This is an optimization exercise on Yosys and OpenROAD, whose aim is small area, a short achievable clock period and few clock cycles, not a production implementation. In this exercise RTL edits were held to simulation tests only and were not proved equivalent to the original. Some runs may be left out. An edit can pass the tests and still lose a function that they never use.

==> flow/design.v <==
module CHIP (	clk,
				rst_n,
				mem_read_D,
				mem_write_D,
				mem_addr_D,
				mem_wdata_D,
				mem_rdata_D,
				mem_ready_D,
				mem_read_I,
				mem_write_I,
				mem_addr_I,
				mem_wdata_I,
				mem_rdata_I,
				mem_ready_I,
				DCACHE_addr,
				DCACHE_wdata,
				DCACHE_wen
			);
input			clk, rst_n;
output			mem_read_D;
output			mem_write_D;
output	[31:4]	mem_addr_D;
output	[127:0]	mem_wdata_D;
input	[127:0]	mem_rdata_D;
input			mem_ready_D;
output			mem_read_I;
output			mem_write_I;
output	[31:4]	mem_addr_I;
output	[127:0]	mem_wdata_I;
input	[127:0]	mem_rdata_I;
input			mem_ready_I;
output	[29:0]	DCACHE_addr;
output	[31:0]	DCACHE_wdata;
output			DCACHE_wen;
wire [29:0] if_pc;
wire        if_hit;
wire [31:0] if_word;
wire [8:0]  if_coff;
wire        if_ptk;
wire        d_ren;
wire [31:0] d_rdata;
wire        d_stall;
wire [3:0]  d_nset;
wire        ld_kill, ld_pend, ld_done, ld_busy;
wire [31:0] ld_ddata;
	RISCV_Pipeline i_RISCV(
		.clk        (clk),
		.rst_n      (rst_n),
		.if_pc      (if_pc),
		.if_hit     (if_hit),
		.if_word    (if_word),
		.if_coff    (if_coff),
		.if_ptk     (if_ptk),
		.d_ren      (d_ren),
		.d_wen      (DCACHE_wen),
		.d_addr     (DCACHE_addr),
		.d_nset     (d_nset),
		.d_wdata    (DCACHE_wdata),
		.d_rdata    (d_rdata),
		.d_stall    (d_stall),
		.ld_kill    (ld_kill),
		.ld_pend    (ld_pend),
		.ld_done    (ld_done),
		.ld_ddata   (ld_ddata),
		.ld_busy    (ld_busy)
	);
	cache D_cache(
		.clk        (clk),
		.rst_n      (rst_n),
		.proc_read  (d_ren),
		.proc_write (DCACHE_wen),
		.proc_addr  (DCACHE_addr),
		.proc_nset  (d_nset),
		.proc_wdata (DCACHE_wdata),
		.proc_rdata (d_rdata),
		.proc_stall (d_stall),
		.ld_kill    (ld_kill),
		.ld_pend    (ld_pend),
		.ld_done    (ld_done),
		.ld_ddata   (ld_ddata),
		.ld_busy    (ld_busy),
		.mem_read   (mem_read_D),
		.mem_write  (mem_write_D),
		.mem_addr   (mem_addr_D),
		.mem_wdata  (mem_wdata_D),
		.mem_rdata  (mem_rdata_D),
		.mem_ready  (mem_ready_D)
	);
	cache_read_only I_cache(
		.clk        (clk),
		.rst_n      (rst_n),
		.pc         (if_pc),
		.hit        (if_hit),
		.word       (if_word),
		.coff       (if_coff),
		.ptk        (if_ptk),
		.mem_read   (mem_read_I),
		.mem_addr   (mem_addr_I),
		.mem_rdata  (mem_rdata_I),
		.mem_ready  (mem_ready_I)
	);
	assign mem_write_I = 1'b0;
	assign mem_wdata_I = 128'd0;
endmodule
module RISCV_Pipeline(
    input              clk,
    input              rst_n,
    output     [29:0]  if_pc,
    input              if_hit,
    input      [31:0]  if_word,
    input      [8:0]   if_coff,
    input              if_ptk,
    output             d_ren,
    output             d_wen,
    output     [29:0]  d_addr,
    output     [3:0]   d_nset,      
    output     [31:0]  d_wdata,
    input      [31:0]  d_rdata,
    input              d_stall,
    input              ld_kill,     
    input              ld_pend,     
    input              ld_done,     
    input      [31:0]  ld_ddata,
    output             ld_busy      
);
    localparam OP_LUI = 5'b01101;
    wire freeze = d_stall;
    integer k;
    reg  [29:0] pc;
    assign if_pc = pc;
    wire [31:0] if_inst = if_word;       
    wire [8:0]  foff  = if_coff;
    wire [8:0]  fsum  = pc[8:0] + foff;
    wire        f_pred = if_ptk;
    wire [29:0] f_tgt = {pc[29:9], fsum[8:0]};
    reg         d_v;
    reg         d_fp;        
    reg  [31:0] d_inst;
    reg  [29:0] d_pc;
    reg         e_v;
    reg  [29:0] e_pc;
    reg  [31:0] e_a, e_b;
    reg  [12:0] e_imm;           
    reg  [4:0]  e_rd;
    reg         e_we, e_ld, e_st, e_br, e_jal, e_jalr, e_pt;
    reg  [2:0]  e_f3;
    reg         e_f7;        
    reg  [3:0]  e_fam, e_fbm;    
    reg  [3:0]  e_fym;           
    reg  [31:0] e_y;
    reg         e_sub;
    reg         e_selsum;        
    reg  [31:0] m_resx;          
    reg         m_we, m_ld, m_st;
    reg  [4:0]  m_rd;
    reg  [31:0] m_res;
    reg  [31:0] m_sd;
    reg         w_we;
    reg  [4:0]  w_rd;
    reg  [31:0] w_res;
    wire [4:0] op  = d_inst[6:2];
    wire [4:0] rs1 = d_inst[19:15];
    wire [4:0] rs2 = d_inst[24:20];
    wire [4:0] rd  = d_inst[11:7];
    wire is_r    = (op == 5'b01100);
    wire is_i    = (op == 5'b00100);
    wire is_ld   = (op == 5'b00000);
    wire is_st   = (op == 5'b01000);
    wire is_br   = (op == 5'b11000);
    wire is_jal  = (op == 5'b11011);
    wire is_jalr = (op == 5'b11001);
    wire we      = (is_r | is_i | is_ld | is_jal | is_jalr) && (rd != 5'd0);
    wire use1    = is_r | is_i | is_ld | is_st | is_br | is_jalr;
    wire use2    = is_r | is_st | is_br;
    reg [31:0] imm;
    always @(*) begin
        if (is_st)       imm = {{21{d_inst[31]}}, d_inst[30:25], d_inst[11:7]};
        else if (is_br)  imm = {{20{d_inst[31]}}, d_inst[7], d_inst[30:25], d_inst[11:8], 1'b0};
        else if (is_jal) imm = {{12{d_inst[31]}}, d_inst[19:12], d_inst[20], d_inst[30:21], 1'b0};
        else             imm = {{21{d_inst[31]}}, d_inst[30:20]};
    end
    wire [31:0] rf_a, rf_b;
    wire        rf_we = w_we || pw_v;
    wire [4:0]  rf_wa = w_we ? w_rd : pw_rd;
    wire [31:0] rf_wd = w_we ? w_res : pw_d;
    register_file rf(
        .clk(clk), .rst_n(rst_n),
        .we(rf_we), .wa(rf_wa), .wd(rf_wd),
        .ra(rs1), .rb(rs2), .da(rf_a), .db(rf_b)
    );
    wire [31:0] m_ldv = {d_rdata[7:0], d_rdata[15:8], d_rdata[23:16], d_rdata[31:24]};
    wire [31:0] w_nxt = m_ld ? m_ldv : m_res;
    reg         pw_v;        
    reg  [4:0]  pl_rd, pw_rd;
    reg  [31:0] pw_d;
    reg         pl_dead;
    wire [31:0] ld_word = {ld_ddata[7:0], ld_ddata[15:8], ld_ddata[23:16], ld_ddata[31:24]};
    wire        ldb1 = ld_done && !pl_dead && pl_rd == rs1 && rs1 != 5'd0;
    wire        ldb2 = ld_done && !pl_dead && pl_rd == rs2 && rs2 != 5'd0;
    wire        fm1  = m_we && !m_ld && m_rd == rs1;
    wire        fm2  = m_we && !m_ld && m_rd == rs2;
    wire [31:0] id_a = fm1 ? m_res : (w_we && w_rd == rs1) ? w_res :
                       (pw_v && pw_rd == rs1) ? pw_d : ldb1 ? ld_word : rf_a;
    wire [31:0] id_b = fm2 ? m_res : (w_we && w_rd == rs2) ? w_res :
                       (pw_v && pw_rd == rs2) ? pw_d : ldb2 ? ld_word : rf_b;
    wire sub_d = (is_r && d_inst[30] && d_inst[14:12] == 3'b000) ||
                 ((is_r || is_i) && d_inst[14:12] == 3'b010);
    assign ld_busy = pw_v;
    wire [4:0] sb_rd  = pl_rd;
    wire       sb_act = ld_pend && !ld_done && sb_rd != 5'd0;
    wire sb_stall = sb_act && ((use1 && rs1 == sb_rd) || (use2 && rs2 == sb_rd));
    wire ld_stall = d_v && ((e_v && e_ld && e_we &&
                    ((use1 && e_rd == rs1) || (use2 && e_rd == rs2))) ||
                    (m_ld && m_we && ((use1 && m_rd == rs1) || (use2 && m_rd == rs2))) ||
                    sb_stall);
    wire same     = (rs1 == rs2);
    wire pred_t   = is_jal || (is_br && (same ? !d_inst[12] : (d_inst[31] || d_inst[12])));
    wire [29:0] id_tgt = d_pc + imm[31:2];
    reg  [31:0] fa, fb;
    always @(*) begin
        for (k = 0; k < 4; k = k + 1) begin
            fa[8*k +: 8] = e_fam[k] ? m_res[8*k +: 8] : e_a[8*k +: 8];
            fb[8*k +: 8] = e_fbm[k] ? m_res[8*k +: 8] : e_b[8*k +: 8];
        end
    end
    wire [31:0] x  = fa;
    reg  [31:0] yy;
    always @(*) begin
        for (k = 0; k < 4; k = k + 1)
            yy[8*k +: 8] = e_fym[k] ? m_resx[8*k +: 8] : e_y[8*k +: 8];
    end
    wire [31:0] y  = yy;     
    reg  [31:0] pg, pp, sum;
    integer dd;
    always @(*) begin
        pg = x & yy;
        pp = x ^ yy;
        pg[0] = pg[0] | (pp[0] & e_sub);
        for (dd = 1; dd < 32; dd = dd * 2)
            for (k = 31; k >= dd; k = k - 1) begin
                pg[k] = pg[k] | (pp[k] & pg[k-dd]);
                pp[k] = pp[k] & pp[k-dd];
            end
        sum = (x ^ yy) ^ {pg[30:0], e_sub};
    end
    wire [7:0]  lsum = x[7:0] + e_imm[7:0];          
    assign d_nset = lsum[7:4];
    wire        lt   = (x[31] ^ yy[31] ^ e_sub) ? x[31] : sum[31];
    wire        shl  = (e_f3 == 3'b001);
    reg  [31:0] xr;
    always @(*) for (k = 0; k < 32; k = k + 1) xr[k] = x[31-k];
    wire [31:0] sin  = shl ? xr : x;
    wire        sfill = e_f7 & x[31] & !shl;
    wire [31:0] sr   = $signed({sfill, sin}) >>> y[4:0];
    reg  [31:0] srr;
    always @(*) for (k = 0; k < 32; k = k + 1) srr[k] = sr[31-k];
    wire [31:0] shv  = shl ? srr : sr;
    reg [31:0] alu;      
    always @(*) begin
        case (e_f3)
            3'b001: alu = shv;
            3'b010: alu = {31'd0, lt};
            3'b100: alu = x ^ y;
            3'b101: alu = shv;
            3'b110: alu = x | y;
            default: alu = x & y;
        endcase
    end
    wire [29:0] e_pc4   = e_pc + 30'd1;
    wire [31:0] e_oth   = (e_jal || e_jalr) ? {e_pc4, 2'b00} : alu;
    wire [31:0] e_res   = e_selsum ? sum : e_oth;
    wire        eq      = (fa == fb);
    wire        taken   = eq ^ e_f3[0];
    wire [29:0] e_btgt  = e_pc + {{19{e_imm[12]}}, e_imm[12:2]};
    wire        br_mis  = e_v && e_br && (taken != e_pt);
    wire        ex_redir = br_mis || (e_v && e_jalr);
    wire [29:0] ex_tgt  = e_jalr ? sum[31:2] : (taken ? e_btgt : e_pc4);
    assign d_ren   = m_ld;
    assign d_wen   = m_st;
    assign d_addr  = m_res[31:2];
    assign d_wdata = m_sd;
    wire id_adv   = !ld_stall;                       
    wire id_redir = d_v && pred_t && !d_fp && id_adv;    
    always @(posedge clk or negedge rst_n) begin
        if (!rst_n) begin
            pc  <= 30'd0;
            d_v <= 1'b0;
            e_v <= 1'b0;
            e_we <= 1'b0; e_ld <= 1'b0; e_st <= 1'b0; e_br <= 1'b0;
            e_jal <= 1'b0; e_jalr <= 1'b0;
            m_we <= 1'b0; m_ld <= 1'b0; m_st <= 1'b0;
        end else if (!freeze) begin
            if (ex_redir) begin
                pc  <= ex_tgt;
                d_v <= 1'b0;
            end else if (ld_stall) begin
            end else if (id_redir) begin
                pc  <= id_tgt;
                d_v <= 1'b0;
            end else begin
                d_v <= if_hit;
                if (if_hit) pc <= f_pred ? f_tgt : pc + 30'd1;
            end
            if (ex_redir || ld_stall || !d_v) begin
                e_v <= 1'b0;
                e_we <= 1'b0; e_ld <= 1'b0; e_st <= 1'b0; e_br <= 1'b0;
                e_jal <= 1'b0; e_jalr <= 1'b0;
            end else begin
                e_v <= 1'b1;
                e_we <= we; e_ld <= is_ld; e_st <= is_st; e_br <= is_br;
                e_jal <= is_jal; e_jalr <= is_jalr;
            end
            m_we <= e_we; m_ld <= e_ld; m_st <= e_st;
        end
    end
    always @(posedge clk or negedge rst_n) begin
        if (!rst_n) w_we <= 1'b0;
        else        w_we <= m_we && !ld_kill && !freeze;
    end
    always @(posedge clk) begin
        w_rd  <= m_rd;
        w_res <= w_nxt;
    end
    wire w_pl = w_we && w_rd == pl_rd;
    always @(posedge clk or negedge rst_n) begin
        if (!rst_n) begin
            pw_v    <= 1'b0;
            pl_dead <= 1'b0;
        end else begin
            if (ld_kill) pl_dead <= 1'b0;
            else if (ld_pend && w_pl) pl_dead <= 1'b1;
            if (ld_done) pw_v <= !(pl_dead || w_pl) && sb_rd != 5'd0;
            else if (!w_we || w_rd == pw_rd) pw_v <= 1'b0;
        end
    end
    always @(posedge clk) begin
        if (ld_kill && !freeze) pl_rd <= m_rd;
        if (ld_done) begin
            pw_rd <= sb_rd;
            pw_d  <= {ld_ddata[7:0], ld_ddata[15:8], ld_ddata[23:16], ld_ddata[31:24]};
        end
    end
    always @(posedge clk) begin
        if (!freeze) begin
            if (!ld_stall) begin
                d_inst <= if_inst;
                d_pc   <= pc;
                d_fp   <= f_pred;
            end
            e_pc  <= d_pc;
            e_a   <= id_a;
            e_b   <= id_b;
            e_imm <= imm[12:0];
            e_rd  <= rd;
            e_pt  <= pred_t;
            e_f3  <= d_inst[14:12];
            e_f7  <= d_inst[30];
            e_fam <= {4{e_we && e_rd == rs1}};
            e_fbm <= {4{e_we && e_rd == rs2}};
            e_fym <= {4{e_we && e_rd == rs2 && (is_r || is_br)}};
            e_y   <= (is_r || is_br ? id_b : imm) ^ {32{sub_d}};
            e_sub <= sub_d;
            e_selsum <= is_ld || is_st || ((is_r || is_i) && d_inst[14:12] == 3'b000);
            m_rd  <= e_rd;
            m_res <= e_res;
            m_resx <= e_res ^ {32{sub_d}};
            m_sd  <= {fb[7:0], fb[15:8], fb[23:16], fb[31:24]};
        end
    end
endmodule
module register_file(
    input         clk,
    input         rst_n,
    input         we,
    input  [4:0]  wa,
    input  [31:0] wd,
    input  [4:0]  ra,
    input  [4:0]  rb,
    output [31:0] da,
    output [31:0] db
);
    reg [31:0] r [1:31];
    reg [31:1] ok;
    wire [31:0] okx = {ok, 1'b0};
    assign da = okx[ra] ? r[ra] : 32'd0;
    assign db = okx[rb] ? r[rb] : 32'd0;
    always @(posedge clk or negedge rst_n) begin
        if (!rst_n) ok <= 31'd0;
        else if (we && wa != 5'd0) ok[wa] <= 1'b1;
    end
    always @(posedge clk) begin
        if (we && wa != 5'd0) r[wa] <= wd;
    end
endmodule
module cache #(
    parameter IW = 1             
)(
    input              clk,
    input              rst_n,
    input              proc_read,
    input              proc_write,
    input      [29:0]  proc_addr,
    input      [3:0]   proc_nset,    
    input      [31:0]  proc_wdata,
    output     [31:0]  proc_rdata,
    output             proc_stall,
    output             ld_kill,
    output             ld_pend,
    output             ld_done,
    output     [31:0]  ld_ddata,
    input              ld_busy,
    output             mem_read,
    output             mem_write,
    output     [27:0]  mem_addr,
    output     [127:0] mem_wdata,
    input      [127:0] mem_rdata,
    input              mem_ready
);
    localparam S  = 1 << IW;
    localparam W  = 4;               
    localparam N  = W * S;           
    localparam LT = 6;               
    localparam TW = LT;
    localparam RB = 28 - IW - LT;    
    integer i, j, w;
    reg [31:0]   data  [0:4*N-1];    
    reg [TW-1:0] tag   [0:N-1];
    reg [N-1:0]  valid, dirty;
    reg [3:0]    wv    [0:N-1];
    reg [2:0]    plru  [0:S-1];      
    function [1:0] plru_victim;
        input [2:0] b;
        plru_victim = b[0] ? {1'b1, b[2]} : {1'b0, b[1]};
    endfunction
    function [2:0] plru_touch;
        input [2:0] b;
        input [1:0] wy;
        begin
            plru_touch = b;
            plru_touch[0] = !wy[1];
            if (wy[1]) plru_touch[2] = !wy[0];
            else       plru_touch[1] = !wy[0];
        end
    endfunction
    wire [27:0]   line = proc_addr[29:2];
    wire [1:0]    wsel = proc_addr[1:0];
    wire [IW-1:0] set  = line[IW-1:0];
    wire [IW-1:0] nset = proc_nset[IW-1:0];
    wire          acc  = proc_read || proc_write;
    reg  [RB-1:0] dreg;              
    wire          inreg = line[27:IW+LT] == dreg;
    wire [TW-1:0] ltag  = line[IW+LT-1:IW];
    reg  [TW-1:0] mt  [0:W-1];
    reg  [W-1:0]  mv;
    reg  [3:0]    mwv [0:W-1];
    reg  [W-1:0]  h, wvs;
    always @(*) begin
        for (w = 0; w < W; w = w + 1) begin
            h[w]   = mv[w] && (mt[w] == ltag) && inreg;
            wvs[w] = mwv[w][wsel];
        end
    end
    wire          tmatch = |h;
    wire [1:0]    hw   = {h[3] | h[2], h[3] | h[1]};
    wire [IW+1:0] hl   = {hw, set};                  
    reg  [1:0]    m_vw;                              
    reg           m_vd;                              
    wire [IW+1:0] vl   = {m_vw, set};                
    wire [IW+1:0] al   = tmatch ? hl : vl;           
    reg          rd_act, wr_act;
    reg          pf_v, pf_iss;       
    reg  [IW+LT-1:0] pf_addr;      
    reg  [IW+1:0] pf_l;
    reg          pq_v;               
    reg  [IW+LT-1:0] pq_addr;
    reg  [IW+1:0] pq_l;
    reg  [127:0] wbuf;
    reg  [27:0]  waddr;
    reg          wbuf_v;
    reg          vc_v;               
    reg  [IW+1:0] vc_l;
    reg           sp_v;
    reg  [IW+1:0] sp_l;
    reg  [1:0]    sp_w;
    reg  [31:0]   sp_d;
    wire          fwd_fill = rd_act && mem_ready && pf_l == hl;
    wire [31:0]   rdm = mem_rdata[32*wsel +: 32];
    reg  [31:0]   rdata;
    always @(*) begin
        rdata = 32'd0;
        for (w = 0; w < W; w = w + 1)
            if (h[w])
                rdata = rdata |
                    (!wvs[w] ? rdm :
                     (sp_v && sp_l == {w[1:0], set} && sp_w == wsel) ? sp_d :
                     data[{w[1:0], set, wsel}]);
    end
    assign proc_rdata = rdata;
    wire sp_hold    = sp_v && rd_act && mem_ready && (sp_l != pf_l);
    wire vict_dirty = m_vd;
    wire alloc_ok   = !pq_v && !(vict_dirty && wbuf_v) && !(sp_v && sp_l == vl) &&
                      !(pf_v && pf_l == vl);
    wire alloc      = acc && !tmatch && inreg && alloc_ok && !(proc_write && sp_hold);
    wire          oreg  = acc && !inreg;
    wire          quiet = !pf_v && !pq_v && !dl_v && !sp_v && !vc_v;
    wire [N-1:0]  dl_lines = valid & dirty;
    wire          any_d = |dl_lines;
    reg  [IW+1:0] ev_l;
    always @(*) begin
        ev_l = {(IW+2){1'b0}};
        for (i = N - 1; i >= 0; i = i - 1)
            if (dl_lines[i]) ev_l = i;
    end
    wire          rmove = oreg && quiet && !any_d;
    wire          evict = oreg && quiet && any_d && !wbuf_v;
    reg          dl_v;
    reg  [1:0]   dl_w;
    reg  [IW+1:0] dl_l;
    wire         defer = proc_read && !dl_v && !ld_busy &&
                         (tmatch ? (!(|(h & wvs)) && !fwd_fill) : alloc);
    assign ld_kill  = defer;
    assign ld_pend  = dl_v;
    assign ld_done  = dl_v && rd_act && mem_ready && pf_l == dl_l;
    assign ld_ddata = mem_rdata[32*dl_w +: 32];
    wire          dl_ok = !dl_v && !ld_busy;
    wire          st_h = proc_read && !fwd_fill && !dl_ok;
    wire          st_m = proc_read ? !(alloc_ok && dl_ok) : (proc_write && !alloc_ok);
    assign proc_stall = (proc_write && sp_hold) ||
                        (|(h & ~wvs) && st_h) || (!tmatch && (inreg ? st_m : acc));
    wire st_do      = proc_write && (tmatch || alloc) && !sp_hold;
    wire rdone   = rd_act && mem_ready;
    wire wdone   = wr_act && mem_ready;
    wire free    = !(rd_act || wr_act) || mem_ready;
    wire a_free  = !pf_v || rdone;
    wire [27:0] rd_line = {dreg, (pf_v && !pf_iss) ? pf_addr : pq_v ? pq_addr : line[IW+LT-1:0]};
    wire rd_want = (pf_v && !pf_iss) || (a_free && (pq_v || alloc));
    wire rd_ok   = !wbuf_v || wdone || (waddr != rd_line);
    wire go_rd   = free && rd_want && rd_ok;
    wire go_wr   = free && !go_rd && wbuf_v && !wdone;
    assign mem_read  = rd_act;
    assign mem_write = wr_act;
    reg  [27:0] maddr;
    assign mem_addr  = maddr;
    assign mem_wdata = wbuf;
    reg [N-1:0] valid_n;
    always @(*) begin
        valid_n = valid;
        if (rmove) valid_n = {N{1'b0}};
        if (evict) valid_n[ev_l] = 1'b0;
        if (alloc) valid_n[vl] = 1'b1;
    end
    reg [2:0]   plru_n [0:S-1];
    reg [N-1:0] vd_n;
    always @(*) begin
        for (i = 0; i < S; i = i + 1)
            plru_n[i] = (acc && (tmatch || alloc) && set == i) ? plru_touch(plru[i], al[IW+1:IW]) : plru[i];
        for (i = 0; i < N; i = i + 1) begin
            if (rmove || (evict && ev_l == i)) vd_n[i] = 1'b0;
            else if (alloc && vl == i)     vd_n[i] = proc_write;
            else if (st_do && hl == i)     vd_n[i] = 1'b1;
            else                           vd_n[i] = valid[i] && dirty[i];
        end
    end
    wire [1:0] vwS = plru_victim(plru[set]);
    wire [1:0] vwN = plru_victim(plru[nset]);
    wire vdS = vd_n[{vwS, set}];
    wire vdN = vd_n[{vwN, nset}];
    always @(posedge clk or negedge rst_n) begin
        if (!rst_n) begin
            rd_act <= 1'b0;
            wr_act <= 1'b0;
            wbuf_v <= 1'b0;
            pf_v   <= 1'b0;
            pf_iss <= 1'b0;
            pq_v   <= 1'b0;
            sp_v   <= 1'b0;
            vc_v   <= 1'b0;
            valid  <= {N{1'b0}};
            dirty  <= {N{1'b0}};
            for (i = 0; i < S; i = i + 1) plru[i] <= 3'd0;
            mv     <= {W{1'b0}};
            m_vw   <= 2'd0;
            m_vd   <= 1'b0;
            dl_v   <= 1'b0;
            ta_v   <= 1'b0;
        end else begin
            ta_v   <= alloc;
            if (defer) dl_v <= 1'b1;
            else if (ld_done) dl_v <= 1'b0;
            m_vw <= proc_stall ? vwS : vwN;
            m_vd <= proc_stall ? vdS : vdN;
            for (w = 0; w < W; w = w + 1)
                mv[w] <= proc_stall ? valid_n[{w[1:0], set}] : valid_n[{w[1:0], nset}];
            valid <= valid_n;
            if (evict) begin
                dirty[ev_l] <= 1'b0;
                wbuf_v      <= 1'b1;
            end
            if (free) begin
                rd_act <= go_rd;
                wr_act <= go_wr;
            end
            if (wdone) wbuf_v <= 1'b0;
            if (a_free) begin
                pf_v   <= pq_v || alloc;
                pf_iss <= go_rd;
                pq_v   <= pq_v && alloc;
            end else begin
                if (go_rd) pf_iss <= 1'b1;
                if (alloc) pq_v <= 1'b1;
            end
            sp_v <= st_do || sp_hold;
            vc_v <= (alloc && vict_dirty) || evict;
            for (i = 0; i < S; i = i + 1) plru[i] <= plru_n[i];
            if (alloc) begin
                dirty[vl] <= proc_write;
                if (vict_dirty) wbuf_v <= 1'b1;
            end else if (st_do) begin
                dirty[hl] <= 1'b1;
            end
        end
    end
    reg [31:0] wbus [0:3];
    always @(*) begin
        for (j = 0; j < 4; j = j + 1)
            wbus[j] = (sp_v && !sp_hold && sp_w == j) ? sp_d : mem_rdata[32*j +: 32];
    end
    reg [3:0] wv_n [0:N-1];
    always @(*) begin
        for (i = 0; i < N; i = i + 1)
            for (j = 0; j < 4; j = j + 1) begin
                if (st_do && al == i && wsel == j)
                    wv_n[i][j] = 1'b1;
                else if (alloc && vl == i)
                    wv_n[i][j] = 1'b0;
                else if (rdone && pf_l == i)
                    wv_n[i][j] = 1'b1;
                else
                    wv_n[i][j] = wv[i][j];
            end
    end
    reg           ta_v;
    reg  [IW+1:0] ta_l;
    reg  [TW-1:0] ta_t;
    reg  [TW-1:0] mt_n [0:W-1];
    reg  [3:0]    mwv_n [0:W-1];
    reg  [IW+1:0] ls, ln;
    always @(*) begin
        for (w = 0; w < W; w = w + 1) begin
            ls = {w[1:0], set};
            ln = {w[1:0], nset};
            if (proc_stall)
                mt_n[w] = (alloc && vl == ls) ? ltag : (ta_v && ta_l == ls) ? ta_t : tag[ls];
            else
                mt_n[w] = (alloc && vl == ln) ? ltag : (ta_v && ta_l == ln) ? ta_t : tag[ln];
            mwv_n[w] = proc_stall ? wv_n[ls] : wv_n[ln];
        end
    end
    always @(posedge clk) begin
        for (w = 0; w < W; w = w + 1) begin
            mt[w]  <= mt_n[w];
            mwv[w] <= mwv_n[w];
        end
        ta_l <= vl;
        ta_t <= ltag;
        if (rmove) dreg <= line[27:IW+LT];
        if (ta_v) tag[ta_l] <= ta_t;
        if (defer) begin
            dl_w <= wsel;
            dl_l <= al;
        end
        if (go_rd) maddr <= rd_line;
        else if (go_wr) maddr <= waddr;
        if (a_free) begin
            if (pq_v) begin
                pf_addr <= pq_addr;
                pf_l    <= pq_l;
            end else begin
                pf_addr <= line[IW+LT-1:0];
                pf_l    <= vl;
            end
        end
        if (alloc) begin
            pq_addr  <= line[IW+LT-1:0];
            pq_l     <= vl;
        end
        if (alloc && vict_dirty) begin
            waddr    <= {dreg, tag[vl], set};
            vc_l     <= vl;
        end else if (evict) begin
            waddr    <= {dreg, tag[ev_l], ev_l[IW-1:0]};
            vc_l     <= ev_l;
        end
        if (vc_v)
            wbuf <= {data[{vc_l, 2'd3}], data[{vc_l, 2'd2}], data[{vc_l, 2'd1}], data[{vc_l, 2'd0}]};
        if (st_do && !sp_hold) begin
            sp_l <= al;
            sp_w <= wsel;
            sp_d <= proc_wdata;
        end
        for (i = 0; i < N; i = i + 1) begin
            for (j = 0; j < 4; j = j + 1) begin
                wv[i][j] <= wv_n[i][j];
                if ((sp_v && !sp_hold && sp_l == i && sp_w == j) ||
                    (rdone && pf_l == i && !wv[i][j]))
                    data[4*i+j] <= wbus[j];
            end
        end
    end
endmodule
module cache_read_only #(
    parameter IW = 3,            
    parameter PD = 3,            
    parameter LT = 4             
)(
    input              clk,
    input              rst_n,
    input      [29:0]  pc,
    output             hit,
    output     [31:0]  word,
    output     [8:0]   coff,        
    output             ptk,         
    output             mem_read,
    output     [27:0]  mem_addr,
    input      [127:0] mem_rdata,
    input              mem_ready
);
    localparam N  = 1 << IW;
    localparam RB = 28 - IW - LT;
    reg [111:0]  data  [0:N-1];
    reg [LT-1:0] tag   [0:N-1];
    reg [RB-1:0] region;
    reg [N-1:0]  valid;
    reg [3:0]    pt    [0:N-1];   
    wire [27:0]   line = pc[29:2];
    wire [IW-1:0] idx  = line[IW-1:0];
    reg          act;
    reg  [27:0]  maddr;
    wire         done = act && mem_ready;
    wire chit = valid[idx] && (tag[idx] == line[IW+LT-1:IW]) && (region == line[27:IW+LT]);
    wire byp  = done && maddr == line;
    assign hit  = chit || byp;
    wire [111:0] ld = data[idx];
    wire [27:0] cw = ld[pc[1:0]*28 +: 28];
    wire [31:0] cword = decomp(cw);
    assign coff  = {cw[26:21], cw[7:5]};
    wire [31:0] bw = mem_rdata[pc[1:0]*32 +: 32];
    assign word  = byp ? {bw[7:0], bw[15:8], bw[23:16], bw[31:24]} : cword;
    function [27:0] comp;
        input [31:0] w;      
        reg   [31:0] ins;
        reg   [2:0]  c;
        begin
            ins = {w[7:0], w[15:8], w[23:16], w[31:24]};
            case (ins[6:2])
                5'b01100: c = 3'd1;      
                5'b00100: c = 3'd2;      
                5'b00000: c = 3'd3;      
                5'b01000: c = 3'd4;      
                5'b11000: c = 3'd5;      
                5'b11011: c = 3'd6;      
                5'b11001: c = 3'd7;      
                default:  c = 3'd0;      
            endcase
            if (c == 3'd6)
                comp = {ins[31:25], ins[11:9], ins[21:12], ins[24:22], ins[8:7], c};
            else
                comp = {ins[31:7], c};
        end
    endfunction
    function [31:0] decomp;
        input [27:0] c;
        reg   [4:0]  op;
        begin
            case (c[2:0])
                3'd1: op = 5'b01100;
                3'd2: op = 5'b00100;
                3'd3: op = 5'b00000;
                3'd4: op = 5'b01000;
                3'd5: op = 5'b11000;
                3'd6: op = 5'b11011;
                3'd7: op = 5'b11001;
                default: op = 5'b11111;
            endcase
            if (c[2:0] == 3'd6)
                decomp = {c[27:21], c[7:5], c[17:8], c[20:18], c[4:3], op, 2'b11};
            else
                decomp = {c[27:3], op, 2'b11};
        end
    endfunction
    wire [3:0] ptl = pt[idx];
    assign ptk  = chit && ptl[pc[1:0]];
    function pred;
        input [31:0] w;      
        input [6:0]  la;     
        input [1:0]  k;      
        reg   [31:0] ins;
        reg   [8:0]  off;
        reg          fits;
        reg   [9:0]  s;
        begin
            ins  = {w[7:0], w[15:8], w[23:16], w[31:24]};
            if (ins[3]) begin
                off  = ins[30:22];
                fits = &{ins[31], ins[19:12], ins[20], ins[30]} ||
                       !(|{ins[31], ins[19:12], ins[20], ins[30]});
            end else begin
                off  = {ins[30:25], ins[11:9]};
                fits = &{ins[31], ins[7], ins[30]} || !(|{ins[31], ins[7], ins[30]});
            end
            s    = {1'b0, la, k} + {1'b0, off};
            pred = ((ins[6:2] == 5'b11011) ||
                    ((ins[6:2] == 5'b11000) &&
                     ((ins[19:15] == ins[24:20]) ? !ins[12] : (ins[31] || ins[12])))) &&
                   fits && (s[9] == ins[31]);
        end
    endfunction
    wire         free = !act || mem_ready;
    reg  [27:0] pline;
    reg         phit;
    always @(posedge clk) begin
        pline <= line;
        phit  <= hit;
    end
    wire          pout = pline[27:IW+LT] != region;
    wire [IW+LT:0] l1 = {1'b0, pline[IW+LT-1:0]} + 1'd1;
    wire [IW+LT:0] l2 = {1'b0, pline[IW+LT-1:0]} + 2'd2;
    wire [IW+LT:0] l3 = {1'b0, pline[IW+LT-1:0]} + 2'd3;
    wire [IW-1:0] i1 = l1[IW-1:0];
    wire [IW-1:0] i2 = l2[IW-1:0];
    wire [IW-1:0] i3 = l3[IW-1:0];
    wire [IW+LT-1:0] mlow = maddr[IW+LT-1:0];
    wire p0 = phit || (done && maddr == pline);
    wire p1 = pout || l1[IW+LT] || (valid[i1] && tag[i1] == l1[IW+LT-1:IW]) || (done && mlow == l1[IW+LT-1:0]);
    wire p2 = (PD < 2) || pout || l2[IW+LT] || (valid[i2] && tag[i2] == l2[IW+LT-1:IW]) || (done && mlow == l2[IW+LT-1:0]);
    wire p3 = (PD < 3) || pout || l3[IW+LT] || (valid[i3] && tag[i3] == l3[IW+LT-1:IW]) || (done && mlow == l3[IW+LT-1:0]);
    wire         want = !p0 || !p1 || !p2 || !p3;
    wire [IW+LT-1:0] nlow = !p1 ? l1[IW+LT-1:0] : !p2 ? l2[IW+LT-1:0] : l3[IW+LT-1:0];
    wire [27:0]  nxt  = !p0 ? pline : {region, nlow};
    assign mem_read = act;
    assign mem_addr = maddr;
    always @(posedge clk or negedge rst_n) begin
        if (!rst_n) begin
            act   <= 1'b0;
            valid <= {N{1'b0}};
        end else begin
            if (free) act <= want;
            if (done) begin
                if (maddr[27:IW+LT] == region) begin
                    valid[maddr[IW-1:0]] <= 1'b1;
                end else begin
                    valid <= {N{1'b0}};
                    valid[maddr[IW-1:0]] <= 1'b1;
                end
            end
        end
    end
    always @(posedge clk) begin
        if (free && want)
            maddr <= nxt;
        if (done) begin
            data[maddr[IW-1:0]] <= {comp(mem_rdata[127:96]), comp(mem_rdata[95:64]),
                                    comp(mem_rdata[63:32]), comp(mem_rdata[31:0])};
            tag[maddr[IW-1:0]]  <= maddr[IW+LT-1:IW];
            pt[maddr[IW-1:0]]   <= {pred(mem_rdata[127:96], maddr[6:0], 2'd3),
                                    pred(mem_rdata[95:64],  maddr[6:0], 2'd2),
                                    pred(mem_rdata[63:32],  maddr[6:0], 2'd1),
                                    pred(mem_rdata[31:0],   maddr[6:0], 2'd0)};
            region <= maddr[27:IW+LT];
        end
    end
endmodule
==> flow/run.sh <==
#!/bin/bash
# synth_recipe.tcl (not shown) runs the flow's synth.tcl, then flattens the netlist and writes it again
# the make line also repeats each setting of config.mk as NAME=value (left out here)
make -C /OpenROAD-flow-scripts/flow DESIGN_CONFIG=/design/flow/config.mk WORK_HOME=/design/flow/orfs CLKGATE_MAP_FILE= SYNTH_SCRIPT=/design/flow/synth_recipe.tcl finish
==> flow/config.mk <==
export PLATFORM = sky130hd
export DESIGN_NAME = CHIP
export DESIGN_NICKNAME = CHIP
export VERILOG_FILES = /design/flow/design.v
export SDC_FILE = /design/flow/constraint.sdc
export NUM_CORES = 4
export LEC_CHECK = 0
export CAP_MARGIN = 20
export CORE_MARGIN = 2
export CORE_UTILIZATION = 40
export PLACE_DENSITY = 0.6
export SETUP_SLACK_MARGIN = 5
export SLEW_MARGIN = 20
==> flow/constraint.sdc <==
create_clock -name core_clock -period 10.0 [get_ports {clk}]
set_input_delay 2.0000 -clock core_clock [delete_from_list [all_inputs] [get_ports {clk}]]
set_output_delay 2.0000 -clock core_clock [all_outputs]
set_load 0.01 [all_outputs]
==> flow_metrics.tcl, run 1 <==
set metrics [dict create \
    grt_pass1_vias 127000 \
    initial_core_util 0.401 \
    placed_area_um2 210000 \
    netlist_instances 13400 \
    cts.htree.levels 5 \
    r2r_end "i_RISCV.w_res[21]" \
    fp-row-count 257 \
    r2r-start "i_RISCV.m_res[3]" \
    synth_most_common_cell "edfxtp_1" \
    synth_simple_gate_area_frac 0.0566 \
    ant_nets 0 \
    worst-setup-path-type "reg -> reg" \
    syn2layout_area_growth_pct 14.4 \
    num-fill-cells 42600 \
    cp.arrival_ps 6010 \
    die-area_um2 497000 \
    grtUsageTotal 0.282 \
    cts_sinks 3978 \
    cp.depth 16 \
    fin_area_um2 225000 \
    synth_edf_count 3697 \
    worstSetupEndpointType "flip-flop" \
    synth_ff_type "edfxtp_1" \
    yosys_warnings 14 \
    first_iter_violations 18400 \
    slowest_delay_ps 800 \
    place.detailed.hpwl_um 453000 \
    skew_ps 148 \
    critical_path_buf_inv_count 5 \
    min-delay-start "i_RISCV.d_pc[11]" \
    max-cap-violations 0 \
    path_cells "buf_4 -> nand2_1 -> buf_4 -> nor2_4 -> buf_4 -> buf_4 -> a22o_1 -> a221oi_1 -> o211ai_1 -> o21ai_0 -> nor2_1 -> a21oi_1 -> o22ai_1 -> a2111oi_2 -> buf_4 -> a21oi_1" \
    cts_root_buf "clkbuf_16" \
    drt-vias-per-instance 6.42 \
    critPathRequiredTime_ps 10910 \
    final_cell_mix "edfxtp_1 (3697), mux4_2 (1147), nor2_1 (879)" \
    status "timing/DRC/antenna clean" \
    cpMaxStageDelayCell "nand2_1" \
    drive_gt1_frac 0.208 \
    clk_latency_ps 1070 \
    reg2reg_depth 16 \
    clk_pin_slew_ps 60 \
    holdPathStages 0 \
    synth_top_area_share 0.565 \
    synth_area_um2 196000 \
    drt_wl_total_um 726000 \
    die_y_um 705 \
    synth.avg_cell_area_um2 14.7 \
    synth_adder_area_share 0.0133 \
    synthMuxAreaShare 0.192 \
    drv_slew 0 \
    worstSetupEndpoint "i_RISCV.w_res[21]" \
    synth_top_family_by_area "multiplexers" \
    ios 639 \
    io_buffers 501 \
    start_kind "flip-flop" \
    grt_remaining_overflow 0 \
    ys_seq_area_frac 0.597 \
    cts_resized 65 \
    worst_pin_slew_ps 1320 \
    dr.pass1.iters 9 \
    whs_ps 457 \
    antenna_found_initial 63 \
    hold_end "i_RISCV.e_pc[11]" \
    path_common_cell "buf_4" \
    cts_setup_buffers 13 \
    crit_fanout 21 \
    fin_crit_ps 5100 \
    yosys-top-cells-count "edfxtp_1 (3697), mux4_2 (1147), nor2_1 (938), nand2_1 (785), clkbuf_1 (658)" \
    tns_ps 0 \
    ys_ff_latch 3978 \
    holdBufCountCts 0 \
    clock_path_buffers 4 \
    via_count 132000 \
]
Testbench counts for the RTL of run 1, summed over its fixed seeds: cycles 12,711.
run 1: layout make-up:
cell class	count	area [µm²]	area share
Sequential cell	3978	117000	0.522
Timing Repair inverter	2	12.5	0.0000557
Inverter	183	751	0.00334
Clock inverter	235	2530	0.0113
Antenna cell	27	67.6	0.000301
Timing Repair Buffer	915	8710	0.0387
Clock buffer	559	11500	0.0513
Tap cell	6475	8100	0.0360
Multi-Input combinational cell	8269	75700	0.337
run 1: metrics by stage:
stage	std cells	setup slack (ps)	utilization
CTS	20600	4940	0.458
detailed placement	19800	2340	0.428
finish	20600	4900	0.459
floorplan	13500	4190	-
global route	20600	4970	0.459
global placement	19800	2350	0.428
run 1: per-layer routing:
| layer | global-route usage | wire, µm |
|---|---|---|
| met3 | 0.0762 | 84300 |
| met2 | 0.434 | 326000 |
| met4 | 0.157 | 49500 |
| met1 | 0.363 | 265000 |
| met5 | 0 | 229 |
run 1: flip-flops by register name, indices dropped and copies added (netlist names), 48 cells and up, named ones only:
name and flops:
D_cache.tag 48, D_cache.wbuf 128, I_cache.data 896, i_RISCV.rf.r 992, D_cache.data 1024
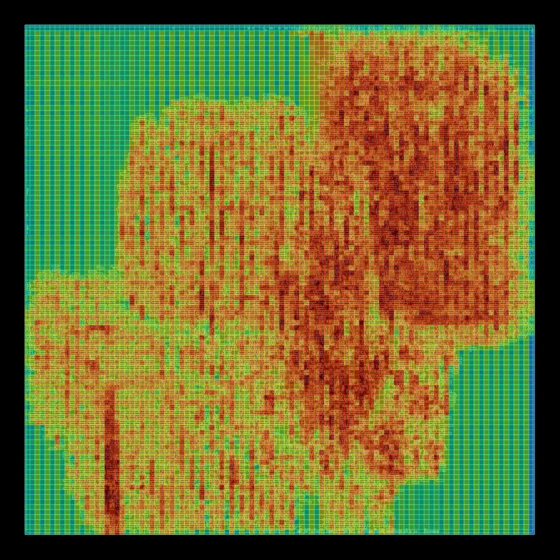
(run_1/final_congestion.png)
GR Util met3: 0.0762
DR WL/cell: 35.2 µm
GR Layer Usage met1: 0.363
final core occ: 0.459
met2 global-route usage: 0.434

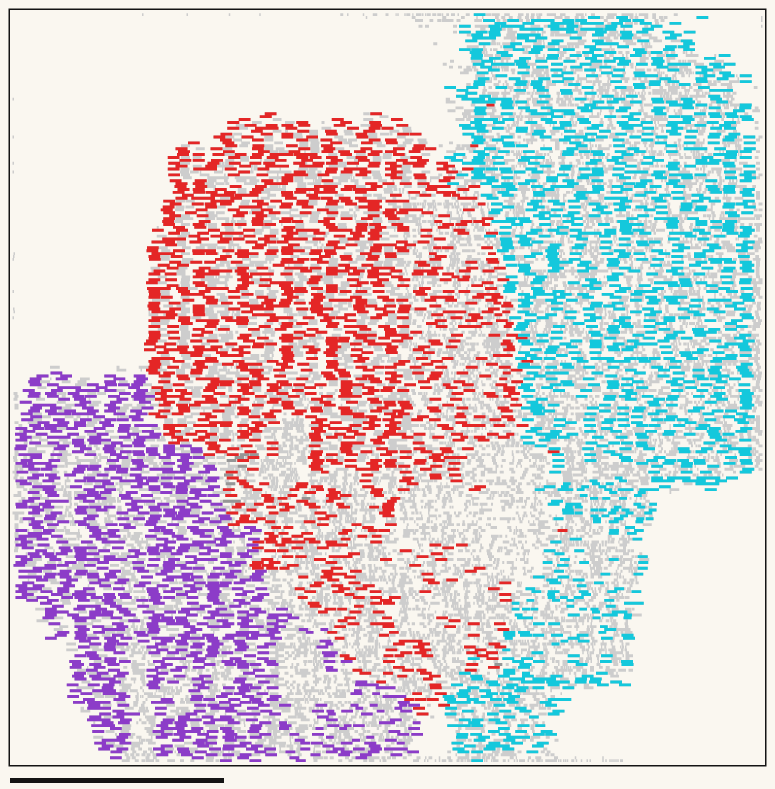
(run_1/hierarchy.png)
Bar = 200 µm.
| scope | color | sequential cells |
|---|---|---|
| `i_RISCV` | red | 1461 |
| `I_cache` | purple | 1047 |
| `D_cache` | cyan | 1459 |
not colored: 11

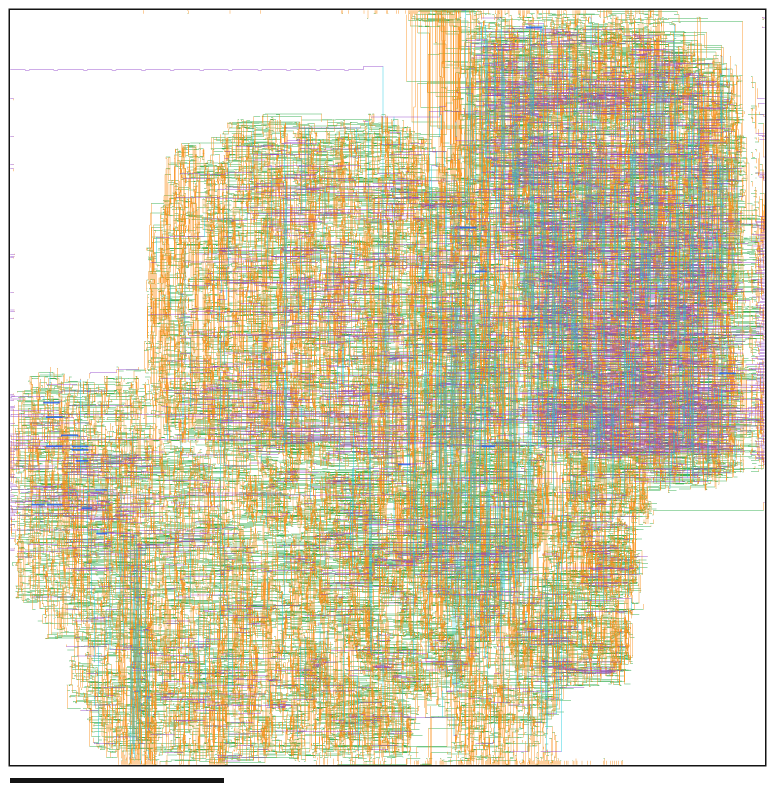
(run_1/metal_stack.png)
Bar = 200 µm.
| layer | color | wire length |
|---|---|---|
| met3 | purple | 84.3 mm |
| met4 | cyan | 49.5 mm |
| met1 | green | 265 mm |
| met5 | blue | 229 µm |
| met2 | orange | 326 mm |

==> run_1/zoom.png <==
Bar = 10 µm. Window x 337 to 367, y 478 to 508 µm. Cells in gray, sequential cells in the stronger gray; small squares are vias.
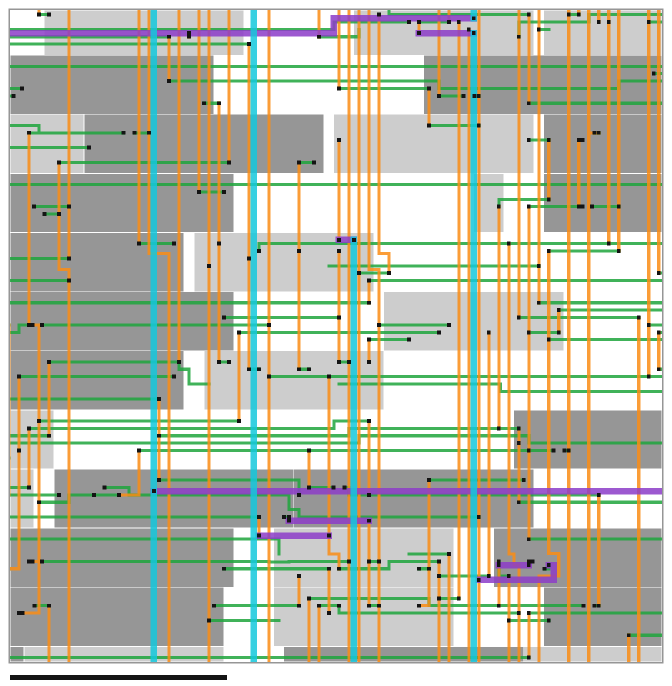

==> inputs of run 2 (changes only) <==
--- a/flow/config.mk
+++ b/flow/config.mk
@@ -7,7 +7,7 @@
 export LEC_CHECK = 0
 export CAP_MARGIN = 20
 export CORE_MARGIN = 2
-export CORE_UTILIZATION = 40
-export PLACE_DENSITY = 0.6
+export CORE_UTILIZATION = 30
+export PLACE_DENSITY = 0.5
 export SETUP_SLACK_MARGIN = 5
 export SLEW_MARGIN = 20
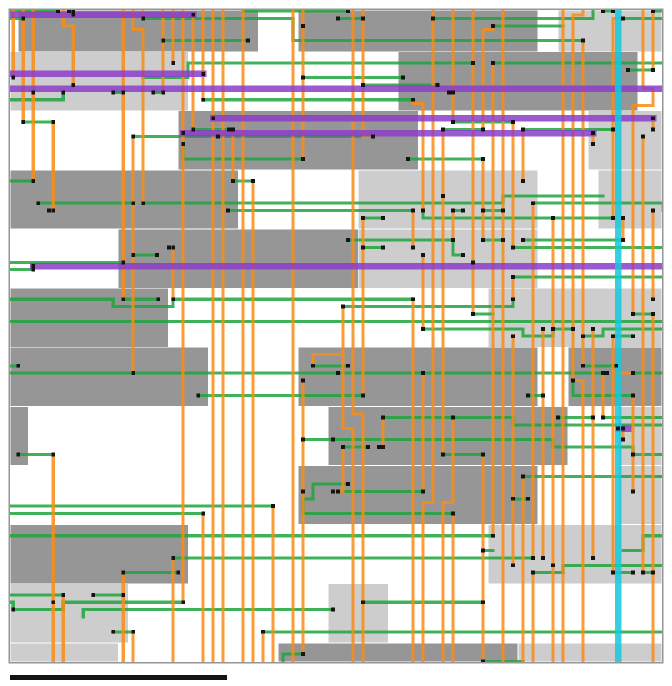
(run_2/zoom.png)
Bar = 10 µm. Window x 392 to 422, y 554 to 584 µm. Cells in gray, sequential cells in the stronger gray; small squares are vias.
| layer | color |
|---|---|
| met2 | orange |
| met4 | cyan |
| met3 | purple |
| met1 | green |
most frequent: edfxtp_1 (12), mux4_2 (7), buf_4 (1)
cells with their middle in the window: 20
sequential cells in the window: 12
netlist names of flops here include: `i_RISCV.rf.r` (12)

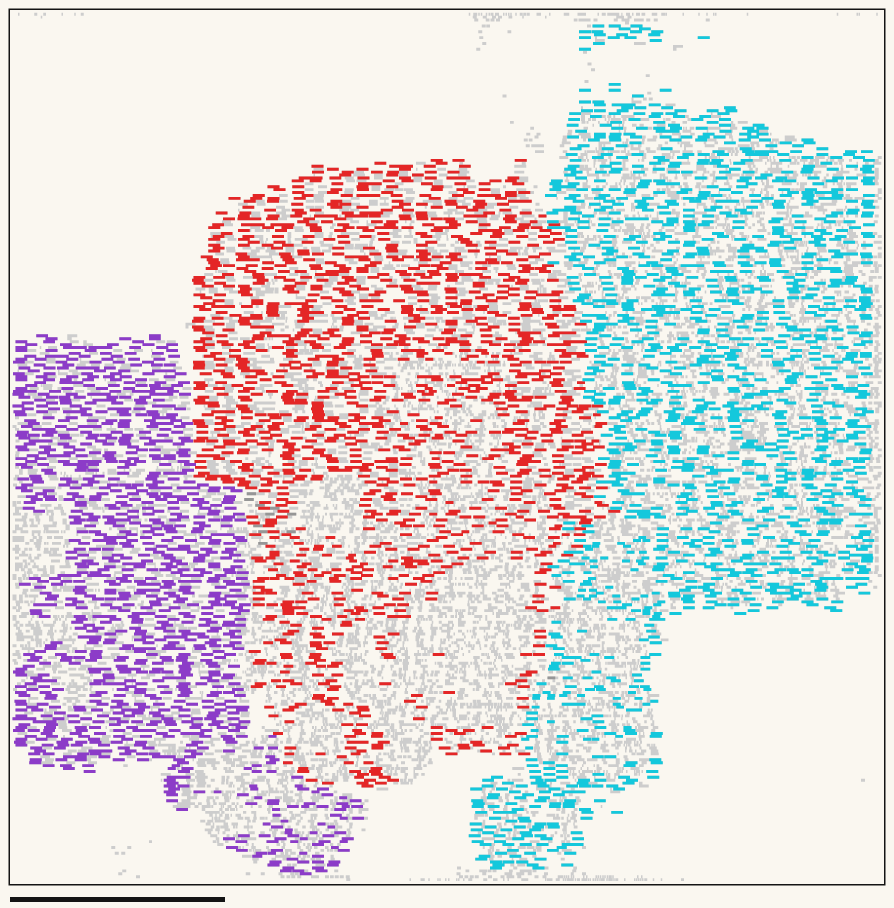
(run_2/hierarchy.png)
Bar = 200 µm.
| scope | color | sequential cells |
|---|---|---|
| `I_cache` | purple | 1047 |
| `i_RISCV` | red | 1461 |
| `D_cache` | cyan | 1459 |
not colored: 11

==> run 2 against run 1 <==
Against the previous run:
- fmax up 0.75%
- die area up 33%
- sequential share of layout area down 0.89 points
- synthesized cell count unchanged
- largest cell class unchanged
- highest routed layer unchanged
==> flow_metrics.tcl, run 2 <==
set metrics [dict create \
    place.detailed.hpwl_um 501000 \
    whs_ps 458 \
    layout_commonest_cell "edfxtp_1" \
    drt_wl_total_um 792000 \
    synth_compound_area_frac 0.0860 \
    slew_headroom 0.118 \
    met2_usage 0.358 \
    cts_resized 60 \
    async_flop_share 0.0309 \
    r2r_end "i_RISCV.w_res[7]" \
    nNonClkBuffers 966 \
    num-fill-cells 62800 \
    status "timing/DRC/antenna clean" \
    utilization 0.350 \
    yosysTopAreaCell "edfxtp_1" \
    ys_ff_latch 3978 \
    holdPathStages 0 \
    grtUsageTotal 0.231 \
    ios 639 \
    cts_tree "built" \
    cts_buffers 448 \
    nets 14300 \
    largest_register_ffs 1024 \
    hold_end "i_RISCV.e_pc[0]" \
    rrSetupSlack_ps 5010 \
    seq-cell-share 0.513 \
    synth_area_um2 196000 \
    io_buffers 501 \
    r2r-start "i_RISCV.m_res[4]" \
    met1_usage 0.302 \
    placed_area_um2 213000 \
    multi_input_area_um2 75800 \
    synth_top_area_share 0.565 \
    synth.avg_cell_area_um2 14.7 \
    grt_pass1_wl_um 1080000 \
    critPathTopFamily "simple AND/OR/NAND/NOR gates" \
    grt-busiest-layer "met2" \
    worstSetupEndpointType "flip-flop" \
    critPathRequiredTime_ps 10750 \
    slowest_delay_ps 670 \
    final_cell_count_no_fill 22900 \
    multi_input_area_share 0.332 \
    die-area_um2 661000 \
    cp.arrival_ps 5820 \
    fmax_mhz 197 \
    cts_sinks 3978 \
    synthTopCellsByArea "edfxtp_1 (57%), mux4_2 (13%), mux2i_1 (3.3%), mux2_2 (2.7%), nor2_1 (1.8%)" \
    n_all_inverters 185 \
    path_cells "clkdlybuf4s50_1 -> buf_4 -> nand2_2 -> nor4_4 -> nand2_2 -> nor4_4 -> buf_6 -> nand2_1 -> o211ai_1 -> o211ai_1 -> a31oi_1 -> nor2_1 -> nor2_1 -> xor2_1" \
    cts_root_buf "clkbuf_16" \
    drv_slew 0 \
    drive_gt1_frac 0.212 \
    final-nonclk-buf-share 0.0398 \
    yosys_warnings 14 \
    initial_core_util 0.301 \
    fin_crit_ps 5070 \
    syn2layout_area_growth_pct 16.4 \
    ys_seq_area_frac 0.597 \
    worst_slack_ps 4930 \
    drt-vias-per-instance 5.79 \
    antenna_found_initial 75 \
    finalSetupViolCount 0 \
    fin_area_um2 229000 \
    worst_pin_slew_ps 1320 \
    die_y_um 813 \
    synth.distinct_cells 97 \
    gp_congestion 0.925 \
    synthMuxAreaShare 0.192 \
    clk_latency_ps 1090 \
    cts.htree.levels 5 \
    ff_latch_area_um2 117000 \
    antenna_cells 41 \
    cpMaxStageDelayCell "a31oi_1" \
    synth_simple_gate_area_frac 0.0566 \
    via_count 133000 \
    synth_top_family_by_area "multiplexers" \
    synth_most_common_cell "edfxtp_1" \
    period_share 0.507 \
    synth_ff_type "edfxtp_1" \
    final_cell_mix "edfxtp_1 (3697), mux4_2 (1147), nor2_1 (874)" \
    worst-setup-path-type "in -> reg" \
    skew_ps 105 \
    largest_class "registers" \
    fp-row-count 297 \
    synthXorXnorAreaFrac 0.0269 \
    yosys-top-cells-count "edfxtp_1 (3697), mux4_2 (1147), nor2_1 (938), nand2_1 (785), clkbuf_1 (658)" \
    post_drt_wl_per_cell_um 34.5 \
    dr.pass1.iters 7 \
    grt_remaining_overflow 0 \
    netlist_instances 13400 \
    regMostFlops "D_cache.data" \
    comb.multi_input.count 8267 \
    first_iter_violations 17700 \
    cts_setup_buffers 29 \
    synth_adder_area_share 0.0133 \
    hold_class "reg -> reg" \
    drcViolationCount 0 \
    clk_pin_slew_ps 60 \
    ant_nets 0 \
    tns_ps 0 \
    min-delay-start "i_RISCV.d_pc[0]" \
    nClkBuffers 573 \
    max-cap-violations 0 \
    core_region_area_um2 653000 \
    tap_cells 8671 \
    reg2reg_depth 12 \
    placedCellCount 22000 \
    largestRegisters "D_cache.data (1024), i_RISCV.rf.r (992), I_cache.data (896)" \
    synth_edf_count 3697 \
    use_met3 0.0594 \
    design.seq.count 3978 \
    critical_path_buf_inv_count 3 \
    start_kind "primary input" \
    grt_pass1_vias 128000 \
    rsz0062_at_grt "true" \
    clock_path_buffers 4 \
    crit_fanout 32 \
    hold_viol_final 0 \
    dp_slack_ps 2890 \
    holdBufCountCts 0 \
    grt_max_degree 119 \
    clk_share 0.0641 \
    die_w_um 813 \
]
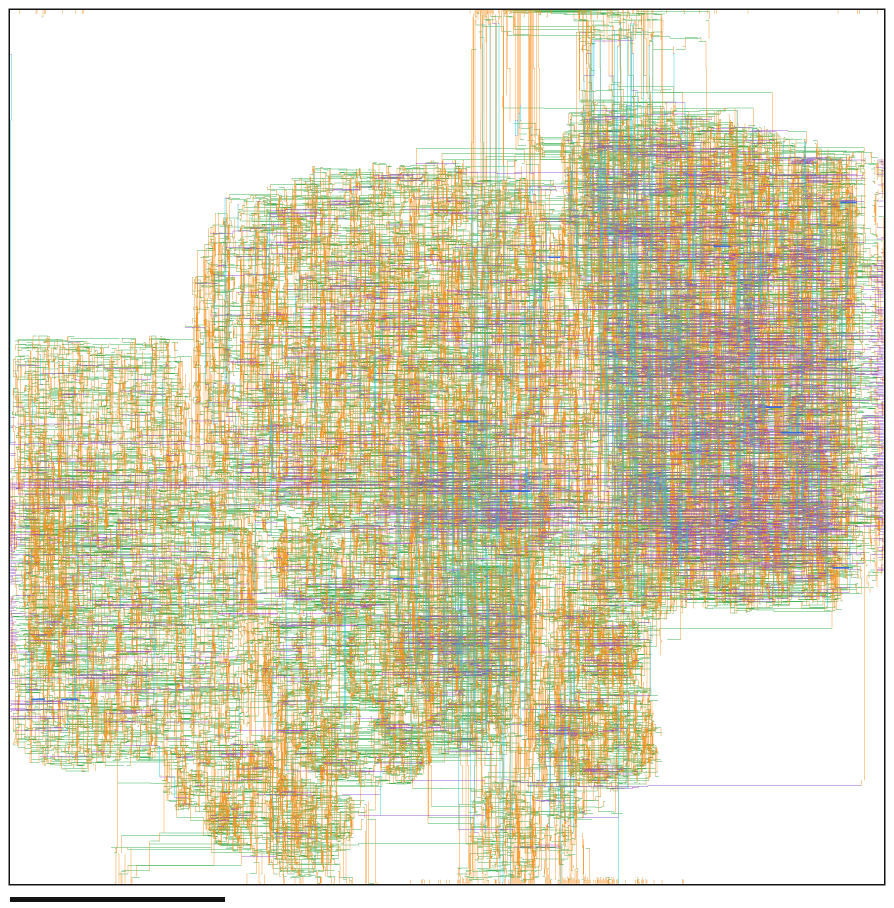
(run_2/metal_stack.png)
Bar = 200 µm.
| layer | color | wire length |
|---|---|---|
| met1 | green | 309 mm |
| met4 | cyan | 46.3 mm |
| met2 | orange | 355 mm |
| met3 | purple | 81.7 mm |
| met5 | blue | 191 µm |

[run 2: changes by cell type in the layout (fill, tap and decap cells not counted), moves of 6 or more]
| cell | delta |
|---|---|
| clkbuf_8 | -10 |
| inv_6 | +6 |
| buf_4 | +46 |
| clkinvlp_4 | +6 |
| clkinv_1 | +11 |
| clkbuf_16 | +18 |
| diode_2 | +14 |
| clkbuf_1 | +6 |
[run 2: worst max path at each step]
| stage | start | to | cells past startpoint |
|---|---|---|---|
| after CTS | i_RISCV.m_res[12] | D_cache.mt[1][1] | 12 |
| final | mem_ready_D | i_RISCV.e_y[3] | 14 |
| after floorplan | mem_ready_I | I_cache.data[1][0] | 5 |
| after detailed placement | mem_ready_D | i_RISCV.e_y[2] | 14 |
| after global placement | mem_ready_D | i_RISCV.e_y[0] | 14 |
| after global routing | i_RISCV.d_inst[5] | i_RISCV.pc[28] | 20 |
[run 2: per-layer routing]
layer	wire length (µm)	vias up
li1	-	54100
met1	309000	69300
met2	355000	7619
met3	81700	1760
met4	46300	26
met5	191	-
==> run_2/final_congestion.png <==
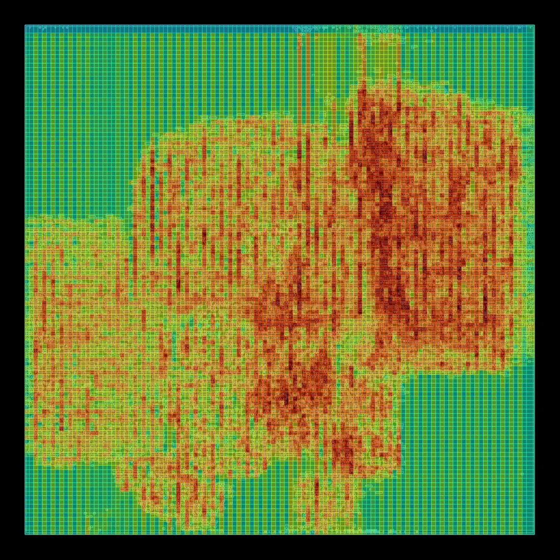

==> inputs of run 3 (changes only) <==
==> flow/config.mk (replaced) <==
export PLATFORM = sky130hd
export DESIGN_NAME = CHIP
export DESIGN_NICKNAME = CHIP
export VERILOG_FILES = /design/flow/design.v
export SDC_FILE = /design/flow/constraint.sdc
export NUM_CORES = 4
export LEC_CHECK = 0
export CAP_MARGIN = 10
export CORE_MARGIN = 2
export CORE_UTILIZATION = 40
export PLACE_DENSITY = 0.6
export SETUP_SLACK_MARGIN = 5
export SLEW_MARGIN = 10
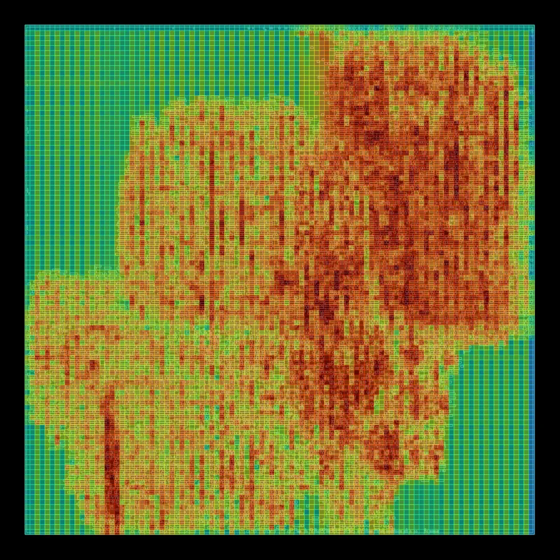
(run_3/final_congestion.png)
GRT Util Overall: 0.282
final core occ: 0.460
GR Layer Usage met1: 0.364

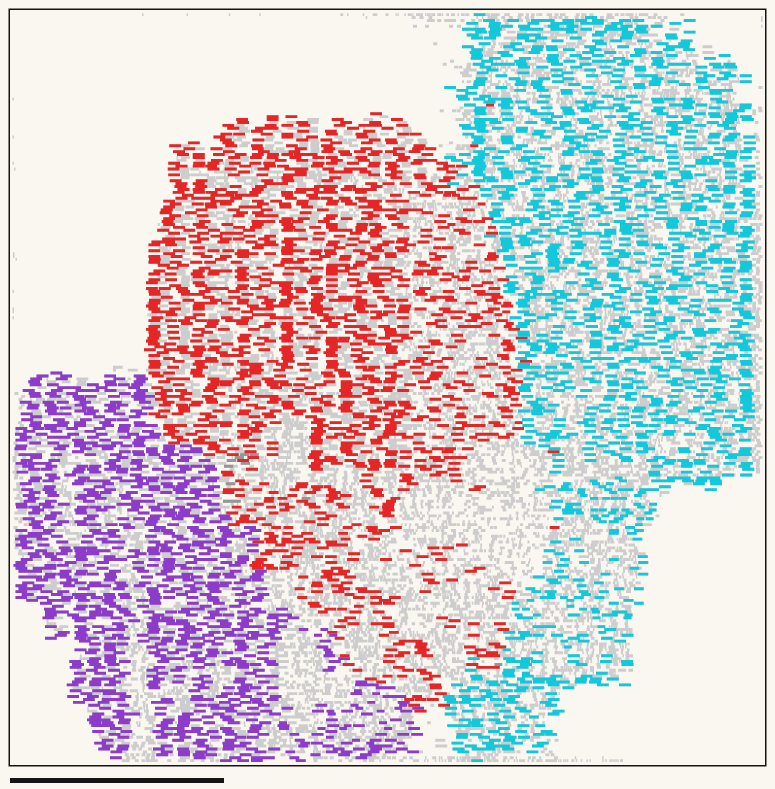
(run_3/hierarchy.png)
Bar = 200 µm.
| scope | color | sequential cells |
|---|---|---|
| `I_cache` | purple | 1047 |
| `i_RISCV` | red | 1461 |
| `D_cache` | cyan | 1459 |
not colored: 11

==> run 3 against run 2 <==
Against the previous run:
- utilization grew 11 points
- synthesized cell count is the same
- synthesized area is the same
- global-route usage grew 5.1 points
- highest routed layer unchanged
==> flow_metrics.tcl, run 3 <==
set metrics [dict create \
    worst_pin_slew_ps 1240 \
    synth_compound_area_frac 0.0860 \
    synth_ff_type "edfxtp_1" \
    hold_end "i_RISCV.e_pc[23]" \
    synth.distinct_cells 97 \
    placed_area_um2 210000 \
    synth_top_area_share 0.565 \
    cts_tree "built" \
    drt-vias-per-instance 6.43 \
    grt_max_degree 127 \
    initial_core_util 0.401 \
    core_region_area_um2 489000 \
    die-area_um2 497000 \
    worstSetupEndpoint "i_RISCV.w_res[21]" \
    worst-setup-path-type "reg -> reg" \
    synth.avg_cell_area_um2 14.7 \
    place.detailed.hpwl_um 453000 \
    finalSetupViolCount 0 \
    cts_sinks 3978 \
    hold_class "reg -> reg" \
    ys_seq_area_frac 0.597 \
    grt_remaining_overflow 0 \
    ff_latch_area_um2 117000 \
    placedCellCount 19800 \
    via_count 133000 \
    clock_path_buffers 4 \
    ys_ff_latch 3978 \
    antenna_found_initial 62 \
    status "timing/DRC/antenna clean" \
    rsz0062_at_grt "true" \
    drive_gt1_frac 0.209 \
    netlist_instances 13400 \
    fin_crit_ps 5070 \
    die_w_um 705 \
    reg2reg_depth 16 \
    cp.arrival_ps 5950 \
    synthTopCellsByArea "edfxtp_1 (57%), mux4_2 (13%), mux2i_1 (3.3%), mux2_2 (2.7%), nor2_1 (1.8%)" \
    fmax_mhz 197 \
    synth_simple_gate_area_frac 0.0566 \
    crit_fanout 21 \
    post_drt_wl_per_cell_um 35.2 \
    synth_adder_area_share 0.0133 \
    yosys-top-cells-count "edfxtp_1 (3697), mux4_2 (1147), nor2_1 (938), nand2_1 (785), clkbuf_1 (658)" \
    clk_latency_ps 1070 \
    ios 639 \
    clk_pin_slew_ps 70 \
    cts_buffers 426 \
    synthMuxAreaShare 0.192 \
    skew_ps 143 \
    yosys_warnings 14 \
    final_cell_mix "edfxtp_1 (3697), mux4_2 (1147), nor2_1 (878)" \
    dp_slack_ps 2350 \
    ant_nets 0 \
    synth_area_um2 196000 \
    grt_pass1_vias 127000 \
    multi_input_area_um2 75800 \
    worst_slack_ps 4930 \
    fp-row-count 257 \
]
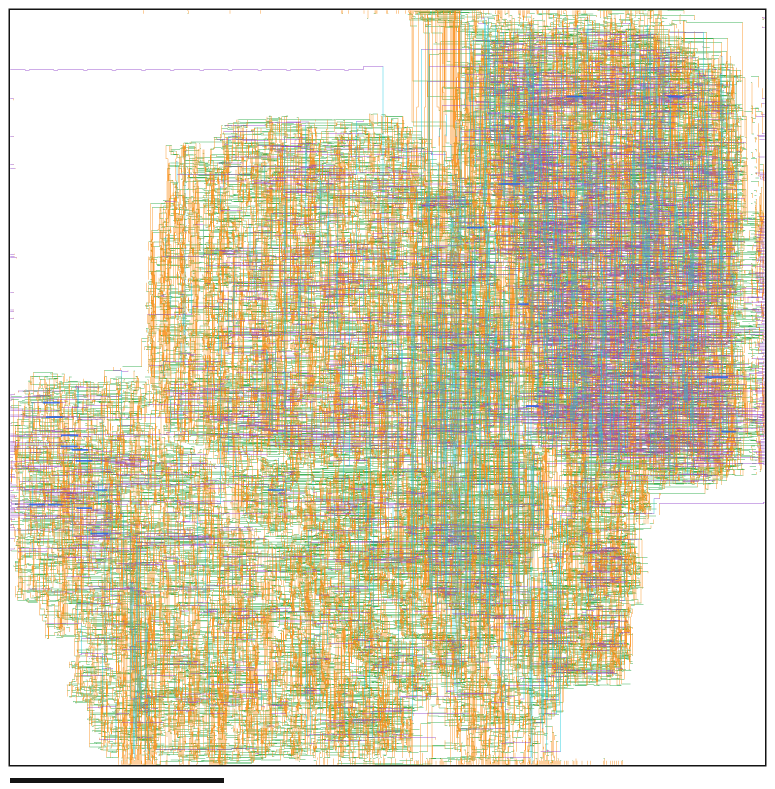
(run_3/metal_stack.png)
Bar = 200 µm.
| layer | color | wire length |
|---|---|---|
| met1 | green | 268 mm |
| met4 | cyan | 50.4 mm |
| met2 | orange | 326 mm |
| met5 | blue | 270 µm |
| met3 | purple | 82.0 mm |

run 3: cell type report:
type,instances,share of cell area
sequential,3978,0.521
multi-input combinational,8270,0.337
clock buffer,547,0.0512
timing repair buffer,924,0.0391
tap,6475,0.0360
clock inverter,242,0.0121
inverter,183,0.00334
antenna,26,0.000289
timing repair inverter,2,0.0000556
run 3: critical path, stage by stage (launching register included):
cell	delay (ps)
edfxtp_1	340
buf_4	420
nand2_1	770
buf_4	480
nor2_4	520
buf_4	380
buf_4	500
a22o_1	220
a221oi_1	50
o211ai_1	130
o21ai_0	120
nor2_1	100
a21oi_1	50
o22ai_1	220
a2111oi_2	90
buf_4	240
a21oi_1	190
run 3: repair_timing:
| item | 4_1_cts | 5_1_grt |
|---|---|---|
| setup buffers | 17 | 23 |
| gates resized for setup | 69 | 63 |
| pin swaps | 3 | 5 |
| hold buffers | 0 | 0 |
| gates cloned | 7 | 2 |
| setup endpoints to repair | 621 | 363 |
run 3: routing by layer:
layer,vias to the layer above,routed length [µm],GRT usage
li1,53900,-,-
met1,68000,268000,0.364
met2,8651,326000,0.434
met3,2122,82000,0.0728
met4,40,50400,0.159
met5,-,269,0
==> run_3/zoom.png <==
Bar = 10 µm. Window x 337 to 367, y 478 to 508 µm. Cells in gray, sequential cells in the stronger gray; small squares are vias.
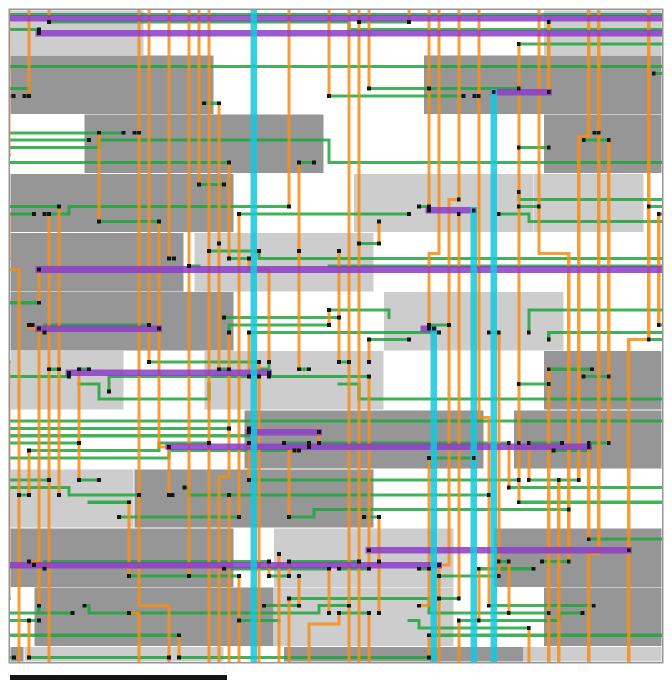

==> inputs of run 4 (changes only) <==
--- a/flow/design.v
+++ b/flow/design.v
@@ -40,7 +40,7 @@
 wire        d_ren;
 wire [31:0] d_rdata;
 wire        d_stall;
-wire [3:0]  d_nset;
+wire [5:0]  d_nset;
 wire        ld_kill, ld_pend, ld_done, ld_busy;
 wire [31:0] ld_ddata;
 	RISCV_Pipeline i_RISCV(
@@ -113,7 +113,7 @@
     output             d_ren,
     output             d_wen,
     output     [29:0]  d_addr,
-    output     [3:0]   d_nset,      
+    output     [5:0]   d_nset,      
     output     [31:0]  d_wdata,
     input      [31:0]  d_rdata,
     input              d_stall,
@@ -244,7 +244,7 @@
         sum = (x ^ yy) ^ {pg[30:0], e_sub};
     end
     wire [7:0]  lsum = x[7:0] + e_imm[7:0];          
-    assign d_nset = lsum[7:4];
+    assign d_nset = lsum[7:2];
     wire        lt   = (x[31] ^ yy[31] ^ e_sub) ? x[31] : sum[31];
     wire        shl  = (e_f3 == 3'b001);
     reg  [31:0] xr;
@@ -400,7 +400,7 @@
     input              proc_read,
     input              proc_write,
     input      [29:0]  proc_addr,
-    input      [3:0]   proc_nset,    
+    input      [5:0]   proc_nset,    
     input      [31:0]  proc_wdata,
     output     [31:0]  proc_rdata,
     output             proc_stall,
@@ -445,7 +445,7 @@
     wire [27:0]   line = proc_addr[29:2];
     wire [1:0]    wsel = proc_addr[1:0];
     wire [IW-1:0] set  = line[IW-1:0];
-    wire [IW-1:0] nset = proc_nset[IW-1:0];
+    wire [IW-1:0] nset = proc_nset[IW+1:2];
     wire          acc  = proc_read || proc_write;
     reg  [RB-1:0] dreg;              
     wire          inreg = line[27:IW+LT] == dreg;
@@ -484,7 +484,22 @@
     reg  [1:0]    sp_w;
     reg  [31:0]   sp_d;
     wire          fwd_fill = rd_act && mem_ready && pf_l == hl;
-    wire [31:0]   rdm = mem_rdata[32*wsel +: 32];
+    reg  [3:0]    r_ws;
+    reg  [S-1:0]  r_so;
+    reg  [31:0]   rdm;
+    reg  [31:0]   rdw [0:W-1];
+    integer       s2;
+    always @(*) begin
+        rdm = 32'd0;
+        for (j = 0; j < 4; j = j + 1)
+            if (r_ws[j]) rdm = rdm | mem_rdata[32*j +: 32];
+        for (w = 0; w < W; w = w + 1) begin
+            rdw[w] = 32'd0;
+            for (s2 = 0; s2 < S; s2 = s2 + 1)
+                for (j = 0; j < 4; j = j + 1)
+                    if (r_so[s2] && r_ws[j]) rdw[w] = rdw[w] | data[4*(S*w+s2)+j];
+        end
+    end
     reg  [31:0]   rdata;
     always @(*) begin
         rdata = 32'd0;
@@ -493,7 +508,7 @@
                 rdata = rdata |
                     (!wvs[w] ? rdm :
                      (sp_v && sp_l == {w[1:0], set} && sp_w == wsel) ? sp_d :
-                     data[{w[1:0], set, wsel}]);
+                     rdw[w]);
     end
     assign proc_rdata = rdata;
     wire sp_hold    = sp_v && rd_act && mem_ready && (sp_l != pf_l);
@@ -657,6 +672,10 @@
         end
     end
     always @(posedge clk) begin
+        if (!proc_stall) begin
+            r_ws <= 4'b0001 << proc_nset[1:0];
+            r_so <= {{(S-1){1'b0}}, 1'b1} << nset;
+        end
         for (w = 0; w < W; w = w + 1) begin
             mt[w]  <= mt_n[w];
             mwv[w] <= mwv_n[w];
--- a/flow/config.mk
+++ b/flow/config.mk
@@ -5,9 +5,9 @@
 export SDC_FILE = /design/flow/constraint.sdc
 export NUM_CORES = 4
 export LEC_CHECK = 0
-export CAP_MARGIN = 10
+export CAP_MARGIN = 20
 export CORE_MARGIN = 2
 export CORE_UTILIZATION = 40
 export PLACE_DENSITY = 0.6
 export SETUP_SLACK_MARGIN = 5
-export SLEW_MARGIN = 10
+export SLEW_MARGIN = 20
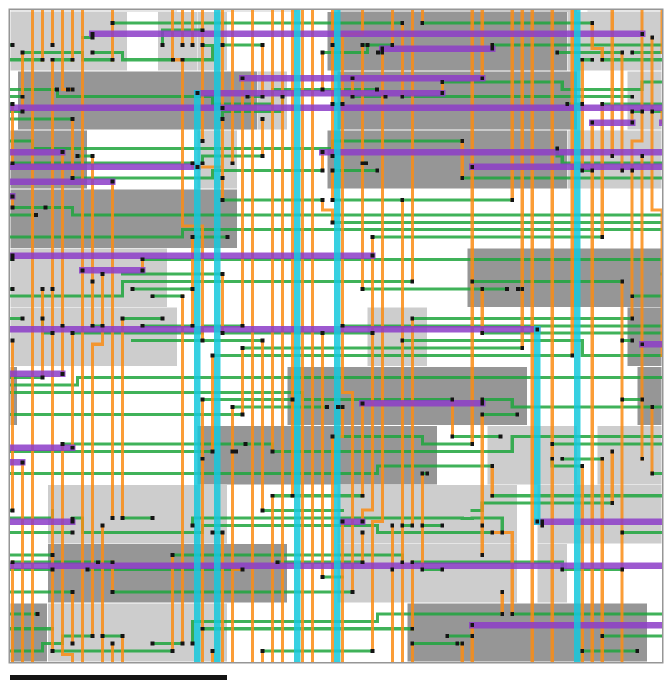
(run_4/zoom.png)
Bar = 10 µm. Window x 335 to 365, y 476 to 506 µm. Cells in gray, sequential cells in the stronger gray; small squares are vias.
| layer | color |
|---|---|
| met4 | cyan |
| met1 | green |
| met3 | purple |
| met2 | orange |
cells with their middle in the window: 28
netlist names of flops here include: `i_RISCV.rf.r` (9), `i_RISCV.pw_d` (1)
sequential cells in the window: 10
most frequent: edfxtp_1 (10), mux4_2 (9)

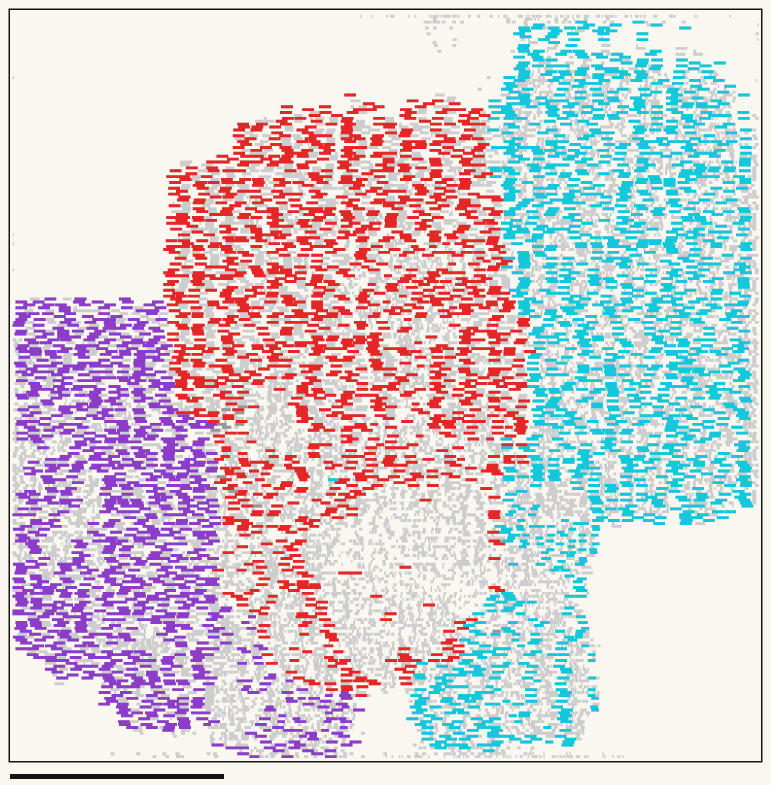
(run_4/hierarchy.png)
Bar = 200 µm.
| scope | color | sequential cells |
|---|---|---|
| `D_cache` | cyan | 1465 |
| `I_cache` | purple | 1047 |
| `i_RISCV` | red | 1461 |
not colored: 11

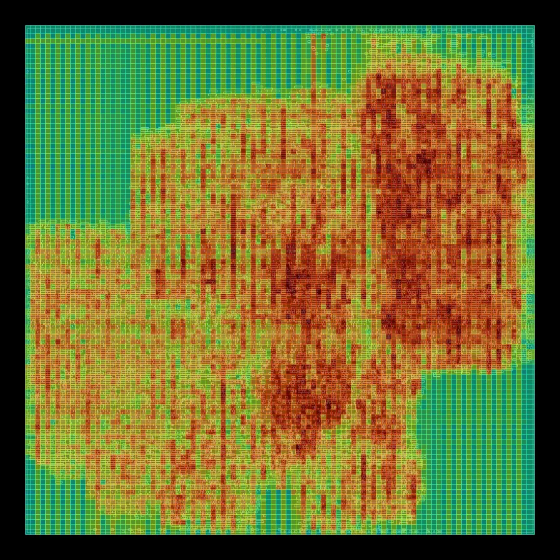
(run_4/final_congestion.png)
GR Util met3: 0.0819
met2 global-route usage: 0.433
GRT Util Overall: 0.281

==> run 4 against run 3 <==
Against the previous run:
- non-clock buffer count is 42 lower
- first-iteration DRC count decreased by 2.9%
- clock skew down 30 ps
- cell count is 1.6% lower
- still clean
- largest cell class unchanged
- hold slack got worse by 14 ps
- global-route usage is 0.11 points lower
- critical path type unchanged
==> flow_metrics.tcl, run 4 <==
set metrics [dict create \
    status "timing/DRC/antenna clean" \
    grt_max_degree 142 \
    drive_gt1_frac 0.202 \
    nets 14000 \
    hold_class "reg -> reg" \
    rrSetupSlack_ps 4970 \
    ios 639 \
    critPathRequiredTime_ps 10980 \
    hold_end "i_RISCV.e_pc[11]" \
    fin_crit_ps 5030 \
    yosys_warnings 15 \
    dr.pass1.iters 8 \
    cp.depth 13 \
    cts.htree.levels 5 \
    synth_top_area_share 0.572 \
    yosysTopAreaCell "edfxtp_1" \
    reg2reg_depth 13 \
    worst_slack_ps 4970 \
    slew_headroom 0.140 \
    rsz0062_at_grt "true" \
    first_iter_violations 18000 \
    drv_slew 0 \
    synth_edf_count 3703 \
    synth_ff_type "edfxtp_1" \
    cts_root_buf "clkbuf_16" \
    worstSetupEndpointType "flip-flop" \
    synthXorXnorAreaFrac 0.0276 \
    die_w_um 701 \
    synth_adder_area_share 0.0135 \
    yosys-top-cells-count "edfxtp_1 (3703), mux4_2 (1068), nor2_1 (816), nand2_1 (677), clkbuf_1 (661)" \
    clk_latency_ps 1050 \
    core_region_area_um2 483000 \
    regMostFlops "D_cache.data" \
    syn2layout_area_growth_pct 14.4 \
    path_common_cell "buf_4" \
    cpMaxStageDelayCell "buf_4" \
    synthTopCellsByArea "edfxtp_1 (57%), mux4_2 (12%), mux2i_1 (2.6%), mux2_2 (2.4%), dfxtp_1 (1.6%)" \
    fp-row-count 255 \
    tns_ps 0 \
    start_kind "flip-flop" \
    largestRegisters "D_cache.data (1024), i_RISCV.rf.r (992), I_cache.data (896)" \
    placed_area_um2 207000 \
    cp.arrival_ps 6010 \
    die-area_um2 491000 \
    synth_most_common_cell "edfxtp_1" \
    drcViolationCount 0 \
    synth_area_um2 194000 \
    clk_pin_slew_ps 60 \
    critical_path_buf_inv_count 5 \
    grt_pass1_wl_um 984000 \
    grt_remaining_overflow 0 \
    grt_pass1_vias 126000 \
    initial_core_util 0.402 \
    drt-vias-per-instance 6.41 \
    synthMuxAreaShare 0.175 \
    fmax_mhz 199 \
    dp_slack_ps 2620 \
    slowest_delay_ps 810 \
    antenna_found_initial 61 \
    synth.distinct_cells 110 \
    cts_resized 58 \
    async_flop_share 0.0309 \
    cts_buffers 424 \
    netlist_instances 13100 \
    largest_register_ffs 1024 \
    worst-setup-path-type "reg -> reg" \
    via_count 130000 \
    critPathTopFamily "buffers and inverters" \
    hold_viol_final 0 \
    layout_commonest_cell "edfxtp_1" \
    cts_sinks 3984 \
    cp-startpoint "D_cache.r_ws[3]" \
    worstSetupEndpoint "i_RISCV.w_res[30]" \
    gp_congestion 0.954 \
    ys_ff_latch 3984 \
    synth_top_family_by_area "multiplexers" \
    cts_setup_buffers 18 \
    cts_tree "built" \
    min-delay-start "i_RISCV.d_pc[11]" \
    holdPathStages 0 \
    post_drt_wl_per_cell_um 35.1 \
    ys_seq_area_frac 0.605 \
    finalSetupViolCount 0 \
    die_y_um 701 \
    fin_area_um2 222000 \
    skew_ps 113 \
    drt_wl_total_um 713000 \
    path_cells "buf_4 -> buf_4 -> and2_4 -> buf_4 -> buf_4 -> a22o_1 -> a221oi_1 -> nand4_1 -> o21ai_0 -> o22ai_1 -> nor3_1 -> buf_4 -> a21oi_1" \
    r2r_end "i_RISCV.w_res[30]" \
    ant_nets 0 \
    clock_path_buffers 4 \
    worst_pin_slew_ps 1290 \
    synth_compound_area_frac 0.0958 \
    synth_simple_gate_area_frac 0.0541 \
    crit_fanout 50 \
    synth.avg_cell_area_um2 14.8 \
    io_buffers 501 \
    final_cell_mix "edfxtp_1 (3703), mux4_2 (1068), nor2_1 (763)" \
    place.detailed.hpwl_um 447000 \
    max-cap-violations 0 \
    r2r-start "D_cache.r_ws[3]" \
    holdBufCountCts 0 \
    period_share 0.503 \
]
Testbench counts for the RTL of run 4, summed over its fixed seeds: cycles 12,711.
-- run 4: cell types whose count changed in the layout (fill, tap and decap cells not counted), sizes merged, moves of 46 or more --
cell    change
a22o       +97
xor2       +65
a31oi      -62
mux2i     -138
xnor2      -48
o22ai      -58
nor2      -120
nand2     -105
a22oi     +276
mux4       -79
mux2       -46
nand4     +115
a221oi     +56
-- run 4: stage by stage --
stage,util,hold WS [ps],instances
after global routing,0.460,460,20300
after global placement,0.428,442,19400
after floorplan,-,361,13300
final,0.460,447,20300
after detailed placement,0.428,450,19400
after CTS,0.459,445,20300
-- run 4: layout make-up --
type	count	area (µm²)
clock buffers	524	11200
repair buffers	882	8440
flip-flops and latches	3984	118000
diodes	24	60.1
clock inverters	270	2980
fillers	42200	261000
well taps	6425	8040
multi-input cells	7996	73100
inverters	201	796
repair inverters	2	12.5
-- run 4: layer usage --
metal | global-route usage | routed length, µm | up-vias
met2 | 0.433 | 321000 | 8552
met3 | 0.0819 | 84600 | 1962
met4 | 0.153 | 46500 | 32
met5 | 0 | 211 | -
met1 | 0.358 | 260000 | 66600
li1 | - | - | 53100
==> run_4/metal_stack.png <==
Bar = 200 µm.
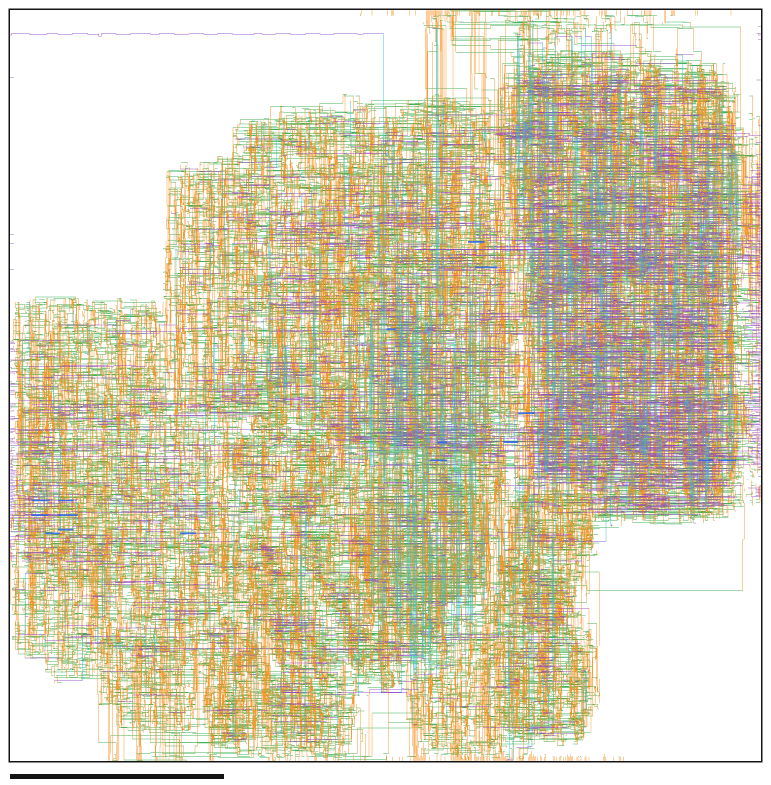

==> inputs of run 5 (changes only) <==
==> flow/config.mk (replaced) <==
export PLATFORM = sky130hd
export DESIGN_NAME = CHIP
export DESIGN_NICKNAME = CHIP
export VERILOG_FILES = /design/flow/design.v
export SDC_FILE = /design/flow/constraint.sdc
export NUM_CORES = 4
export LEC_CHECK = 0
export CAP_MARGIN = 10
export CORE_MARGIN = 2
export CORE_UTILIZATION = 30
export PLACE_DENSITY = 0.5
export SETUP_SLACK_MARGIN = 5
export SLEW_MARGIN = 10
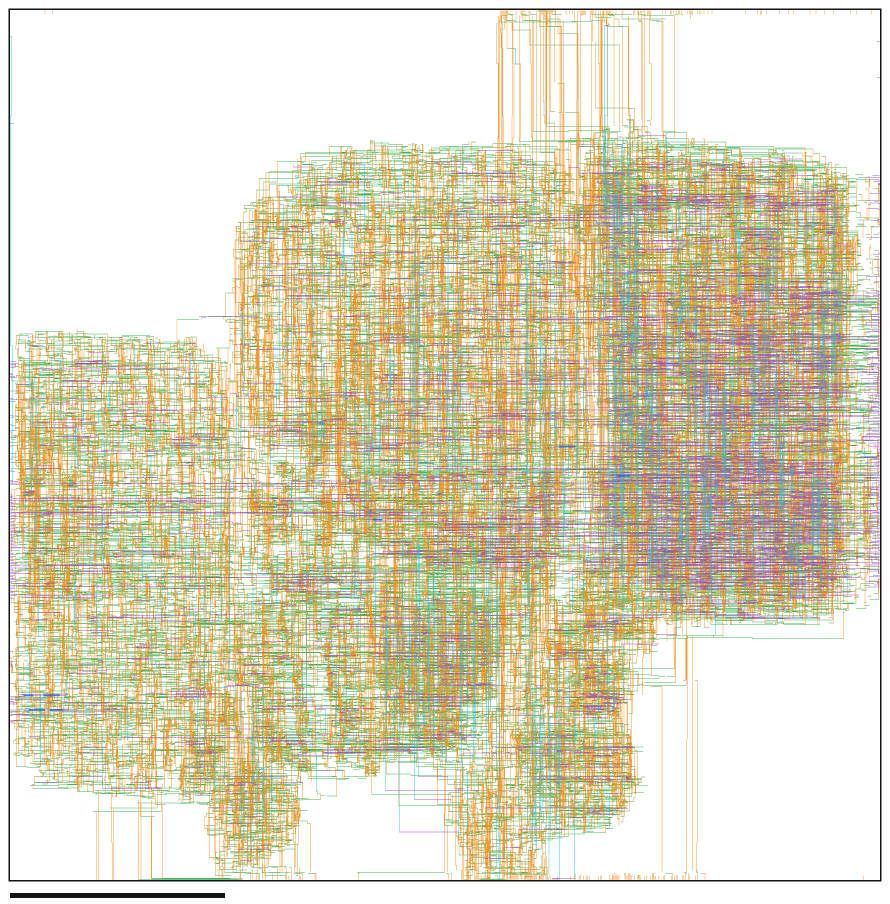
(run_5/metal_stack.png)
Bar = 200 µm.
| layer | color | wire length |
|---|---|---|
| met1 | green | 301 mm |
| met2 | orange | 347 mm |
| met4 | cyan | 39.3 mm |
| met3 | purple | 79.9 mm |
| met5 | blue | 77.3 µm |

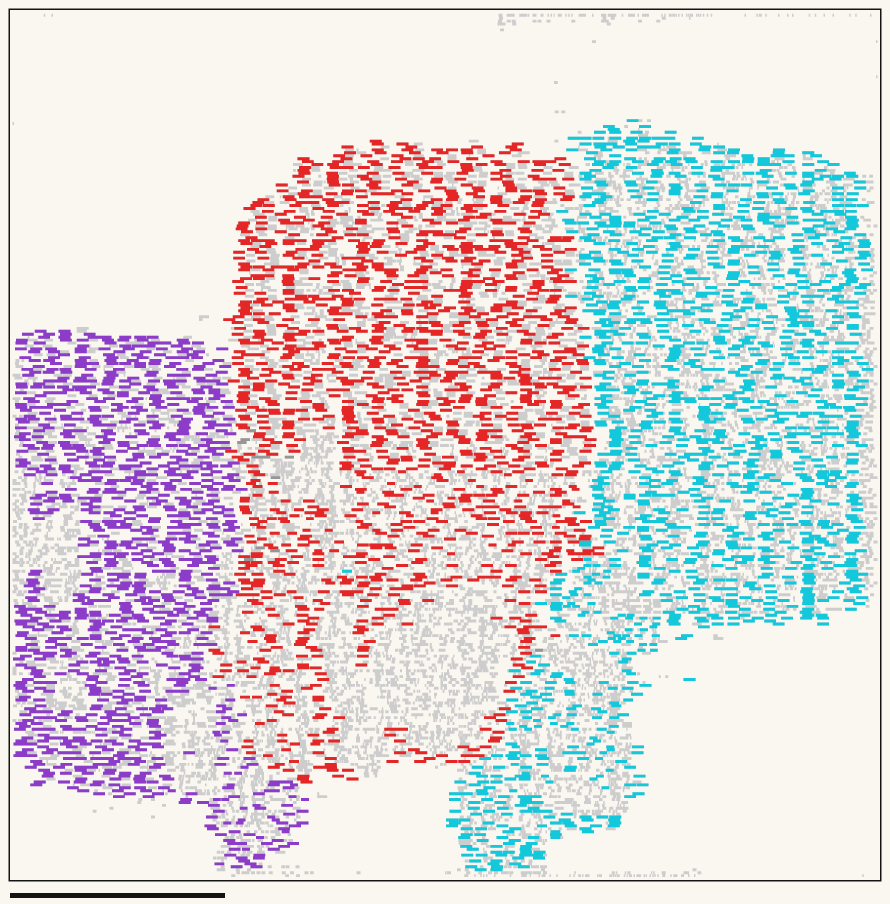
(run_5/hierarchy.png)
Bar = 200 µm.
| scope | color | sequential cells |
|---|---|---|
| `i_RISCV` | red | 1461 |
| `D_cache` | cyan | 1465 |
| `I_cache` | purple | 1047 |

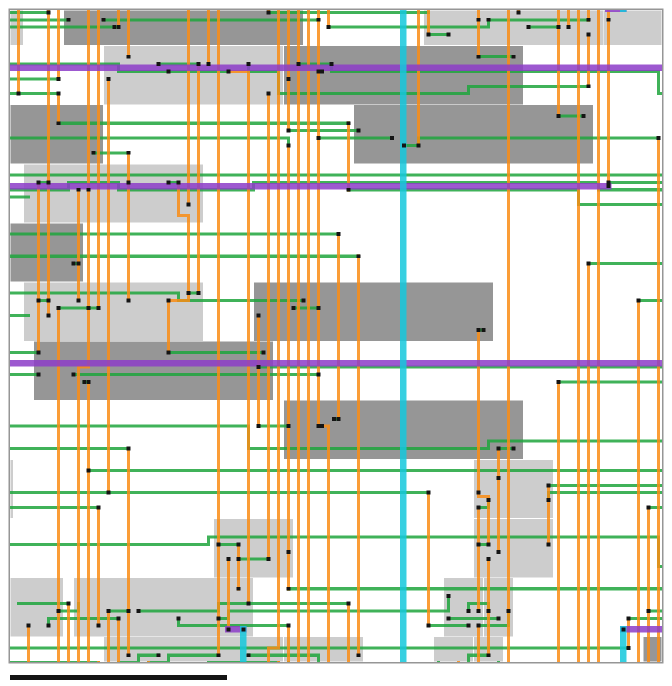
(run_5/zoom.png)
Bar = 10 µm. Window x 389 to 419, y 551 to 581 µm. Cells in gray, sequential cells in the stronger gray; small squares are vias.
| layer | color |
|---|---|
| met2 | orange |
| met1 | green |
| met4 | cyan |
| met3 | purple |
most frequent: edfxtp_1 (6), mux4_2 (5), mux2i_1 (3)
sequential cells in the window: 6
cells with their middle in the window: 16
netlist names of flops here include: `i_RISCV.rf.r` (6)

==> run 5 against run 4 <==
Against the previous run:
- routed wire length rose by 7.7%
- global-route usage fell by 5.6 points
- setup slack improved by 19 ps
- cell count rose by 11%
- largest cell class unchanged
- synthesized area did not move
- still clean on timing, DRC and antenna
- register-to-register slack improved by 20 ps
- critical path type unchanged
- critical endpoint is now i_RISCV.pc[0]
- clock skew rose by 21 ps
==> flow_metrics.tcl, run 5 <==
set metrics [dict create \
    status "timing/DRC/antenna clean" \
    holdBufCountCts 0 \
    n_all_inverters 201 \
    num-fill-cells 62000 \
    grt_pass1_vias 126000 \
    finalSetupViolCount 0 \
    synth_compound_area_frac 0.0958 \
    largest_register_ffs 1024 \
    seq-cell-share 0.521 \
    synth_most_common_cell "edfxtp_1" \
    holdPathStages 0 \
    skew_ps 135 \
    synth_simple_gate_area_frac 0.0541 \
    reg2reg_depth 12 \
    start_kind "flip-flop" \
    synthTopCellsByArea "edfxtp_1 (57%), mux4_2 (12%), mux2i_1 (2.6%), mux2_2 (2.4%), dfxtp_1 (1.6%)" \
    ys_seq_area_frac 0.605 \
    rsz0062_at_grt "true" \
    yosys-top-cells-count "edfxtp_1 (3703), mux4_2 (1068), nor2_1 (816), nand2_1 (677), clkbuf_1 (661)" \
    drcViolationCount 0 \
    grt_max_degree 131 \
    synth_edf_count 3703 \
    clk_pin_slew_ps 60 \
    initial_core_util 0.301 \
    fp-row-count 295 \
    critPathTopFamily "simple AND/OR/NAND/NOR gates" \
    synth_top_area_share 0.572 \
    cts_root_buf "clkbuf_16" \
    synth.avg_cell_area_um2 14.8 \
    multi_input_area_um2 73300 \
    largest_class "registers" \
    drv_slew 0 \
    layout_commonest_cell "edfxtp_1" \
    core_region_area_um2 645000 \
    worst_pin_slew_ps 1340 \
    utilization 0.350 \
    ant_nets 0 \
    slew_headroom 0.101 \
    whs_ps 456 \
    netlist_instances 13100 \
    antenna_cells 43 \
    cts_sinks 3984 \
    tap_cells 8613 \
    grt_pass1_wl_um 1040000 \
    dr.pass1.iters 6 \
    synth_ff_type "edfxtp_1" \
    cts_tree "built" \
    path_cells "xor2_1 -> nor4_2 -> nor2_1 -> nor2_2 -> inv_1 -> xor2_1 -> a311o_2 -> nand2_8 -> clkinv_16 -> nand2_2 -> a211oi_1 -> a221o_1" \
    syn2layout_area_growth_pct 16.1 \
    regMostFlops "D_cache.data" \
    largestRegisters "D_cache.data (1024), i_RISCV.rf.r (992), I_cache.data (896)" \
    via_count 130000 \
    final_cell_count_no_fill 22500 \
    die_w_um 809 \
    io_buffers 501 \
    worst_slack_ps 4990 \
    yosysTopAreaCell "edfxtp_1" \
    synthMuxAreaShare 0.175 \
    cts_buffers 431 \
    ff_latch_area_um2 118000 \
    grt_remaining_overflow 0 \
    period_share 0.501 \
    place.detailed.hpwl_um 480000 \
    drive_gt1_frac 0.203 \
    final-nonclk-buf-share 0.0385 \
    hold_class "reg -> reg" \
    placed_area_um2 210000 \
    crit_fanout 92 \
    max-cap-violations 0 \
    nClkBuffers 537 \
    placedCellCount 21700 \
    fin_crit_ps 5010 \
    tns_ps 0 \
    critPathRequiredTime_ps 10950 \
    synth_area_um2 194000 \
    slowest_delay_ps 750 \
    die_y_um 809 \
    nNonClkBuffers 902 \
    antenna_found_initial 57 \
    comb.multi_input.count 7996 \
    synthXorXnorAreaFrac 0.0276 \
    final_cell_mix "edfxtp_1 (3703), mux4_2 (1068), nor2_1 (762)" \
    design.seq.count 3984 \
    path_common_cell "xor2_1" \
    fmax_mhz 199 \
    drt-vias-per-instance 5.77 \
    cts.htree.levels 5 \
    synth_top_family_by_area "multiplexers" \
    grtUsageTotal 0.225 \
    drt_wl_total_um 768000 \
    clk_latency_ps 1110 \
    synth_adder_area_share 0.0135 \
    fin_area_um2 226000 \
    first_iter_violations 16200 \
    post_drt_wl_per_cell_um 34.1 \
    dp_slack_ps 2830 \
    ys_ff_latch 3984 \
    ios 639 \
    cp.arrival_ps 5960 \
    worstSetupEndpointType "flip-flop" \
    synth.distinct_cells 110 \
    cpMaxStageDelayCell "a211oi_1" \
    hold_viol_final 0 \
]
==> run 5: routing by layer <==
| metal | share of wire | wire length [µm] | track usage |
|---|---|---|---|
| met5 | 0.00010 | 77 | 0 |
| met4 | 0.051 | 39300 | 0.0996 |
| met3 | 0.10 | 79900 | 0.0576 |
| met1 | 0.39 | 301000 | 0.296 |
| met2 | 0.45 | 347000 | 0.350 |
==> run 5: timing repair <==
item                       in CTS  in global routing
cloned                          2                  4
resized for setup              64                 70
buffers inserted               22                 18
setup endpoints to repair     705                615
pin swaps                       8                  6
==> run 5: worst paths after layout <==
path	end	slack [ps]	from
setup reg to reg	i_RISCV.pc[0]	4990	i_RISCV.m_res[7]
hold / removal	i_RISCV.e_pc[14]	460	i_RISCV.d_pc[14]
max in group asynchronous	i_RISCV.pc[3]	7550	rst_n
hold reg to reg	i_RISCV.e_pc[14]	460	i_RISCV.d_pc[14]
setup / recovery	i_RISCV.pc[0]	4990	i_RISCV.m_res[7]
min in group asynchronous	I_cache.act	940	rst_n
==> run_5/final_congestion.png <==
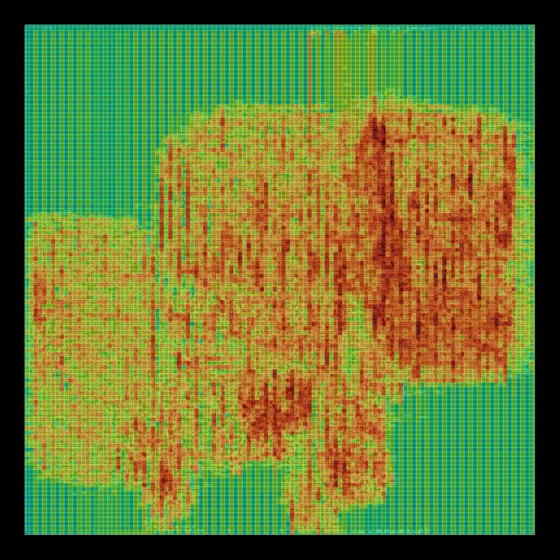

==> inputs of run 6 (changes only) <==
--- a/flow/config.mk
+++ b/flow/config.mk
@@ -7,7 +7,7 @@
 export LEC_CHECK = 0
 export CAP_MARGIN = 10
 export CORE_MARGIN = 2
-export CORE_UTILIZATION = 30
-export PLACE_DENSITY = 0.5
+export CORE_UTILIZATION = 22
+export PLACE_DENSITY = 0.4
 export SETUP_SLACK_MARGIN = 5
 export SLEW_MARGIN = 10
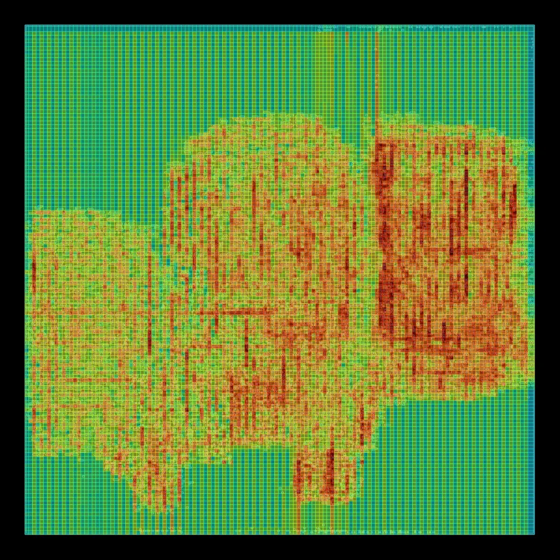
(run_6/final_congestion.png)
GRT Util Overall: 0.183
GR Layer Usage met1: 0.245

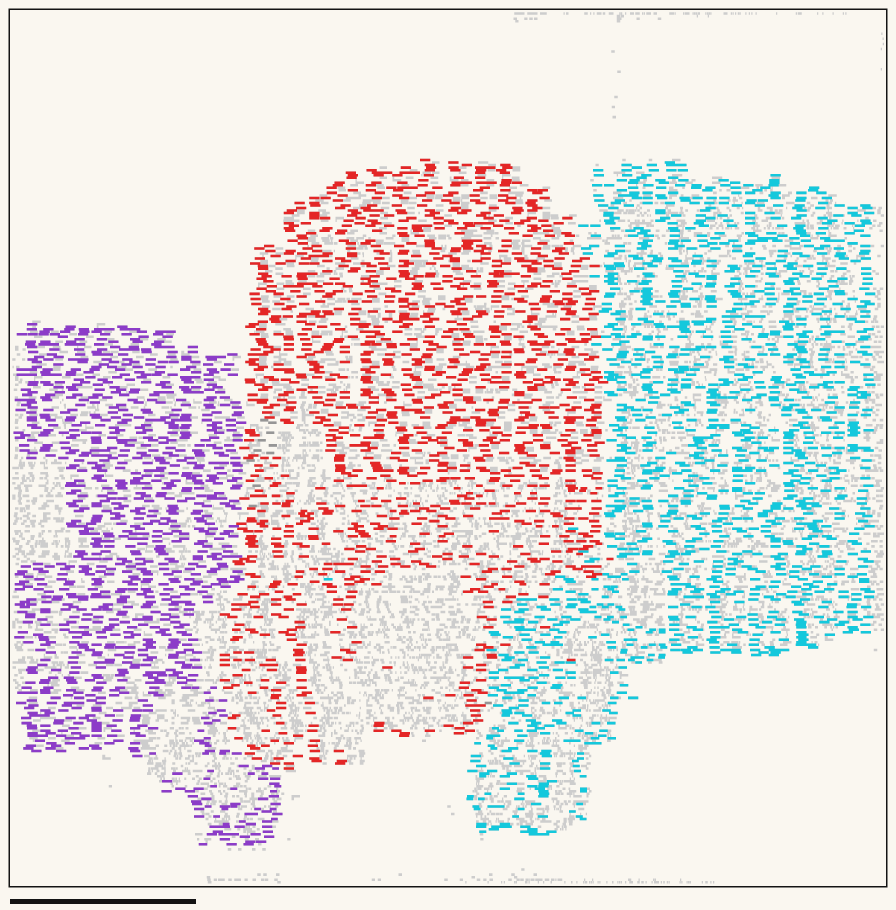
(run_6/hierarchy.png)
Bar = 200 µm.
| scope | color | sequential cells |
|---|---|---|
| `D_cache` | cyan | 1465 |
| `i_RISCV` | red | 1461 |
| `I_cache` | purple | 1047 |
not colored: 11

==> run 6 against run 5 <==
Against the previous run:
- die area is 36% higher
- first-iteration DRC count is 1.2% higher
- sequential cell count stayed put
==> flow_metrics.tcl, run 6 <==
set metrics [dict create \
    cts_root_buf "clkbuf_16" \
    hold_viol_final 0 \
    synth_edf_count 3703 \
    dr.pass1.iters 9 \
    layout_commonest_cell "edfxtp_1" \
    fmax_mhz 200 \
    tns_ps 0 \
    via_count 129000 \
    drt-vias-per-instance 5.02 \
    max-cap-violations 0 \
    path_cells "buf_4 -> buf_4 -> buf_4 -> nor2_2 -> a22o_1 -> a221oi_1 -> nor2_1" \
    r2r_end "D_cache.wbuf[15]" \
    largest_register_ffs 1024 \
    drcViolationCount 0 \
    io_buffers 501 \
    synth_compound_area_frac 0.0958 \
    grt_max_degree 112 \
    num-fill-cells 90300 \
    final_cell_mix "edfxtp_1 (3703), mux4_2 (1068), nor2_1 (760)" \
    core_region_area_um2 881000 \
    gp_congestion 0.875 \
    final_cell_count_no_fill 25800 \
    m1WireLength_um 358000 \
    netlist_instances 13100 \
    synth_top_family_by_area "multiplexers" \
    grt-busiest-layer "met2" \
    period_share 0.501 \
    syn2layout_area_growth_pct 18.4 \
    synth_simple_gate_area_frac 0.0541 \
    async_flop_share 0.0309 \
    drt_wl_total_um 853000 \
    reg2reg_depth 7 \
    multi_input_area_um2 73400 \
    slowest_delay_ps 850 \
    grt_pass1_wl_um 1140000 \
    yosys_warnings 15 \
    use_met3 0.0399 \
    status "timing/DRC/antenna clean" \
    hold_class "reg -> reg" \
    skew_ps 145 \
    worstSetupEndpointType "flip-flop" \
    wl_met2_um 392000 \
    nets 14000 \
    antenna_found_initial 91 \
    path_common_cell "buf_4" \
    cts_resized 89 \
    place.detailed.hpwl_um 552000 \
    synthMuxAreaShare 0.175 \
    initial_core_util 0.220 \
    synth_top_area_share 0.572 \
    ys_ff_latch 3984 \
    ant_nets 0 \
    critPathTopFamily "buffers and inverters" \
    grt_remaining_overflow 0 \
    ys_seq_area_frac 0.605 \
    drive_gt1_frac 0.208 \
    critPathRequiredTime_ps 10800 \
    r2r-start "D_cache.vc_l[2]" \
    drv_slew 0 \
    synth_most_common_cell "edfxtp_1" \
    worst_pin_slew_ps 1270 \
    placedCellCount 24900 \
    fin_crit_ps 5010 \
    synthTopCellsByArea "edfxtp_1 (57%), mux4_2 (12%), mux2i_1 (2.6%), mux2_2 (2.4%), dfxtp_1 (1.6%)" \
    fp-row-count 345 \
    top_layer_used "met5" \
    start_kind "flip-flop" \
    post_drt_wl_per_cell_um 33.1 \
    cpMaxStageDelayCell "edfxtp_1" \
    crit_fanout 59 \
    slew_headroom 0.148 \
    rsz0062_at_grt "false" \
    yosysTopAreaCell "edfxtp_1" \
    die_w_um 944 \
    cts_sinks 3984 \
    largestRegisters "D_cache.data (1024), i_RISCV.rf.r (992), I_cache.data (896)" \
    ios 639 \
    met2_usage 0.294 \
    die-area_um2 890000 \
    clock_path_buffers 4 \
    worst-setup-path-type "reg -> reg" \
    clk_latency_ps 1110 \
    worstSetupEndpoint "D_cache.wbuf[15]" \
    holdPathStages 0 \
    cp-startpoint "D_cache.vc_l[2]" \
    met3_length_um 69100 \
    critical_path_buf_inv_count 3 \
    ff_latch_area_um2 118000 \
    cp.depth 7 \
    yosys-top-cells-count "edfxtp_1 (3703), mux4_2 (1068), nor2_1 (816), nand2_1 (677), clkbuf_1 (661)" \
    finalSetupViolCount 0 \
    synth_ff_type "edfxtp_1" \
    die_y_um 944 \
    regMostFlops "D_cache.data" \
    rrSetupSlack_ps 4990 \
    synth.distinct_cells 110 \
    clk_pin_slew_ps 60 \
    cts_buffers 441 \
    cts_setup_buffers 27 \
    cts_tree "built" \
]
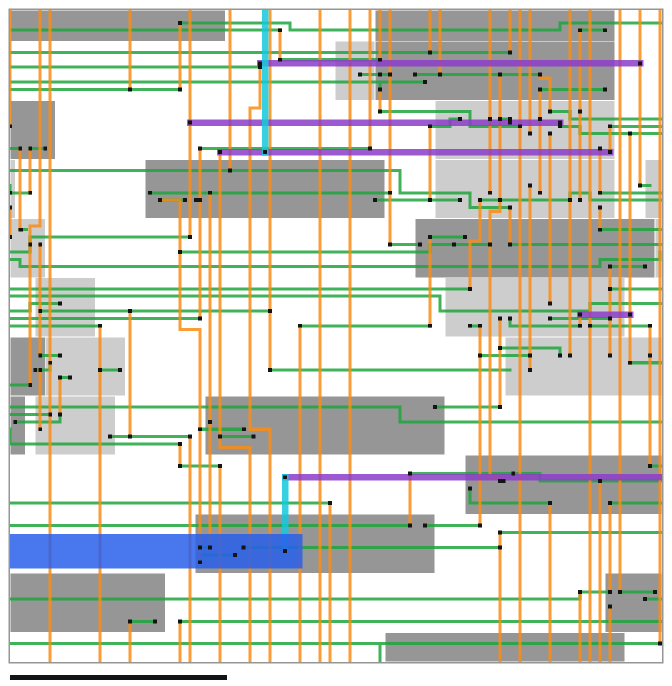
(run_6/zoom.png)
Bar = 10 µm. Window x 457 to 487, y 646 to 676 µm. Cells in gray, sequential cells in the stronger gray; small squares are vias.
| layer | color |
|---|---|
| met2 | orange |
| met3 | purple |
| met4 | cyan |
| met5 | blue |
| met1 | green |
sequential cells in the window: 10
most frequent: edfxtp_1 (10), mux4_2 (4), mux2i_1 (2)
netlist names of flops here include: `i_RISCV.rf.r` (10)
cells with their middle in the window: 19

==> run 6: cell counts after synthesis <==
No cell type changed its count.
==> run 6: worst min path at each step <==
stage	startpoint	to	slack, ps
floorplan	i_RISCV.pc[12]	I_cache.pline[10]	360
global route	i_RISCV.pc[9]	i_RISCV.d_pc[9]	460
detailed placement	i_RISCV.pc[9]	i_RISCV.d_pc[9]	450
finish	i_RISCV.d_pc[6]	i_RISCV.e_pc[6]	450
global placement	i_RISCV.d_pc[14]	i_RISCV.e_pc[14]	450
CTS	i_RISCV.pc[9]	i_RISCV.d_pc[9]	450
==> run 6: final cells by class <==
type	instances	share of cell area
flip-flops and latches	3984	0.511
multi-input cells	7997	0.319
well taps	11800	0.0642
clock buffers	543	0.0504
repair buffers	940	0.0394
clock inverters	273	0.0115
inverters	201	0.00354
diodes	34	0.000370
repair inverters	3	0.000114
==> run 6: per-stage QoR <==
stage / utilization / cell area, µm² / hold WS (ps) / worst slack, ps
final: 0.261 / 230000 / 454 / 4990
after CTS: 0.260 / 229000 / 453 / 5000
after global routing: 0.261 / 230000 / 465 / 5000
after detailed placement: 0.243 / 214000 / 446 / 2750
after floorplan: - / 195000 / 361 / 4240
after global placement: 0.243 / 214000 / 447 / 2800
==> run_6/metal_stack.png <==
Bar = 200 µm.
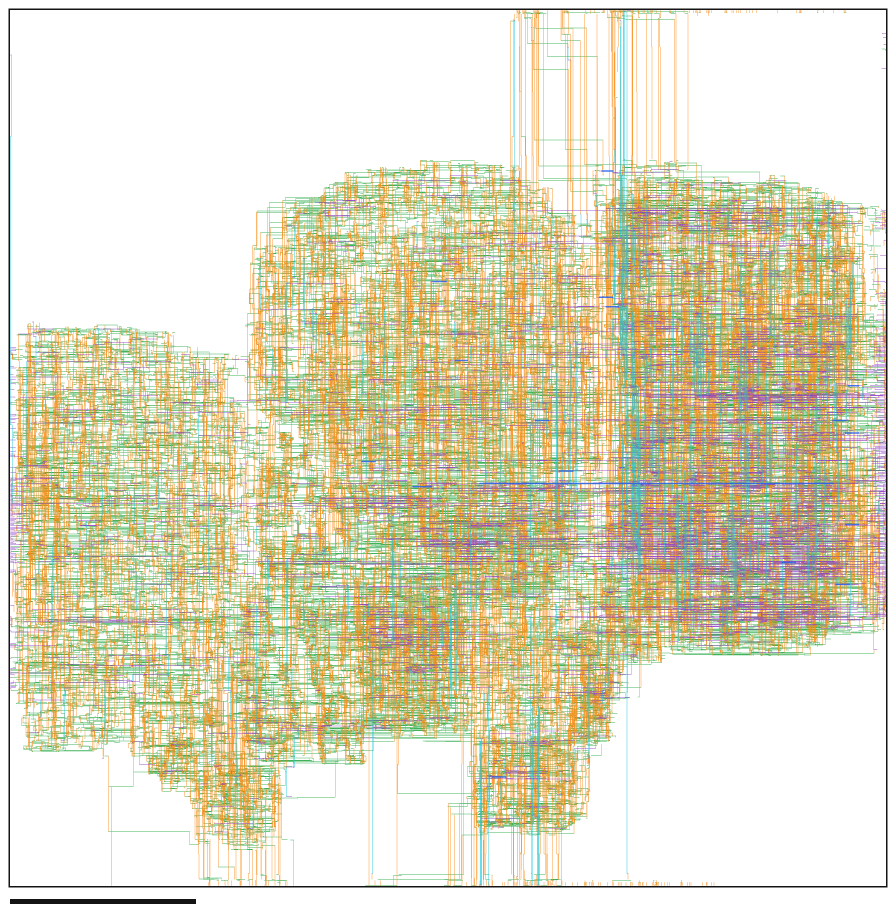

==> inputs of run 7 (changes only) <==
--- a/flow/design.v
+++ b/flow/design.v
@@ -485,7 +485,7 @@
     reg  [31:0]   sp_d;
     wire          fwd_fill = rd_act && mem_ready && pf_l == hl;
     reg  [3:0]    r_ws;
-    reg  [S-1:0]  r_so;
+    reg  [4*S-1:0] r_sk;             
     reg  [31:0]   rdm;
     reg  [31:0]   rdw [0:W-1];
     integer       s2;
@@ -497,7 +497,7 @@
             rdw[w] = 32'd0;
             for (s2 = 0; s2 < S; s2 = s2 + 1)
                 for (j = 0; j < 4; j = j + 1)
-                    if (r_so[s2] && r_ws[j]) rdw[w] = rdw[w] | data[4*(S*w+s2)+j];
+                    if (r_sk[4*s2+j]) rdw[w] = rdw[w] | data[4*(S*w+s2)+j];
         end
     end
     reg  [31:0]   rdata;
@@ -674,7 +674,7 @@
     always @(posedge clk) begin
         if (!proc_stall) begin
             r_ws <= 4'b0001 << proc_nset[1:0];
-            r_so <= {{(S-1){1'b0}}, 1'b1} << nset;
+            r_sk <= {{(4*S-1){1'b0}}, 1'b1} << {nset, proc_nset[1:0]};
         end
         for (w = 0; w < W; w = w + 1) begin
             mt[w]  <= mt_n[w];
--- a/flow/config.mk
+++ b/flow/config.mk
@@ -7,7 +7,7 @@
 export LEC_CHECK = 0
 export CAP_MARGIN = 10
 export CORE_MARGIN = 2
-export CORE_UTILIZATION = 22
-export PLACE_DENSITY = 0.4
+export CORE_UTILIZATION = 30
+export PLACE_DENSITY = 0.5
 export SETUP_SLACK_MARGIN = 5
 export SLEW_MARGIN = 10
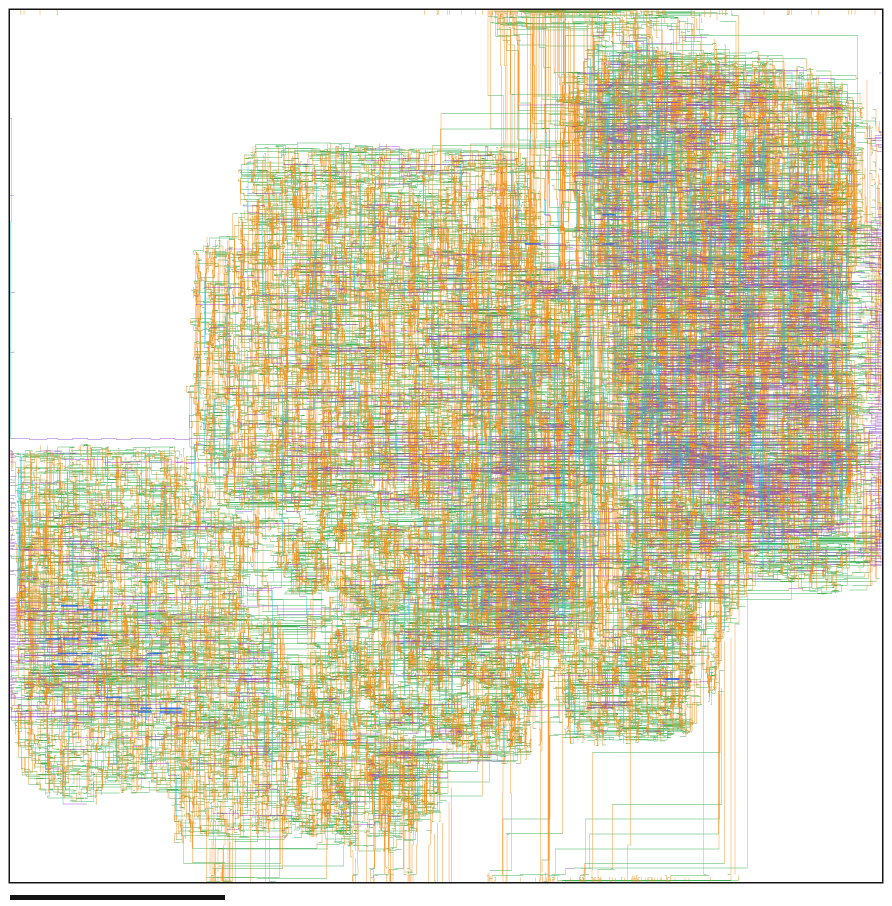
(run_7/metal_stack.png)
Bar = 200 µm.
| layer | color | wire length |
|---|---|---|
| met4 | cyan | 40.0 mm |
| met1 | green | 312 mm |
| met5 | blue | 305 µm |
| met2 | orange | 348 mm |
| met3 | purple | 78.2 mm |

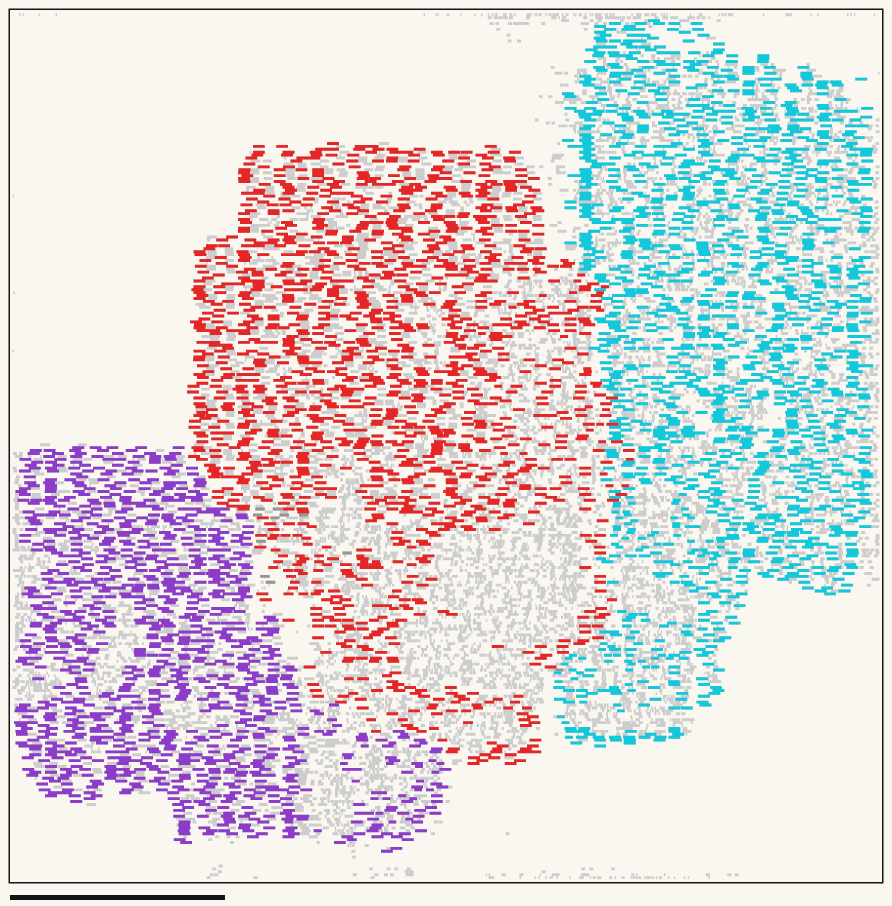
(run_7/hierarchy.png)
Bar = 200 µm.
| scope | color | sequential cells |
|---|---|---|
| `I_cache` | purple | 1047 |
| `i_RISCV` | red | 1461 |
| `D_cache` | cyan | 1471 |
not colored: 11

==> run 7 against run 6 <==
Against the previous run:
- still clean
- via count rose by 1.9%
- routed wire length decreased by 8.7%
- sequential share of layout area up 0.88 points
- cell count decreased by 12%
==> flow_metrics.tcl, run 7 <==
set metrics [dict create \
    worstSetupEndpointType "flip-flop" \
    synth_area_um2 195000 \
    drv_slew 0 \
    seq-cell-share 0.520 \
    via_count 132000 \
    synth.avg_cell_area_um2 14.8 \
    tns_ps 0 \
    synth_most_common_cell "edfxtp_1" \
    worst-setup-path-type "reg -> reg" \
    status "timing/DRC/antenna clean" \
    drive_gt1_frac 0.201 \
    largest_class "registers" \
    synthMuxAreaShare 0.173 \
    cts_setup_buffers 22 \
    synth_top_area_share 0.570 \
    drcViolationCount 0 \
    fmax_mhz 199 \
    die_y_um 811 \
    synthXorXnorAreaFrac 0.0266 \
    async_flop_share 0.0308 \
    ios 639 \
    met2_usage 0.351 \
    largest_register_ffs 1024 \
    nClkBuffers 572 \
    dp_slack_ps 2940 \
    cts_root_buf "clkbuf_16" \
    cts_resized 65 \
    num-fill-cells 62100 \
    grt_pass1_vias 127000 \
    yosys_warnings 15 \
    met3_length_um 78200 \
    place.detailed.hpwl_um 489000 \
    grt_max_degree 158 \
    rrSetupSlack_ps 4970 \
    gp_congestion 0.941 \
    synth_ff_type "edfxtp_1" \
    netlist_instances 13200 \
    holdBufCountCts 0 \
    clk_latency_ps 1110 \
    grt-busiest-layer "met2" \
    die-area_um2 658000 \
    fp-row-count 296 \
    cts_tree "built" \
    hold_end "i_RISCV.e_rd[4]" \
    cts_sinks 3990 \
    holdPathStages 0 \
    rsz0062_at_grt "false" \
    period_share 0.503 \
    top_layer_used "met5" \
    design.seq.count 3990 \
    multi_input_area_share 0.327 \
    ant_nets 0 \
    syn2layout_area_growth_pct 15.9 \
    io_buffers 501 \
    worstSetupEndpoint "i_RISCV.m_resx[19]" \
    synth_top_family_by_area "multiplexers" \
    worst_slack_ps 4970 \
    final-nonclk-buf-share 0.0387 \
    yosys-top-cells-count "edfxtp_1 (3709), mux4_2 (1047), nand2_1 (719), nor2_1 (621), clkbuf_1 (609)" \
    n_all_inverters 215 \
    wl_met2_um 348000 \
    r2r-start "i_RISCV.e_fam[0]" \
    crit_fanout 23 \
    cts_buffers 441 \
    dr.pass1.iters 8 \
    ys_ff_latch 3990 \
    tap_cells 8642 \
    cts.htree.levels 5 \
    ys_seq_area_frac 0.602 \
    max-cap-violations 0 \
    slew_headroom 0.121 \
    reg2reg_depth 15 \
    yosysTopAreaCell "edfxtp_1" \
    synth_adder_area_share 0.0135 \
    r2r_end "i_RISCV.m_resx[19]" \
    hold_viol_final 0 \
    clock_path_buffers 4 \
    drt_wl_total_um 778000 \
    nets 14100 \
    grt_remaining_overflow 0 \
    multi_input_area_um2 74000 \
    final_cell_mix "edfxtp_1 (3709), mux4_2 (1047), nand2_1 (712)" \
    synth_compound_area_frac 0.104 \
    regMostFlops "D_cache.data" \
    layout_commonest_cell "edfxtp_1" \
    first_iter_violations 17400 \
    clk_share 0.0627 \
    comb.multi_input.count 8048 \
    core_region_area_um2 649000 \
    skew_ps 173 \
    cp.arrival_ps 5690 \
    cp-startpoint "i_RISCV.e_fam[0]" \
    synth_edf_count 3709 \
    antenna_cells 33 \
    die_w_um 811 \
]
Testbench counts for the RTL of run 7, summed over its fixed seeds: cycles 12,711.
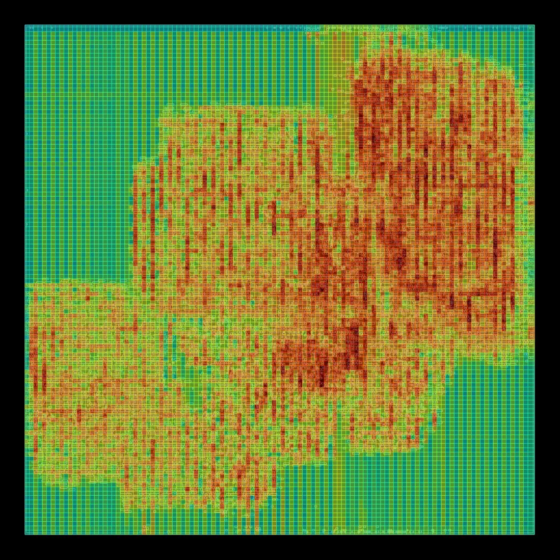
(run_7/final_congestion.png)
DR WL/cell: 34.4 µm
final core occ: 0.349
GRT Util Overall: 0.227
GR Util met3: 0.0567
GR Layer Usage met1: 0.304

-- run 7: through the flow --
| stage | std cells | area [µm²] | hold slack, ps | utilization |
|---|---|---|---|---|
| global route | 22600 | 226000 | 466 | 0.349 |
| CTS | 22600 | 226000 | 453 | 0.348 |
| detailed placement | 21800 | 211000 | 444 | 0.325 |
| global placement | 21800 | 211000 | 441 | 0.325 |
| floorplan | 13300 | 196000 | 361 | - |
| finish | 22700 | 226000 | 441 | 0.349 |
-- run 7: kinds of logic after synthesis --
family,Yosys count
buffers and inverters,1293
adders and majority gates,207
DFF,3990
AOI/OAI and AO/OA,2916
xor gates and xnor gates,590
other,1
muxes,2004
and+or+nand+nor,2201
-- run 7: worst max-delay path: stages, from the launching register on --
cell and delay [ps]:
edfxtp_1 360, buf_4 360, mux2i_1 1020, inv_1 120
ha_1 290, a21o_1 210, a21oi_1 220, o2111a_1 270
o31a_1 330, buf_4 190, o21bai_1 70, xor2_1 370
nor2_1 80, a21oi_1 340, o31a_1 310, xor2_1 90

-- what the ideal ports hide --
The results above use ideal ports. As a check the final layouts listed here were re-extracted and re-timed, cells and wires unchanged.
Step 1 (the two cells are an assumption about what drives the block):
set clk [get_ports {clk}]
set_driving_cell -lib_cell sky130_fd_sc_hd__clkbuf_16 $clk
set_driving_cell -lib_cell sky130_fd_sc_hd__buf_2 [delete_from_list [all_inputs] $clk]
Step 2 moves the port delays by t, midway between the first and last clock arrival at a register: inputs arrive t later, outputs are due t later. That takes back most of the time a late clock gives input paths.
Three values: ideal ports, drivers, drivers and shift; two values: the first two.
| run | shift t [ns] | setup slack, ns | worst data-port slew with drivers (ns) |
|---|---|---|---|
| run 1 | 1.123 | 4.895 / 4.895 / 4.141 | 0.20 |
| run 2 | 1.157 | 4.933 / 4.978 / 3.876 | 0.16 |
| run 3 | 1.127 | 4.929 / 4.929 / 4.091 | 0.21 |
| run 4 | 1.126 | 4.968 / 4.968 / 4.017 | 0.14 |
| run 5 | 1.167 | 4.987 / 4.965 / 4.032 | 0.23 |
| run 6 | 1.192 | 4.992 / 4.992 / 3.955 | 0.29 |
| run 7 | 1.127 | 4.973 / 4.973 / 4.002 | 0.27 |
After both steps every run listed still meets setup and hold. For run 2, which loses most, drivers alone change the setup slack by +0.045 ns; drivers and shift together by -1.057 ns.
